This design comes from an exercise in tuning for small area, a short achievable clock period and few clock cycles on the open sky130 flow, not from production work.
Only simulation tests tie the RTL to the original design; equivalence was not proved.
Power and IR drop assume default switching activity.

==> design/flow/design.v <==
`timescale 1ns / 1ps
module ROM_sigmoid #(parameter ROM_WIDTH = 8) (
    input read_enable,
    input [10:0] addr_sigmoid,
    output reg [ROM_WIDTH-1:0] sigmoid_element
    );
    (* rom_style = "block" *)
    always @(*) begin
      if (read_enable) begin
        case (addr_sigmoid)
          11'b00000000000: sigmoid_element <= 4;
          11'b00000000001: sigmoid_element <= 4;
          11'b00000000010: sigmoid_element <= 4;
          11'b00000000011: sigmoid_element <= 4;
          11'b00000000100: sigmoid_element <= 4;
          11'b00000000101: sigmoid_element <= 4;
          11'b00000000110: sigmoid_element <= 4;
          11'b00000000111: sigmoid_element <= 4;
          11'b00000001000: sigmoid_element <= 4;
          11'b00000001001: sigmoid_element <= 4;
          11'b00000001010: sigmoid_element <= 4;
          11'b00000001011: sigmoid_element <= 4;
          11'b00000001100: sigmoid_element <= 4;
          11'b00000001101: sigmoid_element <= 4;
          11'b00000001110: sigmoid_element <= 4;
          11'b00000001111: sigmoid_element <= 4;
          11'b00000010000: sigmoid_element <= 4;
          11'b00000010001: sigmoid_element <= 4;
          11'b00000010010: sigmoid_element <= 4;
          11'b00000010011: sigmoid_element <= 4;
          11'b00000010100: sigmoid_element <= 4;
          11'b00000010101: sigmoid_element <= 4;
          11'b00000010110: sigmoid_element <= 4;
          11'b00000010111: sigmoid_element <= 4;
          11'b00000011000: sigmoid_element <= 4;
          11'b00000011001: sigmoid_element <= 4;
          11'b00000011010: sigmoid_element <= 5;
          11'b00000011011: sigmoid_element <= 5;
          11'b00000011100: sigmoid_element <= 5;
          11'b00000011101: sigmoid_element <= 5;
          11'b00000011110: sigmoid_element <= 5;
          11'b00000011111: sigmoid_element <= 5;
          11'b00000100000: sigmoid_element <= 5;
          11'b00000100001: sigmoid_element <= 5;
          11'b00000100010: sigmoid_element <= 5;
          11'b00000100011: sigmoid_element <= 5;
          11'b00000100100: sigmoid_element <= 5;
          11'b00000100101: sigmoid_element <= 5;
          11'b00000100110: sigmoid_element <= 5;
          11'b00000100111: sigmoid_element <= 5;
          11'b00000101000: sigmoid_element <= 5;
          11'b00000101001: sigmoid_element <= 5;
          11'b00000101010: sigmoid_element <= 5;
          11'b00000101011: sigmoid_element <= 5;
          11'b00000101100: sigmoid_element <= 5;
          11'b00000101101: sigmoid_element <= 5;
          11'b00000101110: sigmoid_element <= 5;
          11'b00000101111: sigmoid_element <= 5;
          11'b00000110000: sigmoid_element <= 5;
          11'b00000110001: sigmoid_element <= 5;
          11'b00000110010: sigmoid_element <= 5;
          11'b00000110011: sigmoid_element <= 5;
          11'b00000110100: sigmoid_element <= 5;
          11'b00000110101: sigmoid_element <= 5;
          11'b00000110110: sigmoid_element <= 5;
          11'b00000110111: sigmoid_element <= 5;
          11'b00000111000: sigmoid_element <= 5;
          11'b00000111001: sigmoid_element <= 5;
          11'b00000111010: sigmoid_element <= 5;
          11'b00000111011: sigmoid_element <= 5;
          11'b00000111100: sigmoid_element <= 5;
          11'b00000111101: sigmoid_element <= 5;
          11'b00000111110: sigmoid_element <= 5;
          11'b00000111111: sigmoid_element <= 5;
          11'b00001000000: sigmoid_element <= 5;
          11'b00001000001: sigmoid_element <= 5;
          11'b00001000010: sigmoid_element <= 5;
          11'b00001000011: sigmoid_element <= 5;
          11'b00001000100: sigmoid_element <= 5;
          11'b00001000101: sigmoid_element <= 5;
          11'b00001000110: sigmoid_element <= 5;
          11'b00001000111: sigmoid_element <= 5;
          11'b00001001000: sigmoid_element <= 5;
          11'b00001001001: sigmoid_element <= 5;
          11'b00001001010: sigmoid_element <= 5;
          11'b00001001011: sigmoid_element <= 5;
          11'b00001001100: sigmoid_element <= 5;
          11'b00001001101: sigmoid_element <= 6;
          11'b00001001110: sigmoid_element <= 6;
          11'b00001001111: sigmoid_element <= 6;
          11'b00001010000: sigmoid_element <= 6;
          11'b00001010001: sigmoid_element <= 6;
          11'b00001010010: sigmoid_element <= 6;
          11'b00001010011: sigmoid_element <= 6;
          11'b00001010100: sigmoid_element <= 6;
          11'b00001010101: sigmoid_element <= 6;
          11'b00001010110: sigmoid_element <= 6;
          11'b00001010111: sigmoid_element <= 6;
          11'b00001011000: sigmoid_element <= 6;
          11'b00001011001: sigmoid_element <= 6;
          11'b00001011010: sigmoid_element <= 6;
          11'b00001011011: sigmoid_element <= 6;
          11'b00001011100: sigmoid_element <= 6;
          11'b00001011101: sigmoid_element <= 6;
          11'b00001011110: sigmoid_element <= 6;
          11'b00001011111: sigmoid_element <= 6;
          11'b00001100000: sigmoid_element <= 6;
          11'b00001100001: sigmoid_element <= 6;
          11'b00001100010: sigmoid_element <= 6;
          11'b00001100011: sigmoid_element <= 6;
          11'b00001100100: sigmoid_element <= 6;
          11'b00001100101: sigmoid_element <= 6;
          11'b00001100110: sigmoid_element <= 6;
          11'b00001100111: sigmoid_element <= 6;
          11'b00001101000: sigmoid_element <= 6;
          11'b00001101001: sigmoid_element <= 6;
          11'b00001101010: sigmoid_element <= 6;
          11'b00001101011: sigmoid_element <= 6;
          11'b00001101100: sigmoid_element <= 6;
          11'b00001101101: sigmoid_element <= 6;
          11'b00001101110: sigmoid_element <= 6;
          11'b00001101111: sigmoid_element <= 6;
          11'b00001110000: sigmoid_element <= 6;
          11'b00001110001: sigmoid_element <= 6;
          11'b00001110010: sigmoid_element <= 6;
          11'b00001110011: sigmoid_element <= 6;
          11'b00001110100: sigmoid_element <= 6;
          11'b00001110101: sigmoid_element <= 6;
          11'b00001110110: sigmoid_element <= 6;
          11'b00001110111: sigmoid_element <= 6;
          11'b00001111000: sigmoid_element <= 6;
          11'b00001111001: sigmoid_element <= 6;
          11'b00001111010: sigmoid_element <= 6;
          11'b00001111011: sigmoid_element <= 6;
          11'b00001111100: sigmoid_element <= 6;
          11'b00001111101: sigmoid_element <= 6;
          11'b00001111110: sigmoid_element <= 6;
          11'b00001111111: sigmoid_element <= 6;
          11'b00010000000: sigmoid_element <= 7;
          11'b00010000001: sigmoid_element <= 7;
          11'b00010000010: sigmoid_element <= 7;
          11'b00010000011: sigmoid_element <= 7;
          11'b00010000100: sigmoid_element <= 7;
          11'b00010000101: sigmoid_element <= 7;
          11'b00010000110: sigmoid_element <= 7;
          11'b00010000111: sigmoid_element <= 7;
          11'b00010001000: sigmoid_element <= 7;
          11'b00010001001: sigmoid_element <= 7;
          11'b00010001010: sigmoid_element <= 7;
          11'b00010001011: sigmoid_element <= 7;
          11'b00010001100: sigmoid_element <= 7;
          11'b00010001101: sigmoid_element <= 7;
          11'b00010001110: sigmoid_element <= 7;
          11'b00010001111: sigmoid_element <= 7;
          11'b00010010000: sigmoid_element <= 7;
          11'b00010010001: sigmoid_element <= 7;
          11'b00010010010: sigmoid_element <= 7;
          11'b00010010011: sigmoid_element <= 7;
          11'b00010010100: sigmoid_element <= 7;
          11'b00010010101: sigmoid_element <= 7;
          11'b00010010110: sigmoid_element <= 7;
          11'b00010010111: sigmoid_element <= 7;
          11'b00010011000: sigmoid_element <= 7;
          11'b00010011001: sigmoid_element <= 7;
          11'b00010011010: sigmoid_element <= 8;
          11'b00010011011: sigmoid_element <= 8;
          11'b00010011100: sigmoid_element <= 8;
          11'b00010011101: sigmoid_element <= 8;
          11'b00010011110: sigmoid_element <= 8;
          11'b00010011111: sigmoid_element <= 8;
          11'b00010100000: sigmoid_element <= 8;
          11'b00010100001: sigmoid_element <= 8;
          11'b00010100010: sigmoid_element <= 8;
          11'b00010100011: sigmoid_element <= 8;
          11'b00010100100: sigmoid_element <= 8;
          11'b00010100101: sigmoid_element <= 8;
          11'b00010100110: sigmoid_element <= 8;
          11'b00010100111: sigmoid_element <= 8;
          11'b00010101000: sigmoid_element <= 8;
          11'b00010101001: sigmoid_element <= 8;
          11'b00010101010: sigmoid_element <= 8;
          11'b00010101011: sigmoid_element <= 8;
          11'b00010101100: sigmoid_element <= 8;
          11'b00010101101: sigmoid_element <= 8;
          11'b00010101110: sigmoid_element <= 8;
          11'b00010101111: sigmoid_element <= 8;
          11'b00010110000: sigmoid_element <= 8;
          11'b00010110001: sigmoid_element <= 8;
          11'b00010110010: sigmoid_element <= 8;
          11'b00010110011: sigmoid_element <= 8;
          11'b00010110100: sigmoid_element <= 9;
          11'b00010110101: sigmoid_element <= 9;
          11'b00010110110: sigmoid_element <= 9;
          11'b00010110111: sigmoid_element <= 9;
          11'b00010111000: sigmoid_element <= 9;
          11'b00010111001: sigmoid_element <= 9;
          11'b00010111010: sigmoid_element <= 9;
          11'b00010111011: sigmoid_element <= 9;
          11'b00010111100: sigmoid_element <= 9;
          11'b00010111101: sigmoid_element <= 9;
          11'b00010111110: sigmoid_element <= 9;
          11'b00010111111: sigmoid_element <= 9;
          11'b00011000000: sigmoid_element <= 9;
          11'b00011000001: sigmoid_element <= 9;
          11'b00011000010: sigmoid_element <= 9;
          11'b00011000011: sigmoid_element <= 9;
          11'b00011000100: sigmoid_element <= 9;
          11'b00011000101: sigmoid_element <= 9;
          11'b00011000110: sigmoid_element <= 9;
          11'b00011000111: sigmoid_element <= 9;
          11'b00011001000: sigmoid_element <= 9;
          11'b00011001001: sigmoid_element <= 9;
          11'b00011001010: sigmoid_element <= 9;
          11'b00011001011: sigmoid_element <= 9;
          11'b00011001100: sigmoid_element <= 9;
          11'b00011001101: sigmoid_element <= 10;
          11'b00011001110: sigmoid_element <= 10;
          11'b00011001111: sigmoid_element <= 10;
          11'b00011010000: sigmoid_element <= 10;
          11'b00011010001: sigmoid_element <= 10;
          11'b00011010010: sigmoid_element <= 10;
          11'b00011010011: sigmoid_element <= 10;
          11'b00011010100: sigmoid_element <= 10;
          11'b00011010101: sigmoid_element <= 10;
          11'b00011010110: sigmoid_element <= 10;
          11'b00011010111: sigmoid_element <= 10;
          11'b00011011000: sigmoid_element <= 10;
          11'b00011011001: sigmoid_element <= 10;
          11'b00011011010: sigmoid_element <= 10;
          11'b00011011011: sigmoid_element <= 10;
          11'b00011011100: sigmoid_element <= 10;
          11'b00011011101: sigmoid_element <= 10;
          11'b00011011110: sigmoid_element <= 10;
          11'b00011011111: sigmoid_element <= 10;
          11'b00011100000: sigmoid_element <= 10;
          11'b00011100001: sigmoid_element <= 10;
          11'b00011100010: sigmoid_element <= 10;
          11'b00011100011: sigmoid_element <= 10;
          11'b00011100100: sigmoid_element <= 10;
          11'b00011100101: sigmoid_element <= 10;
          11'b00011100110: sigmoid_element <= 10;
          11'b00011100111: sigmoid_element <= 11;
          11'b00011101000: sigmoid_element <= 11;
          11'b00011101001: sigmoid_element <= 11;
          11'b00011101010: sigmoid_element <= 11;
          11'b00011101011: sigmoid_element <= 11;
          11'b00011101100: sigmoid_element <= 11;
          11'b00011101101: sigmoid_element <= 11;
          11'b00011101110: sigmoid_element <= 11;
          11'b00011101111: sigmoid_element <= 11;
          11'b00011110000: sigmoid_element <= 11;
          11'b00011110001: sigmoid_element <= 11;
          11'b00011110010: sigmoid_element <= 11;
          11'b00011110011: sigmoid_element <= 11;
          11'b00011110100: sigmoid_element <= 11;
          11'b00011110101: sigmoid_element <= 11;
          11'b00011110110: sigmoid_element <= 11;
          11'b00011110111: sigmoid_element <= 11;
          11'b00011111000: sigmoid_element <= 11;
          11'b00011111001: sigmoid_element <= 11;
          11'b00011111010: sigmoid_element <= 11;
          11'b00011111011: sigmoid_element <= 11;
          11'b00011111100: sigmoid_element <= 11;
          11'b00011111101: sigmoid_element <= 11;
          11'b00011111110: sigmoid_element <= 11;
          11'b00011111111: sigmoid_element <= 11;
          11'b00100000000: sigmoid_element <= 12;
          11'b00100000001: sigmoid_element <= 12;
          11'b00100000010: sigmoid_element <= 12;
          11'b00100000011: sigmoid_element <= 12;
          11'b00100000100: sigmoid_element <= 12;
          11'b00100000101: sigmoid_element <= 12;
          11'b00100000110: sigmoid_element <= 12;
          11'b00100000111: sigmoid_element <= 12;
          11'b00100001000: sigmoid_element <= 12;
          11'b00100001001: sigmoid_element <= 12;
          11'b00100001010: sigmoid_element <= 12;
          11'b00100001011: sigmoid_element <= 12;
          11'b00100001100: sigmoid_element <= 12;
          11'b00100001101: sigmoid_element <= 12;
          11'b00100001110: sigmoid_element <= 12;
          11'b00100001111: sigmoid_element <= 12;
          11'b00100010000: sigmoid_element <= 12;
          11'b00100010001: sigmoid_element <= 12;
          11'b00100010010: sigmoid_element <= 12;
          11'b00100010011: sigmoid_element <= 12;
          11'b00100010100: sigmoid_element <= 12;
          11'b00100010101: sigmoid_element <= 12;
          11'b00100010110: sigmoid_element <= 12;
          11'b00100010111: sigmoid_element <= 12;
          11'b00100011000: sigmoid_element <= 12;
          11'b00100011001: sigmoid_element <= 12;
          11'b00100011010: sigmoid_element <= 13;
          11'b00100011011: sigmoid_element <= 13;
          11'b00100011100: sigmoid_element <= 13;
          11'b00100011101: sigmoid_element <= 13;
          11'b00100011110: sigmoid_element <= 13;
          11'b00100011111: sigmoid_element <= 13;
          11'b00100100000: sigmoid_element <= 13;
          11'b00100100001: sigmoid_element <= 13;
          11'b00100100010: sigmoid_element <= 13;
          11'b00100100011: sigmoid_element <= 13;
          11'b00100100100: sigmoid_element <= 13;
          11'b00100100101: sigmoid_element <= 13;
          11'b00100100110: sigmoid_element <= 13;
          11'b00100100111: sigmoid_element <= 13;
          11'b00100101000: sigmoid_element <= 13;
          11'b00100101001: sigmoid_element <= 13;
          11'b00100101010: sigmoid_element <= 13;
          11'b00100101011: sigmoid_element <= 13;
          11'b00100101100: sigmoid_element <= 13;
          11'b00100101101: sigmoid_element <= 13;
          11'b00100101110: sigmoid_element <= 13;
          11'b00100101111: sigmoid_element <= 13;
          11'b00100110000: sigmoid_element <= 13;
          11'b00100110001: sigmoid_element <= 13;
          11'b00100110010: sigmoid_element <= 13;
          11'b00100110011: sigmoid_element <= 13;
          11'b00100110100: sigmoid_element <= 14;
          11'b00100110101: sigmoid_element <= 14;
          11'b00100110110: sigmoid_element <= 14;
          11'b00100110111: sigmoid_element <= 14;
          11'b00100111000: sigmoid_element <= 14;
          11'b00100111001: sigmoid_element <= 14;
          11'b00100111010: sigmoid_element <= 14;
          11'b00100111011: sigmoid_element <= 14;
          11'b00100111100: sigmoid_element <= 14;
          11'b00100111101: sigmoid_element <= 14;
          11'b00100111110: sigmoid_element <= 14;
          11'b00100111111: sigmoid_element <= 14;
          11'b00101000000: sigmoid_element <= 14;
          11'b00101000001: sigmoid_element <= 14;
          11'b00101000010: sigmoid_element <= 14;
          11'b00101000011: sigmoid_element <= 14;
          11'b00101000100: sigmoid_element <= 14;
          11'b00101000101: sigmoid_element <= 14;
          11'b00101000110: sigmoid_element <= 14;
          11'b00101000111: sigmoid_element <= 14;
          11'b00101001000: sigmoid_element <= 14;
          11'b00101001001: sigmoid_element <= 14;
          11'b00101001010: sigmoid_element <= 14;
          11'b00101001011: sigmoid_element <= 14;
          11'b00101001100: sigmoid_element <= 14;
          11'b00101001101: sigmoid_element <= 16;
          11'b00101001110: sigmoid_element <= 16;
          11'b00101001111: sigmoid_element <= 16;
          11'b00101010000: sigmoid_element <= 16;
          11'b00101010001: sigmoid_element <= 16;
          11'b00101010010: sigmoid_element <= 16;
          11'b00101010011: sigmoid_element <= 16;
          11'b00101010100: sigmoid_element <= 16;
          11'b00101010101: sigmoid_element <= 16;
          11'b00101010110: sigmoid_element <= 16;
          11'b00101010111: sigmoid_element <= 16;
          11'b00101011000: sigmoid_element <= 16;
          11'b00101011001: sigmoid_element <= 16;
          11'b00101011010: sigmoid_element <= 16;
          11'b00101011011: sigmoid_element <= 16;
          11'b00101011100: sigmoid_element <= 16;
          11'b00101011101: sigmoid_element <= 16;
          11'b00101011110: sigmoid_element <= 16;
          11'b00101011111: sigmoid_element <= 16;
          11'b00101100000: sigmoid_element <= 16;
          11'b00101100001: sigmoid_element <= 16;
          11'b00101100010: sigmoid_element <= 16;
          11'b00101100011: sigmoid_element <= 16;
          11'b00101100100: sigmoid_element <= 16;
          11'b00101100101: sigmoid_element <= 16;
          11'b00101100110: sigmoid_element <= 16;
          11'b00101100111: sigmoid_element <= 17;
          11'b00101101000: sigmoid_element <= 17;
          11'b00101101001: sigmoid_element <= 17;
          11'b00101101010: sigmoid_element <= 17;
          11'b00101101011: sigmoid_element <= 17;
          11'b00101101100: sigmoid_element <= 17;
          11'b00101101101: sigmoid_element <= 17;
          11'b00101101110: sigmoid_element <= 17;
          11'b00101101111: sigmoid_element <= 17;
          11'b00101110000: sigmoid_element <= 17;
          11'b00101110001: sigmoid_element <= 17;
          11'b00101110010: sigmoid_element <= 17;
          11'b00101110011: sigmoid_element <= 17;
          11'b00101110100: sigmoid_element <= 17;
          11'b00101110101: sigmoid_element <= 17;
          11'b00101110110: sigmoid_element <= 17;
          11'b00101110111: sigmoid_element <= 17;
          11'b00101111000: sigmoid_element <= 17;
          11'b00101111001: sigmoid_element <= 17;
          11'b00101111010: sigmoid_element <= 17;
          11'b00101111011: sigmoid_element <= 17;
          11'b00101111100: sigmoid_element <= 17;
          11'b00101111101: sigmoid_element <= 17;
          11'b00101111110: sigmoid_element <= 17;
          11'b00101111111: sigmoid_element <= 17;
          11'b00110000000: sigmoid_element <= 19;
          11'b00110000001: sigmoid_element <= 19;
          11'b00110000010: sigmoid_element <= 19;
          11'b00110000011: sigmoid_element <= 19;
          11'b00110000100: sigmoid_element <= 19;
          11'b00110000101: sigmoid_element <= 19;
          11'b00110000110: sigmoid_element <= 19;
          11'b00110000111: sigmoid_element <= 19;
          11'b00110001000: sigmoid_element <= 19;
          11'b00110001001: sigmoid_element <= 19;
          11'b00110001010: sigmoid_element <= 19;
          11'b00110001011: sigmoid_element <= 19;
          11'b00110001100: sigmoid_element <= 19;
          11'b00110001101: sigmoid_element <= 19;
          11'b00110001110: sigmoid_element <= 19;
          11'b00110001111: sigmoid_element <= 19;
          11'b00110010000: sigmoid_element <= 19;
          11'b00110010001: sigmoid_element <= 19;
          11'b00110010010: sigmoid_element <= 19;
          11'b00110010011: sigmoid_element <= 19;
          11'b00110010100: sigmoid_element <= 19;
          11'b00110010101: sigmoid_element <= 19;
          11'b00110010110: sigmoid_element <= 19;
          11'b00110010111: sigmoid_element <= 19;
          11'b00110011000: sigmoid_element <= 19;
          11'b00110011001: sigmoid_element <= 19;
          11'b00110011010: sigmoid_element <= 21;
          11'b00110011011: sigmoid_element <= 21;
          11'b00110011100: sigmoid_element <= 21;
          11'b00110011101: sigmoid_element <= 21;
          11'b00110011110: sigmoid_element <= 21;
          11'b00110011111: sigmoid_element <= 21;
          11'b00110100000: sigmoid_element <= 21;
          11'b00110100001: sigmoid_element <= 21;
          11'b00110100010: sigmoid_element <= 21;
          11'b00110100011: sigmoid_element <= 21;
          11'b00110100100: sigmoid_element <= 21;
          11'b00110100101: sigmoid_element <= 21;
          11'b00110100110: sigmoid_element <= 21;
          11'b00110100111: sigmoid_element <= 21;
          11'b00110101000: sigmoid_element <= 21;
          11'b00110101001: sigmoid_element <= 21;
          11'b00110101010: sigmoid_element <= 21;
          11'b00110101011: sigmoid_element <= 21;
          11'b00110101100: sigmoid_element <= 21;
          11'b00110101101: sigmoid_element <= 21;
          11'b00110101110: sigmoid_element <= 21;
          11'b00110101111: sigmoid_element <= 21;
          11'b00110110000: sigmoid_element <= 21;
          11'b00110110001: sigmoid_element <= 21;
          11'b00110110010: sigmoid_element <= 21;
          11'b00110110011: sigmoid_element <= 21;
          11'b00110110100: sigmoid_element <= 23;
          11'b00110110101: sigmoid_element <= 23;
          11'b00110110110: sigmoid_element <= 23;
          11'b00110110111: sigmoid_element <= 23;
          11'b00110111000: sigmoid_element <= 23;
          11'b00110111001: sigmoid_element <= 23;
          11'b00110111010: sigmoid_element <= 23;
          11'b00110111011: sigmoid_element <= 23;
          11'b00110111100: sigmoid_element <= 23;
          11'b00110111101: sigmoid_element <= 23;
          11'b00110111110: sigmoid_element <= 23;
          11'b00110111111: sigmoid_element <= 23;
          11'b00111000000: sigmoid_element <= 23;
          11'b00111000001: sigmoid_element <= 23;
          11'b00111000010: sigmoid_element <= 23;
          11'b00111000011: sigmoid_element <= 23;
          11'b00111000100: sigmoid_element <= 23;
          11'b00111000101: sigmoid_element <= 23;
          11'b00111000110: sigmoid_element <= 23;
          11'b00111000111: sigmoid_element <= 23;
          11'b00111001000: sigmoid_element <= 23;
          11'b00111001001: sigmoid_element <= 23;
          11'b00111001010: sigmoid_element <= 23;
          11'b00111001011: sigmoid_element <= 23;
          11'b00111001100: sigmoid_element <= 23;
          11'b00111001101: sigmoid_element <= 25;
          11'b00111001110: sigmoid_element <= 25;
          11'b00111001111: sigmoid_element <= 25;
          11'b00111010000: sigmoid_element <= 25;
          11'b00111010001: sigmoid_element <= 25;
          11'b00111010010: sigmoid_element <= 25;
          11'b00111010011: sigmoid_element <= 25;
          11'b00111010100: sigmoid_element <= 25;
          11'b00111010101: sigmoid_element <= 25;
          11'b00111010110: sigmoid_element <= 25;
          11'b00111010111: sigmoid_element <= 25;
          11'b00111011000: sigmoid_element <= 25;
          11'b00111011001: sigmoid_element <= 25;
          11'b00111011010: sigmoid_element <= 25;
          11'b00111011011: sigmoid_element <= 25;
          11'b00111011100: sigmoid_element <= 25;
          11'b00111011101: sigmoid_element <= 25;
          11'b00111011110: sigmoid_element <= 25;
          11'b00111011111: sigmoid_element <= 25;
          11'b00111100000: sigmoid_element <= 25;
          11'b00111100001: sigmoid_element <= 25;
          11'b00111100010: sigmoid_element <= 25;
          11'b00111100011: sigmoid_element <= 25;
          11'b00111100100: sigmoid_element <= 25;
          11'b00111100101: sigmoid_element <= 25;
          11'b00111100110: sigmoid_element <= 25;
          11'b00111100111: sigmoid_element <= 27;
          11'b00111101000: sigmoid_element <= 27;
          11'b00111101001: sigmoid_element <= 27;
          11'b00111101010: sigmoid_element <= 27;
          11'b00111101011: sigmoid_element <= 27;
          11'b00111101100: sigmoid_element <= 27;
          11'b00111101101: sigmoid_element <= 27;
          11'b00111101110: sigmoid_element <= 27;
          11'b00111101111: sigmoid_element <= 27;
          11'b00111110000: sigmoid_element <= 27;
          11'b00111110001: sigmoid_element <= 27;
          11'b00111110010: sigmoid_element <= 27;
          11'b00111110011: sigmoid_element <= 27;
          11'b00111110100: sigmoid_element <= 27;
          11'b00111110101: sigmoid_element <= 27;
          11'b00111110110: sigmoid_element <= 27;
          11'b00111110111: sigmoid_element <= 27;
          11'b00111111000: sigmoid_element <= 27;
          11'b00111111001: sigmoid_element <= 27;
          11'b00111111010: sigmoid_element <= 27;
          11'b00111111011: sigmoid_element <= 27;
          11'b00111111100: sigmoid_element <= 27;
          11'b00111111101: sigmoid_element <= 27;
          11'b00111111110: sigmoid_element <= 27;
          11'b00111111111: sigmoid_element <= 27;
          11'b01000000000: sigmoid_element <= 30;
          11'b01000000001: sigmoid_element <= 30;
          11'b01000000010: sigmoid_element <= 30;
          11'b01000000011: sigmoid_element <= 30;
          11'b01000000100: sigmoid_element <= 30;
          11'b01000000101: sigmoid_element <= 30;
          11'b01000000110: sigmoid_element <= 30;
          11'b01000000111: sigmoid_element <= 30;
          11'b01000001000: sigmoid_element <= 30;
          11'b01000001001: sigmoid_element <= 30;
          11'b01000001010: sigmoid_element <= 30;
          11'b01000001011: sigmoid_element <= 30;
          11'b01000001100: sigmoid_element <= 30;
          11'b01000001101: sigmoid_element <= 30;
          11'b01000001110: sigmoid_element <= 30;
          11'b01000001111: sigmoid_element <= 30;
          11'b01000010000: sigmoid_element <= 30;
          11'b01000010001: sigmoid_element <= 30;
          11'b01000010010: sigmoid_element <= 30;
          11'b01000010011: sigmoid_element <= 30;
          11'b01000010100: sigmoid_element <= 30;
          11'b01000010101: sigmoid_element <= 30;
          11'b01000010110: sigmoid_element <= 30;
          11'b01000010111: sigmoid_element <= 30;
          11'b01000011000: sigmoid_element <= 30;
          11'b01000011001: sigmoid_element <= 30;
          11'b01000011010: sigmoid_element <= 33;
          11'b01000011011: sigmoid_element <= 33;
          11'b01000011100: sigmoid_element <= 33;
          11'b01000011101: sigmoid_element <= 33;
          11'b01000011110: sigmoid_element <= 33;
          11'b01000011111: sigmoid_element <= 33;
          11'b01000100000: sigmoid_element <= 33;
          11'b01000100001: sigmoid_element <= 33;
          11'b01000100010: sigmoid_element <= 33;
          11'b01000100011: sigmoid_element <= 33;
          11'b01000100100: sigmoid_element <= 33;
          11'b01000100101: sigmoid_element <= 33;
          11'b01000100110: sigmoid_element <= 33;
          11'b01000100111: sigmoid_element <= 33;
          11'b01000101000: sigmoid_element <= 33;
          11'b01000101001: sigmoid_element <= 33;
          11'b01000101010: sigmoid_element <= 33;
          11'b01000101011: sigmoid_element <= 33;
          11'b01000101100: sigmoid_element <= 33;
          11'b01000101101: sigmoid_element <= 33;
          11'b01000101110: sigmoid_element <= 33;
          11'b01000101111: sigmoid_element <= 33;
          11'b01000110000: sigmoid_element <= 33;
          11'b01000110001: sigmoid_element <= 33;
          11'b01000110010: sigmoid_element <= 33;
          11'b01000110011: sigmoid_element <= 33;
          11'b01000110100: sigmoid_element <= 36;
          11'b01000110101: sigmoid_element <= 36;
          11'b01000110110: sigmoid_element <= 36;
          11'b01000110111: sigmoid_element <= 36;
          11'b01000111000: sigmoid_element <= 36;
          11'b01000111001: sigmoid_element <= 36;
          11'b01000111010: sigmoid_element <= 36;
          11'b01000111011: sigmoid_element <= 36;
          11'b01000111100: sigmoid_element <= 36;
          11'b01000111101: sigmoid_element <= 36;
          11'b01000111110: sigmoid_element <= 36;
          11'b01000111111: sigmoid_element <= 36;
          11'b01001000000: sigmoid_element <= 36;
          11'b01001000001: sigmoid_element <= 36;
          11'b01001000010: sigmoid_element <= 36;
          11'b01001000011: sigmoid_element <= 36;
          11'b01001000100: sigmoid_element <= 36;
          11'b01001000101: sigmoid_element <= 36;
          11'b01001000110: sigmoid_element <= 36;
          11'b01001000111: sigmoid_element <= 36;
          11'b01001001000: sigmoid_element <= 36;
          11'b01001001001: sigmoid_element <= 36;
          11'b01001001010: sigmoid_element <= 36;
          11'b01001001011: sigmoid_element <= 36;
          11'b01001001100: sigmoid_element <= 36;
          11'b01001001101: sigmoid_element <= 39;
          11'b01001001110: sigmoid_element <= 39;
          11'b01001001111: sigmoid_element <= 39;
          11'b01001010000: sigmoid_element <= 39;
          11'b01001010001: sigmoid_element <= 39;
          11'b01001010010: sigmoid_element <= 39;
          11'b01001010011: sigmoid_element <= 39;
          11'b01001010100: sigmoid_element <= 39;
          11'b01001010101: sigmoid_element <= 39;
          11'b01001010110: sigmoid_element <= 39;
          11'b01001010111: sigmoid_element <= 39;
          11'b01001011000: sigmoid_element <= 39;
          11'b01001011001: sigmoid_element <= 39;
          11'b01001011010: sigmoid_element <= 39;
          11'b01001011011: sigmoid_element <= 39;
          11'b01001011100: sigmoid_element <= 39;
          11'b01001011101: sigmoid_element <= 39;
          11'b01001011110: sigmoid_element <= 39;
          11'b01001011111: sigmoid_element <= 39;
          11'b01001100000: sigmoid_element <= 39;
          11'b01001100001: sigmoid_element <= 39;
          11'b01001100010: sigmoid_element <= 39;
          11'b01001100011: sigmoid_element <= 39;
          11'b01001100100: sigmoid_element <= 39;
          11'b01001100101: sigmoid_element <= 39;
          11'b01001100110: sigmoid_element <= 39;
          11'b01001100111: sigmoid_element <= 43;
          11'b01001101000: sigmoid_element <= 43;
          11'b01001101001: sigmoid_element <= 43;
          11'b01001101010: sigmoid_element <= 43;
          11'b01001101011: sigmoid_element <= 43;
          11'b01001101100: sigmoid_element <= 43;
          11'b01001101101: sigmoid_element <= 43;
          11'b01001101110: sigmoid_element <= 43;
          11'b01001101111: sigmoid_element <= 43;
          11'b01001110000: sigmoid_element <= 43;
          11'b01001110001: sigmoid_element <= 43;
          11'b01001110010: sigmoid_element <= 43;
          11'b01001110011: sigmoid_element <= 43;
          11'b01001110100: sigmoid_element <= 43;
          11'b01001110101: sigmoid_element <= 43;
          11'b01001110110: sigmoid_element <= 43;
          11'b01001110111: sigmoid_element <= 43;
          11'b01001111000: sigmoid_element <= 43;
          11'b01001111001: sigmoid_element <= 43;
          11'b01001111010: sigmoid_element <= 43;
          11'b01001111011: sigmoid_element <= 43;
          11'b01001111100: sigmoid_element <= 43;
          11'b01001111101: sigmoid_element <= 43;
          11'b01001111110: sigmoid_element <= 43;
          11'b01001111111: sigmoid_element <= 43;
          11'b01010000000: sigmoid_element <= 46;
          11'b01010000001: sigmoid_element <= 46;
          11'b01010000010: sigmoid_element <= 46;
          11'b01010000011: sigmoid_element <= 46;
          11'b01010000100: sigmoid_element <= 46;
          11'b01010000101: sigmoid_element <= 46;
          11'b01010000110: sigmoid_element <= 46;
          11'b01010000111: sigmoid_element <= 46;
          11'b01010001000: sigmoid_element <= 46;
          11'b01010001001: sigmoid_element <= 46;
          11'b01010001010: sigmoid_element <= 46;
          11'b01010001011: sigmoid_element <= 46;
          11'b01010001100: sigmoid_element <= 46;
          11'b01010001101: sigmoid_element <= 46;
          11'b01010001110: sigmoid_element <= 46;
          11'b01010001111: sigmoid_element <= 46;
          11'b01010010000: sigmoid_element <= 46;
          11'b01010010001: sigmoid_element <= 46;
          11'b01010010010: sigmoid_element <= 46;
          11'b01010010011: sigmoid_element <= 46;
          11'b01010010100: sigmoid_element <= 46;
          11'b01010010101: sigmoid_element <= 46;
          11'b01010010110: sigmoid_element <= 46;
          11'b01010010111: sigmoid_element <= 46;
          11'b01010011000: sigmoid_element <= 46;
          11'b01010011001: sigmoid_element <= 46;
          11'b01010011010: sigmoid_element <= 50;
          11'b01010011011: sigmoid_element <= 50;
          11'b01010011100: sigmoid_element <= 50;
          11'b01010011101: sigmoid_element <= 50;
          11'b01010011110: sigmoid_element <= 50;
          11'b01010011111: sigmoid_element <= 50;
          11'b01010100000: sigmoid_element <= 50;
          11'b01010100001: sigmoid_element <= 50;
          11'b01010100010: sigmoid_element <= 50;
          11'b01010100011: sigmoid_element <= 50;
          11'b01010100100: sigmoid_element <= 50;
          11'b01010100101: sigmoid_element <= 50;
          11'b01010100110: sigmoid_element <= 50;
          11'b01010100111: sigmoid_element <= 50;
          11'b01010101000: sigmoid_element <= 50;
          11'b01010101001: sigmoid_element <= 50;
          11'b01010101010: sigmoid_element <= 50;
          11'b01010101011: sigmoid_element <= 50;
          11'b01010101100: sigmoid_element <= 50;
          11'b01010101101: sigmoid_element <= 50;
          11'b01010101110: sigmoid_element <= 50;
          11'b01010101111: sigmoid_element <= 50;
          11'b01010110000: sigmoid_element <= 50;
          11'b01010110001: sigmoid_element <= 50;
          11'b01010110010: sigmoid_element <= 50;
          11'b01010110011: sigmoid_element <= 50;
          11'b01010110100: sigmoid_element <= 54;
          11'b01010110101: sigmoid_element <= 54;
          11'b01010110110: sigmoid_element <= 54;
          11'b01010110111: sigmoid_element <= 54;
          11'b01010111000: sigmoid_element <= 54;
          11'b01010111001: sigmoid_element <= 54;
          11'b01010111010: sigmoid_element <= 54;
          11'b01010111011: sigmoid_element <= 54;
          11'b01010111100: sigmoid_element <= 54;
          11'b01010111101: sigmoid_element <= 54;
          11'b01010111110: sigmoid_element <= 54;
          11'b01010111111: sigmoid_element <= 54;
          11'b01011000000: sigmoid_element <= 54;
          11'b01011000001: sigmoid_element <= 54;
          11'b01011000010: sigmoid_element <= 54;
          11'b01011000011: sigmoid_element <= 54;
          11'b01011000100: sigmoid_element <= 54;
          11'b01011000101: sigmoid_element <= 54;
          11'b01011000110: sigmoid_element <= 54;
          11'b01011000111: sigmoid_element <= 54;
          11'b01011001000: sigmoid_element <= 54;
          11'b01011001001: sigmoid_element <= 54;
          11'b01011001010: sigmoid_element <= 54;
          11'b01011001011: sigmoid_element <= 54;
          11'b01011001100: sigmoid_element <= 54;
          11'b01011001101: sigmoid_element <= 59;
          11'b01011001110: sigmoid_element <= 59;
          11'b01011001111: sigmoid_element <= 59;
          11'b01011010000: sigmoid_element <= 59;
          11'b01011010001: sigmoid_element <= 59;
          11'b01011010010: sigmoid_element <= 59;
          11'b01011010011: sigmoid_element <= 59;
          11'b01011010100: sigmoid_element <= 59;
          11'b01011010101: sigmoid_element <= 59;
          11'b01011010110: sigmoid_element <= 59;
          11'b01011010111: sigmoid_element <= 59;
          11'b01011011000: sigmoid_element <= 59;
          11'b01011011001: sigmoid_element <= 59;
          11'b01011011010: sigmoid_element <= 59;
          11'b01011011011: sigmoid_element <= 59;
          11'b01011011100: sigmoid_element <= 59;
          11'b01011011101: sigmoid_element <= 59;
          11'b01011011110: sigmoid_element <= 59;
          11'b01011011111: sigmoid_element <= 59;
          11'b01011100000: sigmoid_element <= 59;
          11'b01011100001: sigmoid_element <= 59;
          11'b01011100010: sigmoid_element <= 59;
          11'b01011100011: sigmoid_element <= 59;
          11'b01011100100: sigmoid_element <= 59;
          11'b01011100101: sigmoid_element <= 59;
          11'b01011100110: sigmoid_element <= 59;
          11'b01011100111: sigmoid_element <= 63;
          11'b01011101000: sigmoid_element <= 63;
          11'b01011101001: sigmoid_element <= 63;
          11'b01011101010: sigmoid_element <= 63;
          11'b01011101011: sigmoid_element <= 63;
          11'b01011101100: sigmoid_element <= 63;
          11'b01011101101: sigmoid_element <= 63;
          11'b01011101110: sigmoid_element <= 63;
          11'b01011101111: sigmoid_element <= 63;
          11'b01011110000: sigmoid_element <= 63;
          11'b01011110001: sigmoid_element <= 63;
          11'b01011110010: sigmoid_element <= 63;
          11'b01011110011: sigmoid_element <= 63;
          11'b01011110100: sigmoid_element <= 63;
          11'b01011110101: sigmoid_element <= 63;
          11'b01011110110: sigmoid_element <= 63;
          11'b01011110111: sigmoid_element <= 63;
          11'b01011111000: sigmoid_element <= 63;
          11'b01011111001: sigmoid_element <= 63;
          11'b01011111010: sigmoid_element <= 63;
          11'b01011111011: sigmoid_element <= 63;
          11'b01011111100: sigmoid_element <= 63;
          11'b01011111101: sigmoid_element <= 63;
          11'b01011111110: sigmoid_element <= 63;
          11'b01011111111: sigmoid_element <= 63;
          11'b01100000000: sigmoid_element <= 68;
          11'b01100000001: sigmoid_element <= 68;
          11'b01100000010: sigmoid_element <= 68;
          11'b01100000011: sigmoid_element <= 68;
          11'b01100000100: sigmoid_element <= 68;
          11'b01100000101: sigmoid_element <= 68;
          11'b01100000110: sigmoid_element <= 68;
          11'b01100000111: sigmoid_element <= 68;
          11'b01100001000: sigmoid_element <= 68;
          11'b01100001001: sigmoid_element <= 68;
          11'b01100001010: sigmoid_element <= 68;
          11'b01100001011: sigmoid_element <= 68;
          11'b01100001100: sigmoid_element <= 68;
          11'b01100001101: sigmoid_element <= 68;
          11'b01100001110: sigmoid_element <= 68;
          11'b01100001111: sigmoid_element <= 68;
          11'b01100010000: sigmoid_element <= 68;
          11'b01100010001: sigmoid_element <= 68;
          11'b01100010010: sigmoid_element <= 68;
          11'b01100010011: sigmoid_element <= 68;
          11'b01100010100: sigmoid_element <= 68;
          11'b01100010101: sigmoid_element <= 68;
          11'b01100010110: sigmoid_element <= 68;
          11'b01100010111: sigmoid_element <= 68;
          11'b01100011000: sigmoid_element <= 68;
          11'b01100011001: sigmoid_element <= 68;
          11'b01100011010: sigmoid_element <= 73;
          11'b01100011011: sigmoid_element <= 73;
          11'b01100011100: sigmoid_element <= 73;
          11'b01100011101: sigmoid_element <= 73;
          11'b01100011110: sigmoid_element <= 73;
          11'b01100011111: sigmoid_element <= 73;
          11'b01100100000: sigmoid_element <= 73;
          11'b01100100001: sigmoid_element <= 73;
          11'b01100100010: sigmoid_element <= 73;
          11'b01100100011: sigmoid_element <= 73;
          11'b01100100100: sigmoid_element <= 73;
          11'b01100100101: sigmoid_element <= 73;
          11'b01100100110: sigmoid_element <= 73;
          11'b01100100111: sigmoid_element <= 73;
          11'b01100101000: sigmoid_element <= 73;
          11'b01100101001: sigmoid_element <= 73;
          11'b01100101010: sigmoid_element <= 73;
          11'b01100101011: sigmoid_element <= 73;
          11'b01100101100: sigmoid_element <= 73;
          11'b01100101101: sigmoid_element <= 73;
          11'b01100101110: sigmoid_element <= 73;
          11'b01100101111: sigmoid_element <= 73;
          11'b01100110000: sigmoid_element <= 73;
          11'b01100110001: sigmoid_element <= 73;
          11'b01100110010: sigmoid_element <= 73;
          11'b01100110011: sigmoid_element <= 73;
          11'b01100110100: sigmoid_element <= 79;
          11'b01100110101: sigmoid_element <= 79;
          11'b01100110110: sigmoid_element <= 79;
          11'b01100110111: sigmoid_element <= 79;
          11'b01100111000: sigmoid_element <= 79;
          11'b01100111001: sigmoid_element <= 79;
          11'b01100111010: sigmoid_element <= 79;
          11'b01100111011: sigmoid_element <= 79;
          11'b01100111100: sigmoid_element <= 79;
          11'b01100111101: sigmoid_element <= 79;
          11'b01100111110: sigmoid_element <= 79;
          11'b01100111111: sigmoid_element <= 79;
          11'b01101000000: sigmoid_element <= 79;
          11'b01101000001: sigmoid_element <= 79;
          11'b01101000010: sigmoid_element <= 79;
          11'b01101000011: sigmoid_element <= 79;
          11'b01101000100: sigmoid_element <= 79;
          11'b01101000101: sigmoid_element <= 79;
          11'b01101000110: sigmoid_element <= 79;
          11'b01101000111: sigmoid_element <= 79;
          11'b01101001000: sigmoid_element <= 79;
          11'b01101001001: sigmoid_element <= 79;
          11'b01101001010: sigmoid_element <= 79;
          11'b01101001011: sigmoid_element <= 79;
          11'b01101001100: sigmoid_element <= 79;
          11'b01101001101: sigmoid_element <= 84;
          11'b01101001110: sigmoid_element <= 84;
          11'b01101001111: sigmoid_element <= 84;
          11'b01101010000: sigmoid_element <= 84;
          11'b01101010001: sigmoid_element <= 84;
          11'b01101010010: sigmoid_element <= 84;
          11'b01101010011: sigmoid_element <= 84;
          11'b01101010100: sigmoid_element <= 84;
          11'b01101010101: sigmoid_element <= 84;
          11'b01101010110: sigmoid_element <= 84;
          11'b01101010111: sigmoid_element <= 84;
          11'b01101011000: sigmoid_element <= 84;
          11'b01101011001: sigmoid_element <= 84;
          11'b01101011010: sigmoid_element <= 84;
          11'b01101011011: sigmoid_element <= 84;
          11'b01101011100: sigmoid_element <= 84;
          11'b01101011101: sigmoid_element <= 84;
          11'b01101011110: sigmoid_element <= 84;
          11'b01101011111: sigmoid_element <= 84;
          11'b01101100000: sigmoid_element <= 84;
          11'b01101100001: sigmoid_element <= 84;
          11'b01101100010: sigmoid_element <= 84;
          11'b01101100011: sigmoid_element <= 84;
          11'b01101100100: sigmoid_element <= 84;
          11'b01101100101: sigmoid_element <= 84;
          11'b01101100110: sigmoid_element <= 84;
          11'b01101100111: sigmoid_element <= 90;
          11'b01101101000: sigmoid_element <= 90;
          11'b01101101001: sigmoid_element <= 90;
          11'b01101101010: sigmoid_element <= 90;
          11'b01101101011: sigmoid_element <= 90;
          11'b01101101100: sigmoid_element <= 90;
          11'b01101101101: sigmoid_element <= 90;
          11'b01101101110: sigmoid_element <= 90;
          11'b01101101111: sigmoid_element <= 90;
          11'b01101110000: sigmoid_element <= 90;
          11'b01101110001: sigmoid_element <= 90;
          11'b01101110010: sigmoid_element <= 90;
          11'b01101110011: sigmoid_element <= 90;
          11'b01101110100: sigmoid_element <= 90;
          11'b01101110101: sigmoid_element <= 90;
          11'b01101110110: sigmoid_element <= 90;
          11'b01101110111: sigmoid_element <= 90;
          11'b01101111000: sigmoid_element <= 90;
          11'b01101111001: sigmoid_element <= 90;
          11'b01101111010: sigmoid_element <= 90;
          11'b01101111011: sigmoid_element <= 90;
          11'b01101111100: sigmoid_element <= 90;
          11'b01101111101: sigmoid_element <= 90;
          11'b01101111110: sigmoid_element <= 90;
          11'b01101111111: sigmoid_element <= 90;
          11'b01110000000: sigmoid_element <= 96;
          11'b01110000001: sigmoid_element <= 96;
          11'b01110000010: sigmoid_element <= 96;
          11'b01110000011: sigmoid_element <= 96;
          11'b01110000100: sigmoid_element <= 96;
          11'b01110000101: sigmoid_element <= 96;
          11'b01110000110: sigmoid_element <= 96;
          11'b01110000111: sigmoid_element <= 96;
          11'b01110001000: sigmoid_element <= 96;
          11'b01110001001: sigmoid_element <= 96;
          11'b01110001010: sigmoid_element <= 96;
          11'b01110001011: sigmoid_element <= 96;
          11'b01110001100: sigmoid_element <= 96;
          11'b01110001101: sigmoid_element <= 96;
          11'b01110001110: sigmoid_element <= 96;
          11'b01110001111: sigmoid_element <= 96;
          11'b01110010000: sigmoid_element <= 96;
          11'b01110010001: sigmoid_element <= 96;
          11'b01110010010: sigmoid_element <= 96;
          11'b01110010011: sigmoid_element <= 96;
          11'b01110010100: sigmoid_element <= 96;
          11'b01110010101: sigmoid_element <= 96;
          11'b01110010110: sigmoid_element <= 96;
          11'b01110010111: sigmoid_element <= 96;
          11'b01110011000: sigmoid_element <= 96;
          11'b01110011001: sigmoid_element <= 96;
          11'b01110011010: sigmoid_element <= 102;
          11'b01110011011: sigmoid_element <= 102;
          11'b01110011100: sigmoid_element <= 102;
          11'b01110011101: sigmoid_element <= 102;
          11'b01110011110: sigmoid_element <= 102;
          11'b01110011111: sigmoid_element <= 102;
          11'b01110100000: sigmoid_element <= 102;
          11'b01110100001: sigmoid_element <= 102;
          11'b01110100010: sigmoid_element <= 102;
          11'b01110100011: sigmoid_element <= 102;
          11'b01110100100: sigmoid_element <= 102;
          11'b01110100101: sigmoid_element <= 102;
          11'b01110100110: sigmoid_element <= 102;
          11'b01110100111: sigmoid_element <= 102;
          11'b01110101000: sigmoid_element <= 102;
          11'b01110101001: sigmoid_element <= 102;
          11'b01110101010: sigmoid_element <= 102;
          11'b01110101011: sigmoid_element <= 102;
          11'b01110101100: sigmoid_element <= 102;
          11'b01110101101: sigmoid_element <= 102;
          11'b01110101110: sigmoid_element <= 102;
          11'b01110101111: sigmoid_element <= 102;
          11'b01110110000: sigmoid_element <= 102;
          11'b01110110001: sigmoid_element <= 102;
          11'b01110110010: sigmoid_element <= 102;
          11'b01110110011: sigmoid_element <= 102;
          11'b01110110100: sigmoid_element <= 108;
          11'b01110110101: sigmoid_element <= 108;
          11'b01110110110: sigmoid_element <= 108;
          11'b01110110111: sigmoid_element <= 108;
          11'b01110111000: sigmoid_element <= 108;
          11'b01110111001: sigmoid_element <= 108;
          11'b01110111010: sigmoid_element <= 108;
          11'b01110111011: sigmoid_element <= 108;
          11'b01110111100: sigmoid_element <= 108;
          11'b01110111101: sigmoid_element <= 108;
          11'b01110111110: sigmoid_element <= 108;
          11'b01110111111: sigmoid_element <= 108;
          11'b01111000000: sigmoid_element <= 108;
          11'b01111000001: sigmoid_element <= 108;
          11'b01111000010: sigmoid_element <= 108;
          11'b01111000011: sigmoid_element <= 108;
          11'b01111000100: sigmoid_element <= 108;
          11'b01111000101: sigmoid_element <= 108;
          11'b01111000110: sigmoid_element <= 108;
          11'b01111000111: sigmoid_element <= 108;
          11'b01111001000: sigmoid_element <= 108;
          11'b01111001001: sigmoid_element <= 108;
          11'b01111001010: sigmoid_element <= 108;
          11'b01111001011: sigmoid_element <= 108;
          11'b01111001100: sigmoid_element <= 108;
          11'b01111001101: sigmoid_element <= 115;
          11'b01111001110: sigmoid_element <= 115;
          11'b01111001111: sigmoid_element <= 115;
          11'b01111010000: sigmoid_element <= 115;
          11'b01111010001: sigmoid_element <= 115;
          11'b01111010010: sigmoid_element <= 115;
          11'b01111010011: sigmoid_element <= 115;
          11'b01111010100: sigmoid_element <= 115;
          11'b01111010101: sigmoid_element <= 115;
          11'b01111010110: sigmoid_element <= 115;
          11'b01111010111: sigmoid_element <= 115;
          11'b01111011000: sigmoid_element <= 115;
          11'b01111011001: sigmoid_element <= 115;
          11'b01111011010: sigmoid_element <= 115;
          11'b01111011011: sigmoid_element <= 115;
          11'b01111011100: sigmoid_element <= 115;
          11'b01111011101: sigmoid_element <= 115;
          11'b01111011110: sigmoid_element <= 115;
          11'b01111011111: sigmoid_element <= 115;
          11'b01111100000: sigmoid_element <= 115;
          11'b01111100001: sigmoid_element <= 115;
          11'b01111100010: sigmoid_element <= 115;
          11'b01111100011: sigmoid_element <= 115;
          11'b01111100100: sigmoid_element <= 115;
          11'b01111100101: sigmoid_element <= 115;
          11'b01111100110: sigmoid_element <= 115;
          11'b01111100111: sigmoid_element <= 121;
          11'b01111101000: sigmoid_element <= 121;
          11'b01111101001: sigmoid_element <= 121;
          11'b01111101010: sigmoid_element <= 121;
          11'b01111101011: sigmoid_element <= 121;
          11'b01111101100: sigmoid_element <= 121;
          11'b01111101101: sigmoid_element <= 121;
          11'b01111101110: sigmoid_element <= 121;
          11'b01111101111: sigmoid_element <= 121;
          11'b01111110000: sigmoid_element <= 121;
          11'b01111110001: sigmoid_element <= 121;
          11'b01111110010: sigmoid_element <= 121;
          11'b01111110011: sigmoid_element <= 121;
          11'b01111110100: sigmoid_element <= 121;
          11'b01111110101: sigmoid_element <= 121;
          11'b01111110110: sigmoid_element <= 121;
          11'b01111110111: sigmoid_element <= 121;
          11'b01111111000: sigmoid_element <= 121;
          11'b01111111001: sigmoid_element <= 121;
          11'b01111111010: sigmoid_element <= 121;
          11'b01111111011: sigmoid_element <= 121;
          11'b01111111100: sigmoid_element <= 121;
          11'b01111111101: sigmoid_element <= 121;
          11'b01111111110: sigmoid_element <= 121;
          11'b01111111111: sigmoid_element <= 121;
          11'b10000000000: sigmoid_element <= 127;
          11'b10000000001: sigmoid_element <= 127;
          11'b10000000010: sigmoid_element <= 127;
          11'b10000000011: sigmoid_element <= 127;
          11'b10000000100: sigmoid_element <= 127;
          11'b10000000101: sigmoid_element <= 127;
          11'b10000000110: sigmoid_element <= 127;
          11'b10000000111: sigmoid_element <= 127;
          11'b10000001000: sigmoid_element <= 127;
          11'b10000001001: sigmoid_element <= 127;
          11'b10000001010: sigmoid_element <= 127;
          11'b10000001011: sigmoid_element <= 127;
          11'b10000001100: sigmoid_element <= 127;
          11'b10000001101: sigmoid_element <= 127;
          11'b10000001110: sigmoid_element <= 127;
          11'b10000001111: sigmoid_element <= 127;
          11'b10000010000: sigmoid_element <= 127;
          11'b10000010001: sigmoid_element <= 127;
          11'b10000010010: sigmoid_element <= 127;
          11'b10000010011: sigmoid_element <= 127;
          11'b10000010100: sigmoid_element <= 127;
          11'b10000010101: sigmoid_element <= 127;
          11'b10000010110: sigmoid_element <= 127;
          11'b10000010111: sigmoid_element <= 127;
          11'b10000011000: sigmoid_element <= 127;
          11'b10000011001: sigmoid_element <= 134;
          11'b10000011010: sigmoid_element <= 134;
          11'b10000011011: sigmoid_element <= 134;
          11'b10000011100: sigmoid_element <= 134;
          11'b10000011101: sigmoid_element <= 134;
          11'b10000011110: sigmoid_element <= 134;
          11'b10000011111: sigmoid_element <= 134;
          11'b10000100000: sigmoid_element <= 134;
          11'b10000100001: sigmoid_element <= 134;
          11'b10000100010: sigmoid_element <= 134;
          11'b10000100011: sigmoid_element <= 134;
          11'b10000100100: sigmoid_element <= 134;
          11'b10000100101: sigmoid_element <= 134;
          11'b10000100110: sigmoid_element <= 134;
          11'b10000100111: sigmoid_element <= 134;
          11'b10000101000: sigmoid_element <= 134;
          11'b10000101001: sigmoid_element <= 134;
          11'b10000101010: sigmoid_element <= 134;
          11'b10000101011: sigmoid_element <= 134;
          11'b10000101100: sigmoid_element <= 134;
          11'b10000101101: sigmoid_element <= 134;
          11'b10000101110: sigmoid_element <= 134;
          11'b10000101111: sigmoid_element <= 134;
          11'b10000110000: sigmoid_element <= 134;
          11'b10000110001: sigmoid_element <= 134;
          11'b10000110010: sigmoid_element <= 134;
          11'b10000110011: sigmoid_element <= 140;
          11'b10000110100: sigmoid_element <= 140;
          11'b10000110101: sigmoid_element <= 140;
          11'b10000110110: sigmoid_element <= 140;
          11'b10000110111: sigmoid_element <= 140;
          11'b10000111000: sigmoid_element <= 140;
          11'b10000111001: sigmoid_element <= 140;
          11'b10000111010: sigmoid_element <= 140;
          11'b10000111011: sigmoid_element <= 140;
          11'b10000111100: sigmoid_element <= 140;
          11'b10000111101: sigmoid_element <= 140;
          11'b10000111110: sigmoid_element <= 140;
          11'b10000111111: sigmoid_element <= 140;
          11'b10001000000: sigmoid_element <= 140;
          11'b10001000001: sigmoid_element <= 140;
          11'b10001000010: sigmoid_element <= 140;
          11'b10001000011: sigmoid_element <= 140;
          11'b10001000100: sigmoid_element <= 140;
          11'b10001000101: sigmoid_element <= 140;
          11'b10001000110: sigmoid_element <= 140;
          11'b10001000111: sigmoid_element <= 140;
          11'b10001001000: sigmoid_element <= 140;
          11'b10001001001: sigmoid_element <= 140;
          11'b10001001010: sigmoid_element <= 140;
          11'b10001001011: sigmoid_element <= 140;
          11'b10001001100: sigmoid_element <= 147;
          11'b10001001101: sigmoid_element <= 147;
          11'b10001001110: sigmoid_element <= 147;
          11'b10001001111: sigmoid_element <= 147;
          11'b10001010000: sigmoid_element <= 147;
          11'b10001010001: sigmoid_element <= 147;
          11'b10001010010: sigmoid_element <= 147;
          11'b10001010011: sigmoid_element <= 147;
          11'b10001010100: sigmoid_element <= 147;
          11'b10001010101: sigmoid_element <= 147;
          11'b10001010110: sigmoid_element <= 147;
          11'b10001010111: sigmoid_element <= 147;
          11'b10001011000: sigmoid_element <= 147;
          11'b10001011001: sigmoid_element <= 147;
          11'b10001011010: sigmoid_element <= 147;
          11'b10001011011: sigmoid_element <= 147;
          11'b10001011100: sigmoid_element <= 147;
          11'b10001011101: sigmoid_element <= 147;
          11'b10001011110: sigmoid_element <= 147;
          11'b10001011111: sigmoid_element <= 147;
          11'b10001100000: sigmoid_element <= 147;
          11'b10001100001: sigmoid_element <= 147;
          11'b10001100010: sigmoid_element <= 147;
          11'b10001100011: sigmoid_element <= 147;
          11'b10001100100: sigmoid_element <= 147;
          11'b10001100101: sigmoid_element <= 147;
          11'b10001100110: sigmoid_element <= 153;
          11'b10001100111: sigmoid_element <= 153;
          11'b10001101000: sigmoid_element <= 153;
          11'b10001101001: sigmoid_element <= 153;
          11'b10001101010: sigmoid_element <= 153;
          11'b10001101011: sigmoid_element <= 153;
          11'b10001101100: sigmoid_element <= 153;
          11'b10001101101: sigmoid_element <= 153;
          11'b10001101110: sigmoid_element <= 153;
          11'b10001101111: sigmoid_element <= 153;
          11'b10001110000: sigmoid_element <= 153;
          11'b10001110001: sigmoid_element <= 153;
          11'b10001110010: sigmoid_element <= 153;
          11'b10001110011: sigmoid_element <= 153;
          11'b10001110100: sigmoid_element <= 153;
          11'b10001110101: sigmoid_element <= 153;
          11'b10001110110: sigmoid_element <= 153;
          11'b10001110111: sigmoid_element <= 153;
          11'b10001111000: sigmoid_element <= 153;
          11'b10001111001: sigmoid_element <= 153;
          11'b10001111010: sigmoid_element <= 153;
          11'b10001111011: sigmoid_element <= 153;
          11'b10001111100: sigmoid_element <= 153;
          11'b10001111101: sigmoid_element <= 153;
          11'b10001111110: sigmoid_element <= 153;
          11'b10001111111: sigmoid_element <= 159;
          11'b10010000000: sigmoid_element <= 159;
          11'b10010000001: sigmoid_element <= 159;
          11'b10010000010: sigmoid_element <= 159;
          11'b10010000011: sigmoid_element <= 159;
          11'b10010000100: sigmoid_element <= 159;
          11'b10010000101: sigmoid_element <= 159;
          11'b10010000110: sigmoid_element <= 159;
          11'b10010000111: sigmoid_element <= 159;
          11'b10010001000: sigmoid_element <= 159;
          11'b10010001001: sigmoid_element <= 159;
          11'b10010001010: sigmoid_element <= 159;
          11'b10010001011: sigmoid_element <= 159;
          11'b10010001100: sigmoid_element <= 159;
          11'b10010001101: sigmoid_element <= 159;
          11'b10010001110: sigmoid_element <= 159;
          11'b10010001111: sigmoid_element <= 159;
          11'b10010010000: sigmoid_element <= 159;
          11'b10010010001: sigmoid_element <= 159;
          11'b10010010010: sigmoid_element <= 159;
          11'b10010010011: sigmoid_element <= 159;
          11'b10010010100: sigmoid_element <= 159;
          11'b10010010101: sigmoid_element <= 159;
          11'b10010010110: sigmoid_element <= 159;
          11'b10010010111: sigmoid_element <= 159;
          11'b10010011000: sigmoid_element <= 159;
          11'b10010011001: sigmoid_element <= 165;
          11'b10010011010: sigmoid_element <= 165;
          11'b10010011011: sigmoid_element <= 165;
          11'b10010011100: sigmoid_element <= 165;
          11'b10010011101: sigmoid_element <= 165;
          11'b10010011110: sigmoid_element <= 165;
          11'b10010011111: sigmoid_element <= 165;
          11'b10010100000: sigmoid_element <= 165;
          11'b10010100001: sigmoid_element <= 165;
          11'b10010100010: sigmoid_element <= 165;
          11'b10010100011: sigmoid_element <= 165;
          11'b10010100100: sigmoid_element <= 165;
          11'b10010100101: sigmoid_element <= 165;
          11'b10010100110: sigmoid_element <= 165;
          11'b10010100111: sigmoid_element <= 165;
          11'b10010101000: sigmoid_element <= 165;
          11'b10010101001: sigmoid_element <= 165;
          11'b10010101010: sigmoid_element <= 165;
          11'b10010101011: sigmoid_element <= 165;
          11'b10010101100: sigmoid_element <= 165;
          11'b10010101101: sigmoid_element <= 165;
          11'b10010101110: sigmoid_element <= 165;
          11'b10010101111: sigmoid_element <= 165;
          11'b10010110000: sigmoid_element <= 165;
          11'b10010110001: sigmoid_element <= 165;
          11'b10010110010: sigmoid_element <= 165;
          11'b10010110011: sigmoid_element <= 171;
          11'b10010110100: sigmoid_element <= 171;
          11'b10010110101: sigmoid_element <= 171;
          11'b10010110110: sigmoid_element <= 171;
          11'b10010110111: sigmoid_element <= 171;
          11'b10010111000: sigmoid_element <= 171;
          11'b10010111001: sigmoid_element <= 171;
          11'b10010111010: sigmoid_element <= 171;
          11'b10010111011: sigmoid_element <= 171;
          11'b10010111100: sigmoid_element <= 171;
          11'b10010111101: sigmoid_element <= 171;
          11'b10010111110: sigmoid_element <= 171;
          11'b10010111111: sigmoid_element <= 171;
          11'b10011000000: sigmoid_element <= 171;
          11'b10011000001: sigmoid_element <= 171;
          11'b10011000010: sigmoid_element <= 171;
          11'b10011000011: sigmoid_element <= 171;
          11'b10011000100: sigmoid_element <= 171;
          11'b10011000101: sigmoid_element <= 171;
          11'b10011000110: sigmoid_element <= 171;
          11'b10011000111: sigmoid_element <= 171;
          11'b10011001000: sigmoid_element <= 171;
          11'b10011001001: sigmoid_element <= 171;
          11'b10011001010: sigmoid_element <= 171;
          11'b10011001011: sigmoid_element <= 171;
          11'b10011001100: sigmoid_element <= 176;
          11'b10011001101: sigmoid_element <= 176;
          11'b10011001110: sigmoid_element <= 176;
          11'b10011001111: sigmoid_element <= 176;
          11'b10011010000: sigmoid_element <= 176;
          11'b10011010001: sigmoid_element <= 176;
          11'b10011010010: sigmoid_element <= 176;
          11'b10011010011: sigmoid_element <= 176;
          11'b10011010100: sigmoid_element <= 176;
          11'b10011010101: sigmoid_element <= 176;
          11'b10011010110: sigmoid_element <= 176;
          11'b10011010111: sigmoid_element <= 176;
          11'b10011011000: sigmoid_element <= 176;
          11'b10011011001: sigmoid_element <= 176;
          11'b10011011010: sigmoid_element <= 176;
          11'b10011011011: sigmoid_element <= 176;
          11'b10011011100: sigmoid_element <= 176;
          11'b10011011101: sigmoid_element <= 176;
          11'b10011011110: sigmoid_element <= 176;
          11'b10011011111: sigmoid_element <= 176;
          11'b10011100000: sigmoid_element <= 176;
          11'b10011100001: sigmoid_element <= 176;
          11'b10011100010: sigmoid_element <= 176;
          11'b10011100011: sigmoid_element <= 176;
          11'b10011100100: sigmoid_element <= 176;
          11'b10011100101: sigmoid_element <= 176;
          11'b10011100110: sigmoid_element <= 182;
          11'b10011100111: sigmoid_element <= 182;
          11'b10011101000: sigmoid_element <= 182;
          11'b10011101001: sigmoid_element <= 182;
          11'b10011101010: sigmoid_element <= 182;
          11'b10011101011: sigmoid_element <= 182;
          11'b10011101100: sigmoid_element <= 182;
          11'b10011101101: sigmoid_element <= 182;
          11'b10011101110: sigmoid_element <= 182;
          11'b10011101111: sigmoid_element <= 182;
          11'b10011110000: sigmoid_element <= 182;
          11'b10011110001: sigmoid_element <= 182;
          11'b10011110010: sigmoid_element <= 182;
          11'b10011110011: sigmoid_element <= 182;
          11'b10011110100: sigmoid_element <= 182;
          11'b10011110101: sigmoid_element <= 182;
          11'b10011110110: sigmoid_element <= 182;
          11'b10011110111: sigmoid_element <= 182;
          11'b10011111000: sigmoid_element <= 182;
          11'b10011111001: sigmoid_element <= 182;
          11'b10011111010: sigmoid_element <= 182;
          11'b10011111011: sigmoid_element <= 182;
          11'b10011111100: sigmoid_element <= 182;
          11'b10011111101: sigmoid_element <= 182;
          11'b10011111110: sigmoid_element <= 182;
          11'b10011111111: sigmoid_element <= 187;
          11'b10100000000: sigmoid_element <= 187;
          11'b10100000001: sigmoid_element <= 187;
          11'b10100000010: sigmoid_element <= 187;
          11'b10100000011: sigmoid_element <= 187;
          11'b10100000100: sigmoid_element <= 187;
          11'b10100000101: sigmoid_element <= 187;
          11'b10100000110: sigmoid_element <= 187;
          11'b10100000111: sigmoid_element <= 187;
          11'b10100001000: sigmoid_element <= 187;
          11'b10100001001: sigmoid_element <= 187;
          11'b10100001010: sigmoid_element <= 187;
          11'b10100001011: sigmoid_element <= 187;
          11'b10100001100: sigmoid_element <= 187;
          11'b10100001101: sigmoid_element <= 187;
          11'b10100001110: sigmoid_element <= 187;
          11'b10100001111: sigmoid_element <= 187;
          11'b10100010000: sigmoid_element <= 187;
          11'b10100010001: sigmoid_element <= 187;
          11'b10100010010: sigmoid_element <= 187;
          11'b10100010011: sigmoid_element <= 187;
          11'b10100010100: sigmoid_element <= 187;
          11'b10100010101: sigmoid_element <= 187;
          11'b10100010110: sigmoid_element <= 187;
          11'b10100010111: sigmoid_element <= 187;
          11'b10100011000: sigmoid_element <= 187;
          11'b10100011001: sigmoid_element <= 192;
          11'b10100011010: sigmoid_element <= 192;
          11'b10100011011: sigmoid_element <= 192;
          11'b10100011100: sigmoid_element <= 192;
          11'b10100011101: sigmoid_element <= 192;
          11'b10100011110: sigmoid_element <= 192;
          11'b10100011111: sigmoid_element <= 192;
          11'b10100100000: sigmoid_element <= 192;
          11'b10100100001: sigmoid_element <= 192;
          11'b10100100010: sigmoid_element <= 192;
          11'b10100100011: sigmoid_element <= 192;
          11'b10100100100: sigmoid_element <= 192;
          11'b10100100101: sigmoid_element <= 192;
          11'b10100100110: sigmoid_element <= 192;
          11'b10100100111: sigmoid_element <= 192;
          11'b10100101000: sigmoid_element <= 192;
          11'b10100101001: sigmoid_element <= 192;
          11'b10100101010: sigmoid_element <= 192;
          11'b10100101011: sigmoid_element <= 192;
          11'b10100101100: sigmoid_element <= 192;
          11'b10100101101: sigmoid_element <= 192;
          11'b10100101110: sigmoid_element <= 192;
          11'b10100101111: sigmoid_element <= 192;
          11'b10100110000: sigmoid_element <= 192;
          11'b10100110001: sigmoid_element <= 192;
          11'b10100110010: sigmoid_element <= 192;
          11'b10100110011: sigmoid_element <= 196;
          11'b10100110100: sigmoid_element <= 196;
          11'b10100110101: sigmoid_element <= 196;
          11'b10100110110: sigmoid_element <= 196;
          11'b10100110111: sigmoid_element <= 196;
          11'b10100111000: sigmoid_element <= 196;
          11'b10100111001: sigmoid_element <= 196;
          11'b10100111010: sigmoid_element <= 196;
          11'b10100111011: sigmoid_element <= 196;
          11'b10100111100: sigmoid_element <= 196;
          11'b10100111101: sigmoid_element <= 196;
          11'b10100111110: sigmoid_element <= 196;
          11'b10100111111: sigmoid_element <= 196;
          11'b10101000000: sigmoid_element <= 196;
          11'b10101000001: sigmoid_element <= 196;
          11'b10101000010: sigmoid_element <= 196;
          11'b10101000011: sigmoid_element <= 196;
          11'b10101000100: sigmoid_element <= 196;
          11'b10101000101: sigmoid_element <= 196;
          11'b10101000110: sigmoid_element <= 196;
          11'b10101000111: sigmoid_element <= 196;
          11'b10101001000: sigmoid_element <= 196;
          11'b10101001001: sigmoid_element <= 196;
          11'b10101001010: sigmoid_element <= 196;
          11'b10101001011: sigmoid_element <= 196;
          11'b10101001100: sigmoid_element <= 201;
          11'b10101001101: sigmoid_element <= 201;
          11'b10101001110: sigmoid_element <= 201;
          11'b10101001111: sigmoid_element <= 201;
          11'b10101010000: sigmoid_element <= 201;
          11'b10101010001: sigmoid_element <= 201;
          11'b10101010010: sigmoid_element <= 201;
          11'b10101010011: sigmoid_element <= 201;
          11'b10101010100: sigmoid_element <= 201;
          11'b10101010101: sigmoid_element <= 201;
          11'b10101010110: sigmoid_element <= 201;
          11'b10101010111: sigmoid_element <= 201;
          11'b10101011000: sigmoid_element <= 201;
          11'b10101011001: sigmoid_element <= 201;
          11'b10101011010: sigmoid_element <= 201;
          11'b10101011011: sigmoid_element <= 201;
          11'b10101011100: sigmoid_element <= 201;
          11'b10101011101: sigmoid_element <= 201;
          11'b10101011110: sigmoid_element <= 201;
          11'b10101011111: sigmoid_element <= 201;
          11'b10101100000: sigmoid_element <= 201;
          11'b10101100001: sigmoid_element <= 201;
          11'b10101100010: sigmoid_element <= 201;
          11'b10101100011: sigmoid_element <= 201;
          11'b10101100100: sigmoid_element <= 201;
          11'b10101100101: sigmoid_element <= 201;
          11'b10101100110: sigmoid_element <= 205;
          11'b10101100111: sigmoid_element <= 205;
          11'b10101101000: sigmoid_element <= 205;
          11'b10101101001: sigmoid_element <= 205;
          11'b10101101010: sigmoid_element <= 205;
          11'b10101101011: sigmoid_element <= 205;
          11'b10101101100: sigmoid_element <= 205;
          11'b10101101101: sigmoid_element <= 205;
          11'b10101101110: sigmoid_element <= 205;
          11'b10101101111: sigmoid_element <= 205;
          11'b10101110000: sigmoid_element <= 205;
          11'b10101110001: sigmoid_element <= 205;
          11'b10101110010: sigmoid_element <= 205;
          11'b10101110011: sigmoid_element <= 205;
          11'b10101110100: sigmoid_element <= 205;
          11'b10101110101: sigmoid_element <= 205;
          11'b10101110110: sigmoid_element <= 205;
          11'b10101110111: sigmoid_element <= 205;
          11'b10101111000: sigmoid_element <= 205;
          11'b10101111001: sigmoid_element <= 205;
          11'b10101111010: sigmoid_element <= 205;
          11'b10101111011: sigmoid_element <= 205;
          11'b10101111100: sigmoid_element <= 205;
          11'b10101111101: sigmoid_element <= 205;
          11'b10101111110: sigmoid_element <= 205;
          11'b10101111111: sigmoid_element <= 209;
          11'b10110000000: sigmoid_element <= 209;
          11'b10110000001: sigmoid_element <= 209;
          11'b10110000010: sigmoid_element <= 209;
          11'b10110000011: sigmoid_element <= 209;
          11'b10110000100: sigmoid_element <= 209;
          11'b10110000101: sigmoid_element <= 209;
          11'b10110000110: sigmoid_element <= 209;
          11'b10110000111: sigmoid_element <= 209;
          11'b10110001000: sigmoid_element <= 209;
          11'b10110001001: sigmoid_element <= 209;
          11'b10110001010: sigmoid_element <= 209;
          11'b10110001011: sigmoid_element <= 209;
          11'b10110001100: sigmoid_element <= 209;
          11'b10110001101: sigmoid_element <= 209;
          11'b10110001110: sigmoid_element <= 209;
          11'b10110001111: sigmoid_element <= 209;
          11'b10110010000: sigmoid_element <= 209;
          11'b10110010001: sigmoid_element <= 209;
          11'b10110010010: sigmoid_element <= 209;
          11'b10110010011: sigmoid_element <= 209;
          11'b10110010100: sigmoid_element <= 209;
          11'b10110010101: sigmoid_element <= 209;
          11'b10110010110: sigmoid_element <= 209;
          11'b10110010111: sigmoid_element <= 209;
          11'b10110011000: sigmoid_element <= 209;
          11'b10110011001: sigmoid_element <= 212;
          11'b10110011010: sigmoid_element <= 212;
          11'b10110011011: sigmoid_element <= 212;
          11'b10110011100: sigmoid_element <= 212;
          11'b10110011101: sigmoid_element <= 212;
          11'b10110011110: sigmoid_element <= 212;
          11'b10110011111: sigmoid_element <= 212;
          11'b10110100000: sigmoid_element <= 212;
          11'b10110100001: sigmoid_element <= 212;
          11'b10110100010: sigmoid_element <= 212;
          11'b10110100011: sigmoid_element <= 212;
          11'b10110100100: sigmoid_element <= 212;
          11'b10110100101: sigmoid_element <= 212;
          11'b10110100110: sigmoid_element <= 212;
          11'b10110100111: sigmoid_element <= 212;
          11'b10110101000: sigmoid_element <= 212;
          11'b10110101001: sigmoid_element <= 212;
          11'b10110101010: sigmoid_element <= 212;
          11'b10110101011: sigmoid_element <= 212;
          11'b10110101100: sigmoid_element <= 212;
          11'b10110101101: sigmoid_element <= 212;
          11'b10110101110: sigmoid_element <= 212;
          11'b10110101111: sigmoid_element <= 212;
          11'b10110110000: sigmoid_element <= 212;
          11'b10110110001: sigmoid_element <= 212;
          11'b10110110010: sigmoid_element <= 212;
          11'b10110110011: sigmoid_element <= 216;
          11'b10110110100: sigmoid_element <= 216;
          11'b10110110101: sigmoid_element <= 216;
          11'b10110110110: sigmoid_element <= 216;
          11'b10110110111: sigmoid_element <= 216;
          11'b10110111000: sigmoid_element <= 216;
          11'b10110111001: sigmoid_element <= 216;
          11'b10110111010: sigmoid_element <= 216;
          11'b10110111011: sigmoid_element <= 216;
          11'b10110111100: sigmoid_element <= 216;
          11'b10110111101: sigmoid_element <= 216;
          11'b10110111110: sigmoid_element <= 216;
          11'b10110111111: sigmoid_element <= 216;
          11'b10111000000: sigmoid_element <= 216;
          11'b10111000001: sigmoid_element <= 216;
          11'b10111000010: sigmoid_element <= 216;
          11'b10111000011: sigmoid_element <= 216;
          11'b10111000100: sigmoid_element <= 216;
          11'b10111000101: sigmoid_element <= 216;
          11'b10111000110: sigmoid_element <= 216;
          11'b10111000111: sigmoid_element <= 216;
          11'b10111001000: sigmoid_element <= 216;
          11'b10111001001: sigmoid_element <= 216;
          11'b10111001010: sigmoid_element <= 216;
          11'b10111001011: sigmoid_element <= 216;
          11'b10111001100: sigmoid_element <= 219;
          11'b10111001101: sigmoid_element <= 219;
          11'b10111001110: sigmoid_element <= 219;
          11'b10111001111: sigmoid_element <= 219;
          11'b10111010000: sigmoid_element <= 219;
          11'b10111010001: sigmoid_element <= 219;
          11'b10111010010: sigmoid_element <= 219;
          11'b10111010011: sigmoid_element <= 219;
          11'b10111010100: sigmoid_element <= 219;
          11'b10111010101: sigmoid_element <= 219;
          11'b10111010110: sigmoid_element <= 219;
          11'b10111010111: sigmoid_element <= 219;
          11'b10111011000: sigmoid_element <= 219;
          11'b10111011001: sigmoid_element <= 219;
          11'b10111011010: sigmoid_element <= 219;
          11'b10111011011: sigmoid_element <= 219;
          11'b10111011100: sigmoid_element <= 219;
          11'b10111011101: sigmoid_element <= 219;
          11'b10111011110: sigmoid_element <= 219;
          11'b10111011111: sigmoid_element <= 219;
          11'b10111100000: sigmoid_element <= 219;
          11'b10111100001: sigmoid_element <= 219;
          11'b10111100010: sigmoid_element <= 219;
          11'b10111100011: sigmoid_element <= 219;
          11'b10111100100: sigmoid_element <= 219;
          11'b10111100101: sigmoid_element <= 219;
          11'b10111100110: sigmoid_element <= 222;
          11'b10111100111: sigmoid_element <= 222;
          11'b10111101000: sigmoid_element <= 222;
          11'b10111101001: sigmoid_element <= 222;
          11'b10111101010: sigmoid_element <= 222;
          11'b10111101011: sigmoid_element <= 222;
          11'b10111101100: sigmoid_element <= 222;
          11'b10111101101: sigmoid_element <= 222;
          11'b10111101110: sigmoid_element <= 222;
          11'b10111101111: sigmoid_element <= 222;
          11'b10111110000: sigmoid_element <= 222;
          11'b10111110001: sigmoid_element <= 222;
          11'b10111110010: sigmoid_element <= 222;
          11'b10111110011: sigmoid_element <= 222;
          11'b10111110100: sigmoid_element <= 222;
          11'b10111110101: sigmoid_element <= 222;
          11'b10111110110: sigmoid_element <= 222;
          11'b10111110111: sigmoid_element <= 222;
          11'b10111111000: sigmoid_element <= 222;
          11'b10111111001: sigmoid_element <= 222;
          11'b10111111010: sigmoid_element <= 222;
          11'b10111111011: sigmoid_element <= 222;
          11'b10111111100: sigmoid_element <= 222;
          11'b10111111101: sigmoid_element <= 222;
          11'b10111111110: sigmoid_element <= 222;
          11'b10111111111: sigmoid_element <= 225;
          11'b11000000000: sigmoid_element <= 225;
          11'b11000000001: sigmoid_element <= 225;
          11'b11000000010: sigmoid_element <= 225;
          11'b11000000011: sigmoid_element <= 225;
          11'b11000000100: sigmoid_element <= 225;
          11'b11000000101: sigmoid_element <= 225;
          11'b11000000110: sigmoid_element <= 225;
          11'b11000000111: sigmoid_element <= 225;
          11'b11000001000: sigmoid_element <= 225;
          11'b11000001001: sigmoid_element <= 225;
          11'b11000001010: sigmoid_element <= 225;
          11'b11000001011: sigmoid_element <= 225;
          11'b11000001100: sigmoid_element <= 225;
          11'b11000001101: sigmoid_element <= 225;
          11'b11000001110: sigmoid_element <= 225;
          11'b11000001111: sigmoid_element <= 225;
          11'b11000010000: sigmoid_element <= 225;
          11'b11000010001: sigmoid_element <= 225;
          11'b11000010010: sigmoid_element <= 225;
          11'b11000010011: sigmoid_element <= 225;
          11'b11000010100: sigmoid_element <= 225;
          11'b11000010101: sigmoid_element <= 225;
          11'b11000010110: sigmoid_element <= 225;
          11'b11000010111: sigmoid_element <= 225;
          11'b11000011000: sigmoid_element <= 225;
          11'b11000011001: sigmoid_element <= 228;
          11'b11000011010: sigmoid_element <= 228;
          11'b11000011011: sigmoid_element <= 228;
          11'b11000011100: sigmoid_element <= 228;
          11'b11000011101: sigmoid_element <= 228;
          11'b11000011110: sigmoid_element <= 228;
          11'b11000011111: sigmoid_element <= 228;
          11'b11000100000: sigmoid_element <= 228;
          11'b11000100001: sigmoid_element <= 228;
          11'b11000100010: sigmoid_element <= 228;
          11'b11000100011: sigmoid_element <= 228;
          11'b11000100100: sigmoid_element <= 228;
          11'b11000100101: sigmoid_element <= 228;
          11'b11000100110: sigmoid_element <= 228;
          11'b11000100111: sigmoid_element <= 228;
          11'b11000101000: sigmoid_element <= 228;
          11'b11000101001: sigmoid_element <= 228;
          11'b11000101010: sigmoid_element <= 228;
          11'b11000101011: sigmoid_element <= 228;
          11'b11000101100: sigmoid_element <= 228;
          11'b11000101101: sigmoid_element <= 228;
          11'b11000101110: sigmoid_element <= 228;
          11'b11000101111: sigmoid_element <= 228;
          11'b11000110000: sigmoid_element <= 228;
          11'b11000110001: sigmoid_element <= 228;
          11'b11000110010: sigmoid_element <= 228;
          11'b11000110011: sigmoid_element <= 230;
          11'b11000110100: sigmoid_element <= 230;
          11'b11000110101: sigmoid_element <= 230;
          11'b11000110110: sigmoid_element <= 230;
          11'b11000110111: sigmoid_element <= 230;
          11'b11000111000: sigmoid_element <= 230;
          11'b11000111001: sigmoid_element <= 230;
          11'b11000111010: sigmoid_element <= 230;
          11'b11000111011: sigmoid_element <= 230;
          11'b11000111100: sigmoid_element <= 230;
          11'b11000111101: sigmoid_element <= 230;
          11'b11000111110: sigmoid_element <= 230;
          11'b11000111111: sigmoid_element <= 230;
          11'b11001000000: sigmoid_element <= 230;
          11'b11001000001: sigmoid_element <= 230;
          11'b11001000010: sigmoid_element <= 230;
          11'b11001000011: sigmoid_element <= 230;
          11'b11001000100: sigmoid_element <= 230;
          11'b11001000101: sigmoid_element <= 230;
          11'b11001000110: sigmoid_element <= 230;
          11'b11001000111: sigmoid_element <= 230;
          11'b11001001000: sigmoid_element <= 230;
          11'b11001001001: sigmoid_element <= 230;
          11'b11001001010: sigmoid_element <= 230;
          11'b11001001011: sigmoid_element <= 230;
          11'b11001001100: sigmoid_element <= 232;
          11'b11001001101: sigmoid_element <= 232;
          11'b11001001110: sigmoid_element <= 232;
          11'b11001001111: sigmoid_element <= 232;
          11'b11001010000: sigmoid_element <= 232;
          11'b11001010001: sigmoid_element <= 232;
          11'b11001010010: sigmoid_element <= 232;
          11'b11001010011: sigmoid_element <= 232;
          11'b11001010100: sigmoid_element <= 232;
          11'b11001010101: sigmoid_element <= 232;
          11'b11001010110: sigmoid_element <= 232;
          11'b11001010111: sigmoid_element <= 232;
          11'b11001011000: sigmoid_element <= 232;
          11'b11001011001: sigmoid_element <= 232;
          11'b11001011010: sigmoid_element <= 232;
          11'b11001011011: sigmoid_element <= 232;
          11'b11001011100: sigmoid_element <= 232;
          11'b11001011101: sigmoid_element <= 232;
          11'b11001011110: sigmoid_element <= 232;
          11'b11001011111: sigmoid_element <= 232;
          11'b11001100000: sigmoid_element <= 232;
          11'b11001100001: sigmoid_element <= 232;
          11'b11001100010: sigmoid_element <= 232;
          11'b11001100011: sigmoid_element <= 232;
          11'b11001100100: sigmoid_element <= 232;
          11'b11001100101: sigmoid_element <= 232;
          11'b11001100110: sigmoid_element <= 234;
          11'b11001100111: sigmoid_element <= 234;
          11'b11001101000: sigmoid_element <= 234;
          11'b11001101001: sigmoid_element <= 234;
          11'b11001101010: sigmoid_element <= 234;
          11'b11001101011: sigmoid_element <= 234;
          11'b11001101100: sigmoid_element <= 234;
          11'b11001101101: sigmoid_element <= 234;
          11'b11001101110: sigmoid_element <= 234;
          11'b11001101111: sigmoid_element <= 234;
          11'b11001110000: sigmoid_element <= 234;
          11'b11001110001: sigmoid_element <= 234;
          11'b11001110010: sigmoid_element <= 234;
          11'b11001110011: sigmoid_element <= 234;
          11'b11001110100: sigmoid_element <= 234;
          11'b11001110101: sigmoid_element <= 234;
          11'b11001110110: sigmoid_element <= 234;
          11'b11001110111: sigmoid_element <= 234;
          11'b11001111000: sigmoid_element <= 234;
          11'b11001111001: sigmoid_element <= 234;
          11'b11001111010: sigmoid_element <= 234;
          11'b11001111011: sigmoid_element <= 234;
          11'b11001111100: sigmoid_element <= 234;
          11'b11001111101: sigmoid_element <= 234;
          11'b11001111110: sigmoid_element <= 234;
          11'b11001111111: sigmoid_element <= 236;
          11'b11010000000: sigmoid_element <= 236;
          11'b11010000001: sigmoid_element <= 236;
          11'b11010000010: sigmoid_element <= 236;
          11'b11010000011: sigmoid_element <= 236;
          11'b11010000100: sigmoid_element <= 236;
          11'b11010000101: sigmoid_element <= 236;
          11'b11010000110: sigmoid_element <= 236;
          11'b11010000111: sigmoid_element <= 236;
          11'b11010001000: sigmoid_element <= 236;
          11'b11010001001: sigmoid_element <= 236;
          11'b11010001010: sigmoid_element <= 236;
          11'b11010001011: sigmoid_element <= 236;
          11'b11010001100: sigmoid_element <= 236;
          11'b11010001101: sigmoid_element <= 236;
          11'b11010001110: sigmoid_element <= 236;
          11'b11010001111: sigmoid_element <= 236;
          11'b11010010000: sigmoid_element <= 236;
          11'b11010010001: sigmoid_element <= 236;
          11'b11010010010: sigmoid_element <= 236;
          11'b11010010011: sigmoid_element <= 236;
          11'b11010010100: sigmoid_element <= 236;
          11'b11010010101: sigmoid_element <= 236;
          11'b11010010110: sigmoid_element <= 236;
          11'b11010010111: sigmoid_element <= 236;
          11'b11010011000: sigmoid_element <= 236;
          11'b11010011001: sigmoid_element <= 238;
          11'b11010011010: sigmoid_element <= 238;
          11'b11010011011: sigmoid_element <= 238;
          11'b11010011100: sigmoid_element <= 238;
          11'b11010011101: sigmoid_element <= 238;
          11'b11010011110: sigmoid_element <= 238;
          11'b11010011111: sigmoid_element <= 238;
          11'b11010100000: sigmoid_element <= 238;
          11'b11010100001: sigmoid_element <= 238;
          11'b11010100010: sigmoid_element <= 238;
          11'b11010100011: sigmoid_element <= 238;
          11'b11010100100: sigmoid_element <= 238;
          11'b11010100101: sigmoid_element <= 238;
          11'b11010100110: sigmoid_element <= 238;
          11'b11010100111: sigmoid_element <= 238;
          11'b11010101000: sigmoid_element <= 238;
          11'b11010101001: sigmoid_element <= 238;
          11'b11010101010: sigmoid_element <= 238;
          11'b11010101011: sigmoid_element <= 238;
          11'b11010101100: sigmoid_element <= 238;
          11'b11010101101: sigmoid_element <= 238;
          11'b11010101110: sigmoid_element <= 238;
          11'b11010101111: sigmoid_element <= 238;
          11'b11010110000: sigmoid_element <= 238;
          11'b11010110001: sigmoid_element <= 238;
          11'b11010110010: sigmoid_element <= 238;
          11'b11010110011: sigmoid_element <= 239;
          11'b11010110100: sigmoid_element <= 239;
          11'b11010110101: sigmoid_element <= 239;
          11'b11010110110: sigmoid_element <= 239;
          11'b11010110111: sigmoid_element <= 239;
          11'b11010111000: sigmoid_element <= 239;
          11'b11010111001: sigmoid_element <= 239;
          11'b11010111010: sigmoid_element <= 239;
          11'b11010111011: sigmoid_element <= 239;
          11'b11010111100: sigmoid_element <= 239;
          11'b11010111101: sigmoid_element <= 239;
          11'b11010111110: sigmoid_element <= 239;
          11'b11010111111: sigmoid_element <= 239;
          11'b11011000000: sigmoid_element <= 239;
          11'b11011000001: sigmoid_element <= 239;
          11'b11011000010: sigmoid_element <= 239;
          11'b11011000011: sigmoid_element <= 239;
          11'b11011000100: sigmoid_element <= 239;
          11'b11011000101: sigmoid_element <= 239;
          11'b11011000110: sigmoid_element <= 239;
          11'b11011000111: sigmoid_element <= 239;
          11'b11011001000: sigmoid_element <= 239;
          11'b11011001001: sigmoid_element <= 239;
          11'b11011001010: sigmoid_element <= 239;
          11'b11011001011: sigmoid_element <= 239;
          11'b11011001100: sigmoid_element <= 241;
          11'b11011001101: sigmoid_element <= 241;
          11'b11011001110: sigmoid_element <= 241;
          11'b11011001111: sigmoid_element <= 241;
          11'b11011010000: sigmoid_element <= 241;
          11'b11011010001: sigmoid_element <= 241;
          11'b11011010010: sigmoid_element <= 241;
          11'b11011010011: sigmoid_element <= 241;
          11'b11011010100: sigmoid_element <= 241;
          11'b11011010101: sigmoid_element <= 241;
          11'b11011010110: sigmoid_element <= 241;
          11'b11011010111: sigmoid_element <= 241;
          11'b11011011000: sigmoid_element <= 241;
          11'b11011011001: sigmoid_element <= 241;
          11'b11011011010: sigmoid_element <= 241;
          11'b11011011011: sigmoid_element <= 241;
          11'b11011011100: sigmoid_element <= 241;
          11'b11011011101: sigmoid_element <= 241;
          11'b11011011110: sigmoid_element <= 241;
          11'b11011011111: sigmoid_element <= 241;
          11'b11011100000: sigmoid_element <= 241;
          11'b11011100001: sigmoid_element <= 241;
          11'b11011100010: sigmoid_element <= 241;
          11'b11011100011: sigmoid_element <= 241;
          11'b11011100100: sigmoid_element <= 241;
          11'b11011100101: sigmoid_element <= 241;
          11'b11011100110: sigmoid_element <= 242;
          11'b11011100111: sigmoid_element <= 242;
          11'b11011101000: sigmoid_element <= 242;
          11'b11011101001: sigmoid_element <= 242;
          11'b11011101010: sigmoid_element <= 242;
          11'b11011101011: sigmoid_element <= 242;
          11'b11011101100: sigmoid_element <= 242;
          11'b11011101101: sigmoid_element <= 242;
          11'b11011101110: sigmoid_element <= 242;
          11'b11011101111: sigmoid_element <= 242;
          11'b11011110000: sigmoid_element <= 242;
          11'b11011110001: sigmoid_element <= 242;
          11'b11011110010: sigmoid_element <= 242;
          11'b11011110011: sigmoid_element <= 242;
          11'b11011110100: sigmoid_element <= 242;
          11'b11011110101: sigmoid_element <= 242;
          11'b11011110110: sigmoid_element <= 242;
          11'b11011110111: sigmoid_element <= 242;
          11'b11011111000: sigmoid_element <= 242;
          11'b11011111001: sigmoid_element <= 242;
          11'b11011111010: sigmoid_element <= 242;
          11'b11011111011: sigmoid_element <= 242;
          11'b11011111100: sigmoid_element <= 242;
          11'b11011111101: sigmoid_element <= 242;
          11'b11011111110: sigmoid_element <= 242;
          11'b11011111111: sigmoid_element <= 243;
          11'b11100000000: sigmoid_element <= 243;
          11'b11100000001: sigmoid_element <= 243;
          11'b11100000010: sigmoid_element <= 243;
          11'b11100000011: sigmoid_element <= 243;
          11'b11100000100: sigmoid_element <= 243;
          11'b11100000101: sigmoid_element <= 243;
          11'b11100000110: sigmoid_element <= 243;
          11'b11100000111: sigmoid_element <= 243;
          11'b11100001000: sigmoid_element <= 243;
          11'b11100001001: sigmoid_element <= 243;
          11'b11100001010: sigmoid_element <= 243;
          11'b11100001011: sigmoid_element <= 243;
          11'b11100001100: sigmoid_element <= 243;
          11'b11100001101: sigmoid_element <= 243;
          11'b11100001110: sigmoid_element <= 243;
          11'b11100001111: sigmoid_element <= 243;
          11'b11100010000: sigmoid_element <= 243;
          11'b11100010001: sigmoid_element <= 243;
          11'b11100010010: sigmoid_element <= 243;
          11'b11100010011: sigmoid_element <= 243;
          11'b11100010100: sigmoid_element <= 243;
          11'b11100010101: sigmoid_element <= 243;
          11'b11100010110: sigmoid_element <= 243;
          11'b11100010111: sigmoid_element <= 243;
          11'b11100011000: sigmoid_element <= 243;
          11'b11100011001: sigmoid_element <= 244;
          11'b11100011010: sigmoid_element <= 244;
          11'b11100011011: sigmoid_element <= 244;
          11'b11100011100: sigmoid_element <= 244;
          11'b11100011101: sigmoid_element <= 244;
          11'b11100011110: sigmoid_element <= 244;
          11'b11100011111: sigmoid_element <= 244;
          11'b11100100000: sigmoid_element <= 244;
          11'b11100100001: sigmoid_element <= 244;
          11'b11100100010: sigmoid_element <= 244;
          11'b11100100011: sigmoid_element <= 244;
          11'b11100100100: sigmoid_element <= 244;
          11'b11100100101: sigmoid_element <= 244;
          11'b11100100110: sigmoid_element <= 244;
          11'b11100100111: sigmoid_element <= 244;
          11'b11100101000: sigmoid_element <= 244;
          11'b11100101001: sigmoid_element <= 244;
          11'b11100101010: sigmoid_element <= 244;
          11'b11100101011: sigmoid_element <= 244;
          11'b11100101100: sigmoid_element <= 244;
          11'b11100101101: sigmoid_element <= 244;
          11'b11100101110: sigmoid_element <= 244;
          11'b11100101111: sigmoid_element <= 244;
          11'b11100110000: sigmoid_element <= 244;
          11'b11100110001: sigmoid_element <= 244;
          11'b11100110010: sigmoid_element <= 244;
          11'b11100110011: sigmoid_element <= 245;
          11'b11100110100: sigmoid_element <= 245;
          11'b11100110101: sigmoid_element <= 245;
          11'b11100110110: sigmoid_element <= 245;
          11'b11100110111: sigmoid_element <= 245;
          11'b11100111000: sigmoid_element <= 245;
          11'b11100111001: sigmoid_element <= 245;
          11'b11100111010: sigmoid_element <= 245;
          11'b11100111011: sigmoid_element <= 245;
          11'b11100111100: sigmoid_element <= 245;
          11'b11100111101: sigmoid_element <= 245;
          11'b11100111110: sigmoid_element <= 245;
          11'b11100111111: sigmoid_element <= 245;
          11'b11101000000: sigmoid_element <= 245;
          11'b11101000001: sigmoid_element <= 245;
          11'b11101000010: sigmoid_element <= 245;
          11'b11101000011: sigmoid_element <= 245;
          11'b11101000100: sigmoid_element <= 245;
          11'b11101000101: sigmoid_element <= 245;
          11'b11101000110: sigmoid_element <= 245;
          11'b11101000111: sigmoid_element <= 245;
          11'b11101001000: sigmoid_element <= 245;
          11'b11101001001: sigmoid_element <= 245;
          11'b11101001010: sigmoid_element <= 245;
          11'b11101001011: sigmoid_element <= 245;
          11'b11101001100: sigmoid_element <= 246;
          11'b11101001101: sigmoid_element <= 246;
          11'b11101001110: sigmoid_element <= 246;
          11'b11101001111: sigmoid_element <= 246;
          11'b11101010000: sigmoid_element <= 246;
          11'b11101010001: sigmoid_element <= 246;
          11'b11101010010: sigmoid_element <= 246;
          11'b11101010011: sigmoid_element <= 246;
          11'b11101010100: sigmoid_element <= 246;
          11'b11101010101: sigmoid_element <= 246;
          11'b11101010110: sigmoid_element <= 246;
          11'b11101010111: sigmoid_element <= 246;
          11'b11101011000: sigmoid_element <= 246;
          11'b11101011001: sigmoid_element <= 246;
          11'b11101011010: sigmoid_element <= 246;
          11'b11101011011: sigmoid_element <= 246;
          11'b11101011100: sigmoid_element <= 246;
          11'b11101011101: sigmoid_element <= 246;
          11'b11101011110: sigmoid_element <= 246;
          11'b11101011111: sigmoid_element <= 246;
          11'b11101100000: sigmoid_element <= 246;
          11'b11101100001: sigmoid_element <= 246;
          11'b11101100010: sigmoid_element <= 246;
          11'b11101100011: sigmoid_element <= 246;
          11'b11101100100: sigmoid_element <= 246;
          11'b11101100101: sigmoid_element <= 246;
          11'b11101100110: sigmoid_element <= 247;
          11'b11101100111: sigmoid_element <= 247;
          11'b11101101000: sigmoid_element <= 247;
          11'b11101101001: sigmoid_element <= 247;
          11'b11101101010: sigmoid_element <= 247;
          11'b11101101011: sigmoid_element <= 247;
          11'b11101101100: sigmoid_element <= 247;
          11'b11101101101: sigmoid_element <= 247;
          11'b11101101110: sigmoid_element <= 247;
          11'b11101101111: sigmoid_element <= 247;
          11'b11101110000: sigmoid_element <= 247;
          11'b11101110001: sigmoid_element <= 247;
          11'b11101110010: sigmoid_element <= 247;
          11'b11101110011: sigmoid_element <= 247;
          11'b11101110100: sigmoid_element <= 247;
          11'b11101110101: sigmoid_element <= 247;
          11'b11101110110: sigmoid_element <= 247;
          11'b11101110111: sigmoid_element <= 247;
          11'b11101111000: sigmoid_element <= 247;
          11'b11101111001: sigmoid_element <= 247;
          11'b11101111010: sigmoid_element <= 247;
          11'b11101111011: sigmoid_element <= 247;
          11'b11101111100: sigmoid_element <= 247;
          11'b11101111101: sigmoid_element <= 247;
          11'b11101111110: sigmoid_element <= 247;
          11'b11101111111: sigmoid_element <= 248;
          11'b11110000000: sigmoid_element <= 248;
          11'b11110000001: sigmoid_element <= 248;
          11'b11110000010: sigmoid_element <= 248;
          11'b11110000011: sigmoid_element <= 248;
          11'b11110000100: sigmoid_element <= 248;
          11'b11110000101: sigmoid_element <= 248;
          11'b11110000110: sigmoid_element <= 248;
          11'b11110000111: sigmoid_element <= 248;
          11'b11110001000: sigmoid_element <= 248;
          11'b11110001001: sigmoid_element <= 248;
          11'b11110001010: sigmoid_element <= 248;
          11'b11110001011: sigmoid_element <= 248;
          11'b11110001100: sigmoid_element <= 248;
          11'b11110001101: sigmoid_element <= 248;
          11'b11110001110: sigmoid_element <= 248;
          11'b11110001111: sigmoid_element <= 248;
          11'b11110010000: sigmoid_element <= 248;
          11'b11110010001: sigmoid_element <= 248;
          11'b11110010010: sigmoid_element <= 248;
          11'b11110010011: sigmoid_element <= 248;
          11'b11110010100: sigmoid_element <= 248;
          11'b11110010101: sigmoid_element <= 248;
          11'b11110010110: sigmoid_element <= 248;
          11'b11110010111: sigmoid_element <= 248;
          11'b11110011000: sigmoid_element <= 248;
          11'b11110011001: sigmoid_element <= 249;
          11'b11110011010: sigmoid_element <= 249;
          11'b11110011011: sigmoid_element <= 249;
          11'b11110011100: sigmoid_element <= 249;
          11'b11110011101: sigmoid_element <= 249;
          11'b11110011110: sigmoid_element <= 249;
          11'b11110011111: sigmoid_element <= 249;
          11'b11110100000: sigmoid_element <= 249;
          11'b11110100001: sigmoid_element <= 249;
          11'b11110100010: sigmoid_element <= 249;
          11'b11110100011: sigmoid_element <= 249;
          11'b11110100100: sigmoid_element <= 249;
          11'b11110100101: sigmoid_element <= 249;
          11'b11110100110: sigmoid_element <= 249;
          11'b11110100111: sigmoid_element <= 249;
          11'b11110101000: sigmoid_element <= 249;
          11'b11110101001: sigmoid_element <= 249;
          11'b11110101010: sigmoid_element <= 249;
          11'b11110101011: sigmoid_element <= 249;
          11'b11110101100: sigmoid_element <= 249;
          11'b11110101101: sigmoid_element <= 249;
          11'b11110101110: sigmoid_element <= 249;
          11'b11110101111: sigmoid_element <= 249;
          11'b11110110000: sigmoid_element <= 249;
          11'b11110110001: sigmoid_element <= 249;
          11'b11110110010: sigmoid_element <= 249;
          11'b11110110011: sigmoid_element <= 249;
          11'b11110110100: sigmoid_element <= 249;
          11'b11110110101: sigmoid_element <= 249;
          11'b11110110110: sigmoid_element <= 249;
          11'b11110110111: sigmoid_element <= 249;
          11'b11110111000: sigmoid_element <= 249;
          11'b11110111001: sigmoid_element <= 249;
          11'b11110111010: sigmoid_element <= 249;
          11'b11110111011: sigmoid_element <= 249;
          11'b11110111100: sigmoid_element <= 249;
          11'b11110111101: sigmoid_element <= 249;
          11'b11110111110: sigmoid_element <= 249;
          11'b11110111111: sigmoid_element <= 249;
          11'b11111000000: sigmoid_element <= 249;
          11'b11111000001: sigmoid_element <= 249;
          11'b11111000010: sigmoid_element <= 249;
          11'b11111000011: sigmoid_element <= 249;
          11'b11111000100: sigmoid_element <= 249;
          11'b11111000101: sigmoid_element <= 249;
          11'b11111000110: sigmoid_element <= 249;
          11'b11111000111: sigmoid_element <= 249;
          11'b11111001000: sigmoid_element <= 249;
          11'b11111001001: sigmoid_element <= 249;
          11'b11111001010: sigmoid_element <= 249;
          11'b11111001011: sigmoid_element <= 249;
          11'b11111001100: sigmoid_element <= 250;
          11'b11111001101: sigmoid_element <= 250;
          11'b11111001110: sigmoid_element <= 250;
          11'b11111001111: sigmoid_element <= 250;
          11'b11111010000: sigmoid_element <= 250;
          11'b11111010001: sigmoid_element <= 250;
          11'b11111010010: sigmoid_element <= 250;
          11'b11111010011: sigmoid_element <= 250;
          11'b11111010100: sigmoid_element <= 250;
          11'b11111010101: sigmoid_element <= 250;
          11'b11111010110: sigmoid_element <= 250;
          11'b11111010111: sigmoid_element <= 250;
          11'b11111011000: sigmoid_element <= 250;
          11'b11111011001: sigmoid_element <= 250;
          11'b11111011010: sigmoid_element <= 250;
          11'b11111011011: sigmoid_element <= 250;
          11'b11111011100: sigmoid_element <= 250;
          11'b11111011101: sigmoid_element <= 250;
          11'b11111011110: sigmoid_element <= 250;
          11'b11111011111: sigmoid_element <= 250;
          11'b11111100000: sigmoid_element <= 250;
          11'b11111100001: sigmoid_element <= 250;
          11'b11111100010: sigmoid_element <= 250;
          11'b11111100011: sigmoid_element <= 250;
          11'b11111100100: sigmoid_element <= 250;
          11'b11111100101: sigmoid_element <= 250;
          11'b11111100110: sigmoid_element <= 250;
          11'b11111100111: sigmoid_element <= 250;
          11'b11111101000: sigmoid_element <= 250;
          11'b11111101001: sigmoid_element <= 250;
          11'b11111101010: sigmoid_element <= 250;
          11'b11111101011: sigmoid_element <= 250;
          11'b11111101100: sigmoid_element <= 250;
          11'b11111101101: sigmoid_element <= 250;
          11'b11111101110: sigmoid_element <= 250;
          11'b11111101111: sigmoid_element <= 250;
          11'b11111110000: sigmoid_element <= 250;
          11'b11111110001: sigmoid_element <= 250;
          11'b11111110010: sigmoid_element <= 250;
          11'b11111110011: sigmoid_element <= 250;
          11'b11111110100: sigmoid_element <= 250;
          11'b11111110101: sigmoid_element <= 250;
          11'b11111110110: sigmoid_element <= 250;
          11'b11111110111: sigmoid_element <= 250;
          11'b11111111000: sigmoid_element <= 250;
          11'b11111111001: sigmoid_element <= 250;
          11'b11111111010: sigmoid_element <= 250;
          11'b11111111011: sigmoid_element <= 250;
          11'b11111111100: sigmoid_element <= 250;
          11'b11111111101: sigmoid_element <= 250;
          11'b11111111110: sigmoid_element <= 250;
          11'b11111111111: sigmoid_element <= 251;
        default: sigmoid_element <= 0;
      endcase
      end
      else
        sigmoid_element <= 0;
    end
endmodule
`timescale 1ns / 1ps
module RAM_weightsIH #(parameter RAM_WIDTH = 16, RAM_ADDR_BITS = 7) (
    input clk,
    input write_enable,
    input [RAM_ADDR_BITS-1:0] read_addr,
    input [RAM_ADDR_BITS-1:0] write_address,
    input signed [RAM_WIDTH-1:0] RAM_in,
    output signed [RAM_WIDTH-1:0] RAM_out
    );
    (* ram_style="distributed" *)
    reg signed [RAM_WIDTH-1:0] weightsIH [(2**RAM_ADDR_BITS)-1:0];
    always @(posedge clk)
       if (write_enable) begin
          weightsIH[write_address] <= RAM_in;
        end
    assign RAM_out = weightsIH[read_addr];
endmodule
`timescale 1ns / 1ps
module RAM_weightsHO #(parameter RAM_WIDTH = 16, RAM_ADDR_BITS = 4) (
    input clk,
    input write_enable,
    input [RAM_ADDR_BITS-1:0] read_addr,
    input [RAM_ADDR_BITS-1:0] write_address,
    input signed [RAM_WIDTH-1:0] RAM_in,
    output signed [RAM_WIDTH-1:0] RAM_out
    );
    (* ram_style="distributed" *)
    reg signed [RAM_WIDTH-1:0] weightsHO [(2**RAM_ADDR_BITS)-1:0];
    always @(posedge clk)
       if (write_enable) begin
          weightsHO[write_address] <= RAM_in;
        end
    assign RAM_out = weightsHO[read_addr];
endmodule
`timescale 1ns / 1ps
module RAM_testdata #(parameter RAM_WIDTH = 16, RAM_ADDR_BITS = 4) (
    input clk,
    input write_enable,
    input [RAM_ADDR_BITS-1:0] read_addr,
    input [RAM_ADDR_BITS-1:0] write_address,
    input signed [RAM_WIDTH-1:0] RAM_in,
    output signed [RAM_WIDTH-1:0] RAM_out
    );
    (* ram_style="distributed" *)
    reg signed [RAM_WIDTH-1:0] testdata [(2**RAM_ADDR_BITS)-1:0];
    always @(posedge clk)
       if (write_enable) begin
          testdata[write_address] <= RAM_in;
        end
    assign RAM_out = testdata[read_addr];
endmodule
`timescale 1ns / 1ps
module RAM_hidden #(parameter RAM_WIDTH = 32, RAM_ADDR_BITS = 3) (
    input clk,
    input write_enable,
    input [RAM_ADDR_BITS-1:0] read_addr,
    input [RAM_ADDR_BITS-1:0] write_address,
    input signed [RAM_WIDTH-1:0] RAM_in,
    output signed [RAM_WIDTH-1:0] RAM_out
    );
    (* ram_style="distributed" *)
    reg signed [RAM_WIDTH-1:0] hidden_val [(2**RAM_ADDR_BITS)-1:0];
    always @(posedge clk)
       if (write_enable) begin
          hidden_val[write_address] <= RAM_in;
        end
    assign RAM_out = hidden_val[read_addr];
endmodule
`timescale 1ns / 1ps
module RAM_output #(parameter RAM_WIDTH = 32, RAM_ADDR_BITS = 2) (
    input clk,
    input write_enable,
    input [RAM_ADDR_BITS-1:0] read_addr,
    input [RAM_ADDR_BITS-1:0] write_address,
    input signed [RAM_WIDTH-1:0] RAM_in,
    output signed [RAM_WIDTH-1:0] RAM_out
    );
    (* ram_style="distributed" *)
    reg signed [RAM_WIDTH-1:0] output_val [(2**RAM_ADDR_BITS)-1:0];
    always @(posedge clk)
       if (write_enable) begin
          output_val[write_address] <= RAM_in;
        end
    assign RAM_out = output_val[read_addr];
endmodule
module myip_v1_0 
	(
		ACLK,
		ARESETN,
		S_AXIS_TREADY,
		S_AXIS_TDATA,
		S_AXIS_TLAST,
		S_AXIS_TVALID,
		M_AXIS_TVALID,
		M_AXIS_TDATA,
		M_AXIS_TLAST,
		M_AXIS_TREADY
	);
input                          ACLK;     
input                          ARESETN;  
output                         S_AXIS_TREADY;   
input      [31 : 0]            S_AXIS_TDATA;    
input                          S_AXIS_TLAST;    
input                          S_AXIS_TVALID;   
output                         M_AXIS_TVALID;   
output     [31 : 0]            M_AXIS_TDATA;    
output                         M_AXIS_TLAST;    
input                          M_AXIS_TREADY;   
  localparam NUMBER_OF_INPUT_WEIGHTSIH  = 65;
  localparam NUMBER_OF_INPUT_WEIGHTSHO  = 15;
  localparam NUM_FEATURES  = 13;
  localparam NUM_TEST_DATA = 36;
  localparam NUM_HIDDEN_NODES = 5;
  localparam NUM_OUTPUT_NODES = 3;
  localparam NUMBER_OF_OUTPUT_WORDS = NUM_TEST_DATA + 1;
  localparam Idle  = 7'b1000000;
  localparam Read_WeightsIH = 7'b0100000;
  localparam Read_WeightsHO = 7'b0010000;
  localparam Read_Test_Data = 7'b0001000;
  localparam Computing_Hidden = 7'b0000100;
  localparam Computing_Output = 7'b0000010;
  localparam Write_Outputs  = 7'b0000001;
  reg [6:0] state;
  reg signed [31:0] accum;
  wire signed [31:0] accum_clamped = (accum < -1024) ? -1024 : (accum > 1023) ? 1023 : accum;
  reg [1:0] prediction;
  reg [15:0] highest_pred;
  reg flag;
  reg [$clog2(NUMBER_OF_INPUT_WEIGHTSIH) - 1:0] nr_of_reads;
  reg [$clog2(NUMBER_OF_OUTPUT_WORDS) - 1:0]nr_of_writes;
  reg [3:0] counter_hidden;
  reg [1:0] counter_output;
  reg read_ROM_enable;
  reg [10:0] addr_sigmoid;
  wire [7:0] sigmoid_element;
  ROM_sigmoid ROM_sigmoid1(read_ROM_enable, addr_sigmoid, sigmoid_element);
  reg write_enable_IH, write_enable_HO, write_enable_testdata, write_enable_hidden, write_enable_output;
  reg [6:0] read_addr_IH, write_addr;
  reg [3:0] read_addr_HO, read_addr_testdata;
  reg [2:0] read_addr_hidden;
  reg [1:0] read_addr_output;
  reg signed [15:0] RAM_in;
  wire signed [15:0] RAM_out_IH, RAM_out_HO, RAM_out_testdata;
  reg signed [31:0] RAM_hidden_in, RAM_output_in;
  wire signed [31:0] RAM_out_hidden, RAM_out_output;
  RAM_weightsIH RAM_weightsIH1(ACLK, write_enable_IH, read_addr_IH, write_addr, RAM_in, RAM_out_IH);
  RAM_weightsHO RAM_weightsHO1(ACLK, write_enable_HO, read_addr_HO, write_addr[3:0], RAM_in, RAM_out_HO);
  RAM_testdata RAM_testdata1(ACLK, write_enable_testdata, read_addr_testdata, write_addr[3:0], RAM_in, RAM_out_testdata);
  RAM_hidden RAM_hidden1(ACLK, write_enable_hidden, read_addr_hidden, write_addr[2:0], RAM_hidden_in, RAM_out_hidden);
  RAM_output RAM_output1(ACLK, write_enable_output, read_addr_output, write_addr[1:0], RAM_output_in, RAM_out_output);
  assign S_AXIS_TREADY = (state == Read_WeightsIH) | (state == Read_WeightsHO) | (state == Read_Test_Data);
  assign M_AXIS_TVALID = (state == Write_Outputs);
  assign M_AXIS_TLAST = (state == Write_Outputs);
  assign M_AXIS_TDATA = (nr_of_writes == NUMBER_OF_OUTPUT_WORDS - 1) ? 12345 : prediction;
  always @(posedge ACLK) 
  begin
    if (!ARESETN)
      begin
         state        <= Idle;
         counter_output <= 0;
         counter_hidden <= 0;
         nr_of_reads  <= 0;
         nr_of_writes <= 0;
         accum <= 0;
         addr_sigmoid <= 0;
         read_ROM_enable <= 0;
         write_enable_IH <= 0;
         write_enable_HO <= 0;
         write_enable_testdata <= 0;
         write_enable_hidden <= 0;
         write_enable_output <= 0;
         read_addr_IH <= 0;
         read_addr_HO <= 0;
         read_addr_testdata <= 0;
         read_addr_hidden <= 0;
         read_addr_output <= 0;
         write_addr <= 0;
         RAM_in <= 0;
         RAM_hidden_in <= 0;
         RAM_output_in <= 0;
         highest_pred <= 0;
      end
    else
      case (state)
        Idle:
          if (S_AXIS_TVALID == 1)
          begin
            state       <= Read_WeightsIH;
            write_enable_IH <= 0;
            nr_of_reads <= NUMBER_OF_INPUT_WEIGHTSIH - 1;
            accum <= 0;
            addr_sigmoid <= 0;
            read_ROM_enable <= 0;
            write_enable_HO <= 0;
            write_enable_testdata <= 0;
            write_enable_hidden <= 0;
            write_enable_output <= 0;
            read_addr_IH <= 0;
            read_addr_HO <= 0;
            read_addr_testdata <= 0;
            read_addr_hidden <= 0;
            read_addr_output <= 0;
            write_addr <= 0;
            RAM_in <= 0;
            RAM_hidden_in <= 0;
            RAM_output_in <= 0;
            counter_hidden <= 0;
            counter_output <= 0;
            highest_pred <= 0;
            prediction <= 0;
            flag <= 0;
          end
        Read_WeightsIH:
          if (S_AXIS_TVALID == 1) 
          begin
            write_enable_IH <= 1;
            RAM_in <= S_AXIS_TDATA;
            if (flag == 1)
                write_addr <= write_addr + 1;
            else
                flag <= 1;
            if (nr_of_reads == 0)
              begin
                state        <= Read_WeightsHO;
                flag <= 0;
                nr_of_reads <= NUMBER_OF_INPUT_WEIGHTSHO - 1;
              end
            else
                nr_of_reads <= nr_of_reads - 1;
          end
        Read_WeightsHO:
            if (S_AXIS_TVALID == 1) 
            begin
              if (write_enable_IH) begin
                write_enable_HO <= 1;
                write_enable_IH <= 0;
                write_addr <= 0;
              end
              RAM_in <= S_AXIS_TDATA;
              if (flag == 1)
                write_addr <= write_addr + 1;
              else
                flag <= 1;
              if (nr_of_reads == 0)
                begin
                  state        <= Write_Outputs;
                  nr_of_writes <= NUMBER_OF_OUTPUT_WORDS - 1;
                end
              else
                  nr_of_reads <= nr_of_reads - 1;
            end
        Read_Test_Data:
            if (S_AXIS_TVALID == 1) 
            begin
              write_enable_testdata <= 1;
              RAM_in <= S_AXIS_TDATA;
              if (flag == 1)
                write_addr <= write_addr + 1;
              else
                flag <= 1;
              if (nr_of_reads == 0)
                begin
                  state        <= Computing_Hidden;
                  accum <= 0;
                end
              else
                nr_of_reads <= nr_of_reads - 1;
            end
        Computing_Hidden:
          begin
              if (write_enable_testdata) begin  
                write_enable_testdata <= 0;
                write_addr <= 0;
              end
              if (write_enable_hidden == 1) begin  
                write_enable_hidden <= 0;
                write_addr <= write_addr + 1;
              end
              if (read_ROM_enable) begin  
                  read_ROM_enable <= 0;
                  write_enable_hidden <= 1;
                  RAM_hidden_in <= sigmoid_element;
              end
              else 
                write_enable_hidden <= 0;
              if (counter_hidden == 5) begin  
                state <= Computing_Output;
                highest_pred <= 0;
                accum <= 0;
                counter_hidden <= 0;
                read_addr_testdata <= 0;
                read_addr_IH <= 0;
              end else begin  
                  accum <= accum + (RAM_out_IH * RAM_out_testdata >>> 8);
                  read_addr_testdata  <= read_addr_testdata + 1;  
                  read_addr_IH <= read_addr_IH + 5;  
                  if (read_addr_testdata == 13) begin  
                    read_ROM_enable <= 1;
                    addr_sigmoid <= accum_clamped + 1024;
                    read_addr_testdata <= 0;
                    read_addr_IH <= counter_hidden + 1;
                    counter_hidden <= counter_hidden + 1;
                    accum <= 0;
                  end
              end
          end
        Computing_Output:
          begin
            if (write_enable_hidden) begin  
                write_addr <= 0;
                write_enable_hidden <= 0;
            end
            if (write_enable_output == 1) begin  
              write_enable_output <= 0;
              write_addr <= write_addr + 1;
            end
            if (read_ROM_enable) begin  
                read_ROM_enable <= 0;
                if (highest_pred < sigmoid_element) begin
                    highest_pred <= sigmoid_element;
                    prediction <= counter_output;
                end
                write_enable_output <= 1;
                RAM_output_in <= sigmoid_element;
            end
            else 
              write_enable_output <= 0;
            if (counter_output == 3) begin  
              state <= Write_Outputs;
              counter_output <= 0;
              read_addr_hidden <= 0;
              read_addr_HO <= 0;
              accum <= 0;
            end else begin  
                accum <= accum + (RAM_out_HO * RAM_out_hidden >>> 8);
                read_addr_hidden  <= read_addr_hidden + 1;  
                read_addr_HO <= read_addr_HO + 3;  
                if (read_addr_hidden == 5) begin  
                  read_ROM_enable <= 1;
                  addr_sigmoid <= accum_clamped + 1024;
                  read_addr_hidden <= 0;
                  read_addr_HO <= counter_output + 1;
                  counter_output <= counter_output + 1;
                  accum <= 0;
                end
            end
        end
        Write_Outputs:
          begin
              if (write_enable_output) begin
                  write_addr <= 0;
                  write_enable_output <= 0;
              end
              if (M_AXIS_TREADY == 1) 
              begin
                if (nr_of_writes == 0) 
                   state <= Idle;
                else begin
                       if (write_enable_HO)
                          write_enable_HO <= 0;
                       write_addr <= 0;
                       flag <= 0;
                       nr_of_reads <= NUM_FEATURES - 1;
                       state <= Read_Test_Data;
                       nr_of_writes <= nr_of_writes - 1;
                end
              end
          end
      endcase
  end
endmodule
==> design/flow/run.sh <==
#!/bin/bash
# synth_recipe.tcl (not shown) runs the flow's synth.tcl, then flattens the netlist and writes it again
# the make line also repeats each setting of config.mk as NAME=value (left out here)
make -C /OpenROAD-flow-scripts/flow DESIGN_CONFIG=/design/flow/config.mk WORK_HOME=/design/flow/orfs CLKGATE_MAP_FILE= SYNTH_SCRIPT=/design/flow/synth_recipe.tcl finish
==> design/flow/config.mk <==
export PLATFORM = sky130hd
export DESIGN_NAME = myip_v1_0
export DESIGN_NICKNAME = myip_v1_0
export VERILOG_FILES = /design/flow/design.v
export SDC_FILE = /design/flow/constraint.sdc
export NUM_CORES = 4
export LEC_CHECK = 0
export CAP_MARGIN = 20
export CORE_MARGIN = 2
export CORE_UTILIZATION = 40
export PLACE_DENSITY = 0.6
export SLEW_MARGIN = 20
export SYNTH_MEMORY_MAX_BITS = 65536
==> design/flow/constraint.sdc <==
create_clock -name core_clock -period 12.5 [get_ports {ACLK}]
set_input_delay 2.5000 -clock core_clock [delete_from_list [all_inputs] [get_ports {ACLK}]]
set_output_delay 2.5000 -clock core_clock [all_outputs]
set_load 0.01 [all_outputs]
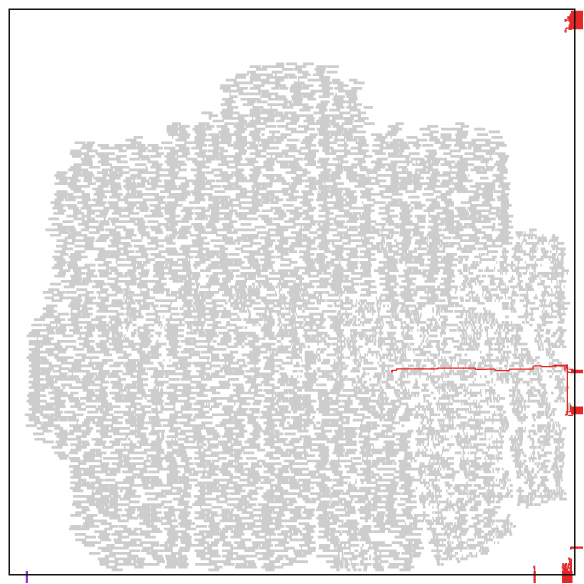
Fig. 1. Wires at chosen ports, followed through buffers.
(1 px per um)
- M_AXIS_TDATA: red (bits 32; direction output; edge 21 right, 11 bottom; end cells 28; buffers 7; wire 468 um)
- S_AXIS_TLAST: purple (bits 1; direction input; edge bottom; end cells 0; buffers 0)

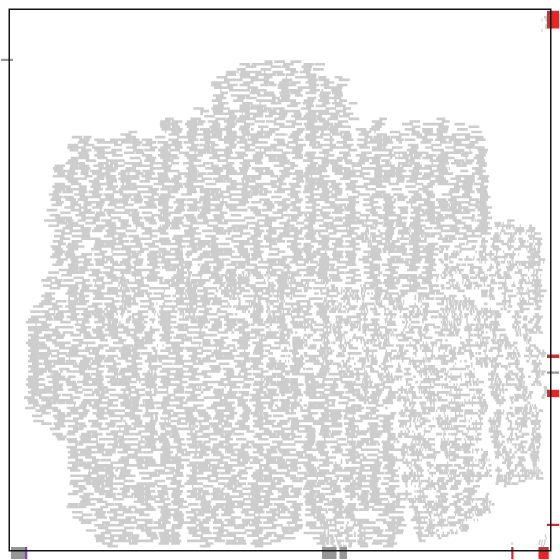
Fig. 2. Pin placement.
Pins as bars across the die edge, other pins in grey.
- M_AXIS_TDATA: red (pins 32; direction output; edge 21 right, 11 bottom)
- S_AXIS_TLAST: purple (pins 1; direction input; edge bottom)
- all pins by edge: 49 bottom, 22 right, 1 left
Die X-Extent: 563.9 um
chip height: 563.9 um
count of port buffers added during placement: 29

==> run notes <==
netlist area before placement=125,400 um2; dominant cells by area after synthesis=sky130_fd_sc_hd__edfxtp_1, sky130_fd_sc_hd__mux4_2, sky130_fd_sc_hd__fa_1, sky130_fd_sc_hd__ha_1, sky130_fd_sc_hd__dfxtp_1; post-synthesis share of cell area spent on xor and xnor gates=less than 1%; H-tree depth=5; routability cong.=between 0.8 and 0.9; Critical Path Sink Type=flop; starting density of the core=40.20%; Final Instance Count excl. Fillers=11.76k; adder and majority cell fraction of the synthesized area=about 8.2%; fraction of the cycle the final worst path needs=a little over nine tenths; library cell with the highest instance count after synthesis=sky130_fd_sc_hd__edfxtp_1; Synth Area in Compound Gates=between 2 and 3%; Total Die Area=between 300,000 and 400,000 um2; Commonest cells post-synth=sky130_fd_sc_hd__edfxtp_1, sky130_fd_sc_hd__mux4_2, sky130_fd_sc_hd__nor2_1; Sinks on Clock Net=2,785; post-synth top area share=~63%; Clk pin slew, worst setup/hold paths=around 0.060 ns; hpwl dp=192,900 um; max cap viols=0; highest clock rate=83.69 MHz; DRT Pass-1 Iters=8; status=finished clean; dominant register cell in the synthesized netlist=sky130_fd_sc_hd__edfxtp_1; post-synthesis simple-gate area fraction=about 4.8%; Worst Tran Pin Value=between 1 and 1.5 ns; Syn Inst Count=approximately 7.0k; Inst Count DP=around 11k; signed area change from the synthesized netlist to the final layout=13.11%; count of antenna-violating nets left after detailed routing=0; number of placement rows=~210; Setup Viol. Count Final=0; final count of pins violating max slew=0; met3 capacity usage during global routing=2.346%; total gr overflow=0; Mapped Avg Cell Area=~18 um2; biggest cell delay along the critical path=between 0.6 and 0.7 ns; DRC=0; cts-stage hold buffer count=0; flops & latches, synth=2,785; minimum clock period after layout=11.95 ns; Placement Setup Slack=between 0.1 and 0.15 ns; Data arrival, critical path=between 10 and 15 ns; Worst setup SP type=flop; number of global-route vias before repair=67.16k; pin count of the biggest net entering global routing=~120; via count of the routed design=between 60k and 70k; global-route met2 utilization=between 30% and 40%; Final Skew=0.08917 ns; Post-synth EDFFs=2,627; GR met1 Demand/Resource=about a quarter; Top Ports=72; warning count from the yosys run=7; main combinational cell family by area after synthesis=multiplexers; most common cell type on the critical path=sky130_fd_sc_hd__fa_1; CTS tree=built; placed instance area=132,600 um2; Pwr Density=roughly 180 nW/um2; Post-synth ARST share=0%; routed wire length=between 300,000 and 400,000 um; wire length of the first global-routing pass=~450,000 um; crit path max-delay cell type=sky130_fd_sc_hd__mux4_2; final-stage net count=between 8k and 9k; antenna violations before repair=12; CTS Root Cell=sky130_fd_sc_hd__clkbuf_16; category of the critical setup timing path=reg -> reg; largest driver fanout on the critical path=35; area of the core=between 300,000 and 400,000 um2; Hold/Removal Path Class=reg -> reg; clock latency reported for the late side of the worst-skew pair=0.89 ns; Slew Limit Headroom=between 20% and 30%; final std cell area, no fill=141,800 um2; routed wirelength normalized by instance count=between 20 and 30 um; Num CTS Buffers=roughly 300; mux cell area share after synthesis=15.29%; count of routing violations after the opening detailed-route iteration=6,461; number of distinct library cells after synthesis=90; maximum buffer depth of the clock tree=4; worst setup slack after layout=between 0.5 and 0.6 ns; Yosys top cell by area=sky130_fd_sc_hd__edfxtp_1; required time at the endpoint of the critical path=approximately 13 ns; DR vias/cell=5.558; busiest grt layer=met2; global-route total usage across every layer=about a fifth; reported leakage power=42.26 nW; proportion of synthesized chip area in sequential cells=between 60% and 70%; number of hold violations in the final report=0; maximum vdd drop=around 0.3 mV; Final TNS setup=0 ns; proportion of layout cells with a drive suffix above 1=about 22%
Testbench counts, summed over its fixed seeds: cycles 91,824.
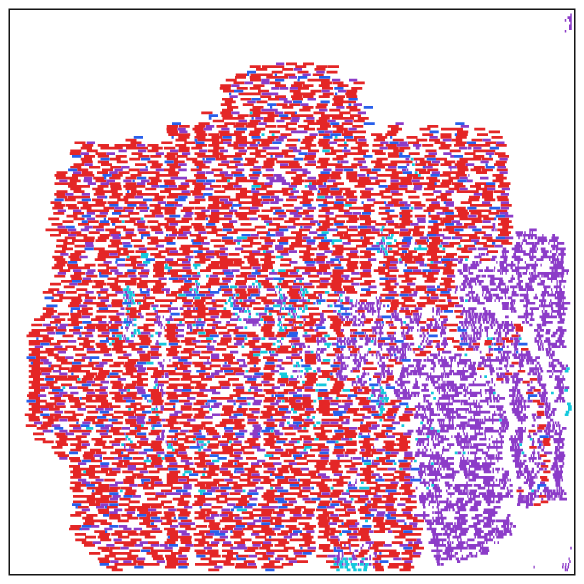
Fig. 3. Cells coloured by class.
(1 px per um)
- remaining buffers and delay cells: cyan (cells 377; share of their area 2.5%)
- remaining logic cells: purple (cells 3,932; share of their area 31%)
- clock drivers and dummy loads: blue (cells 517; share of their area 6.6%)
- registers: red (cells 2,785; share of their area 60%)

[logic make-up after synthesis]
kind of cell / count (synthesis)
multiplexers: 913
flip-flops: 2785
AO/OA/AOI/OAI: 543
AND/OR/NAND/NOR: 1278
adder cells (fa/ha/maj): 620
buffers and inverters: 783
other: 1
XOR/XNOR: 111
[worst max-delay path: cells and delay by family, from the launching register on]
family / cells / cell delay [ns]
AOI/OAI and AO/OA: 18 / 3.62
xor gates and xnor gates: 2 / 0.36
DFF: 1 / 0.36
muxes: 4 / 1.91
and+or+nand+nor: 5 / 0.93
adders and majority gates: 8 / 3.50
buffers and inverters: 7 / 1.16
[flip-flops by register name, summed over array words and instances (netlist names), 6 cells and up, named ones only]
name and count:
RAM_in 16, write_addr 7, nr_of_writes 6, RAM_hidden_in 8
RAM_testdata1.testdata 256, state 7, RAM_hidden1.hidden_val 64, nr_of_reads 7
RAM_weightsHO1.weightsHO 256, RAM_weightsIH1.weightsIH 2048, highest_pred 8, accum 32
read_addr_IH 7, addr_sigmoid 11
[repair_timing]
action	CTS	global route
resized for setup	0	7
endpoints found under the setup margin	0	3
buffers inserted	0	8
hold endpoints to repair	0	0
[area by class of cell]
class / instances / area [um2]
Multi-Input combinational cell: 3490 / 40330
Tap cell: 4140 / 5180
Clock buffer: 373 / 7864
Timing Repair Buffer: 377 / 3466
Inverter: 442 / 1662
Fill cell: 26494 / 170100
Sequential cell: 2785 / 82140
Antenna cell: 6 / 15.01
Clock inverter: 144 / 1169
[per-layer routing]
metal | up-vias | part of all wire [%]
li1 | 27943 | -
met1 | 34897 | 42
met2 | 2101 | 49
met3 | 404 | 6.0
met4 | 2 | 2.3
met5 | - | 0.036
[through the flow]
step | utilization, % | power (mW) | hold WS (ns)
global route | 45.47 | 26.50 | 0.4926
floorplan | - | 15.57 | 0.4411
finish | 45.47 | 25.15 | 0.4772
global placement | 42.50 | 16.96 | 0.4493
detailed placement | 42.50 | 17.11 | 0.4709
CTS | 45.40 | 25.38 | 0.4803
[cells in the final DEF (no fill, tap or decap), drive strengths merged, types with 158 or more instances in the layout]
| cell type | Yosys | routed |
|---|---|---|
| edfxtp | 2627 | 2627 |
| nand2 | 249 | 249 |
| buf | 156 | 347 |
| mux4 | 799 | 799 |
| clkbuf | 185 | 374 |
| fa | 344 | 344 |
| inv | 439 | 453 |
| dfxtp | 158 | 158 |
| ha | 276 | 276 |
| a21oi | 184 | 184 |
| nor2 | 510 | 510 |
[worst paths after layout]
path	from	to	slack, ns	depth (start not counted)
min	highest_pred[0]$_SDFFE_PN0P_	highest_pred[0]$_SDFFE_PN0P_	0.48	2
max reg2reg	flop	accum[31]$_SDFFE_PN0P_	0.55	44
max	flop	accum[31]$_SDFFE_PN0P_	0.55	44
min reg2reg	highest_pred[0]$_SDFFE_PN0P_	highest_pred[0]$_SDFFE_PN0P_	0.48	2
[report_power, final]
group	internal, mW	switching [mW]
Combinational	2.82	3.86
Sequential	10.1	0.0417
Clock	4.75	3.53

[afterwards: timing with drivers on the ports]
How much do the figures lean on ideal ports? The routed layout below was timed once more, with nothing changed but the port constraints. Step 1, drivers: a clkbuf_16 drives ACLK and a buf_2 each remaining input, both assumed. Step 2 moves the port delays by t, midway between the first and last clock arrival at a register: inputs arrive t later, outputs are due t later. That takes back most of the time a late clock gives input paths. Slacks: ideal ports / drivers / drivers and shift; pairs: ideal ports / drivers.
shift t [ns]: 0.927
setup slack, ns: 0.551 / 0.551 / 0.551
worst register clock-pin slew, ns: 0.07 / 0.07
After both steps this run still meets setup and hold. For this run, drivers alone change the setup slack by 0.000 ns; drivers and shift together by 0.000 ns.
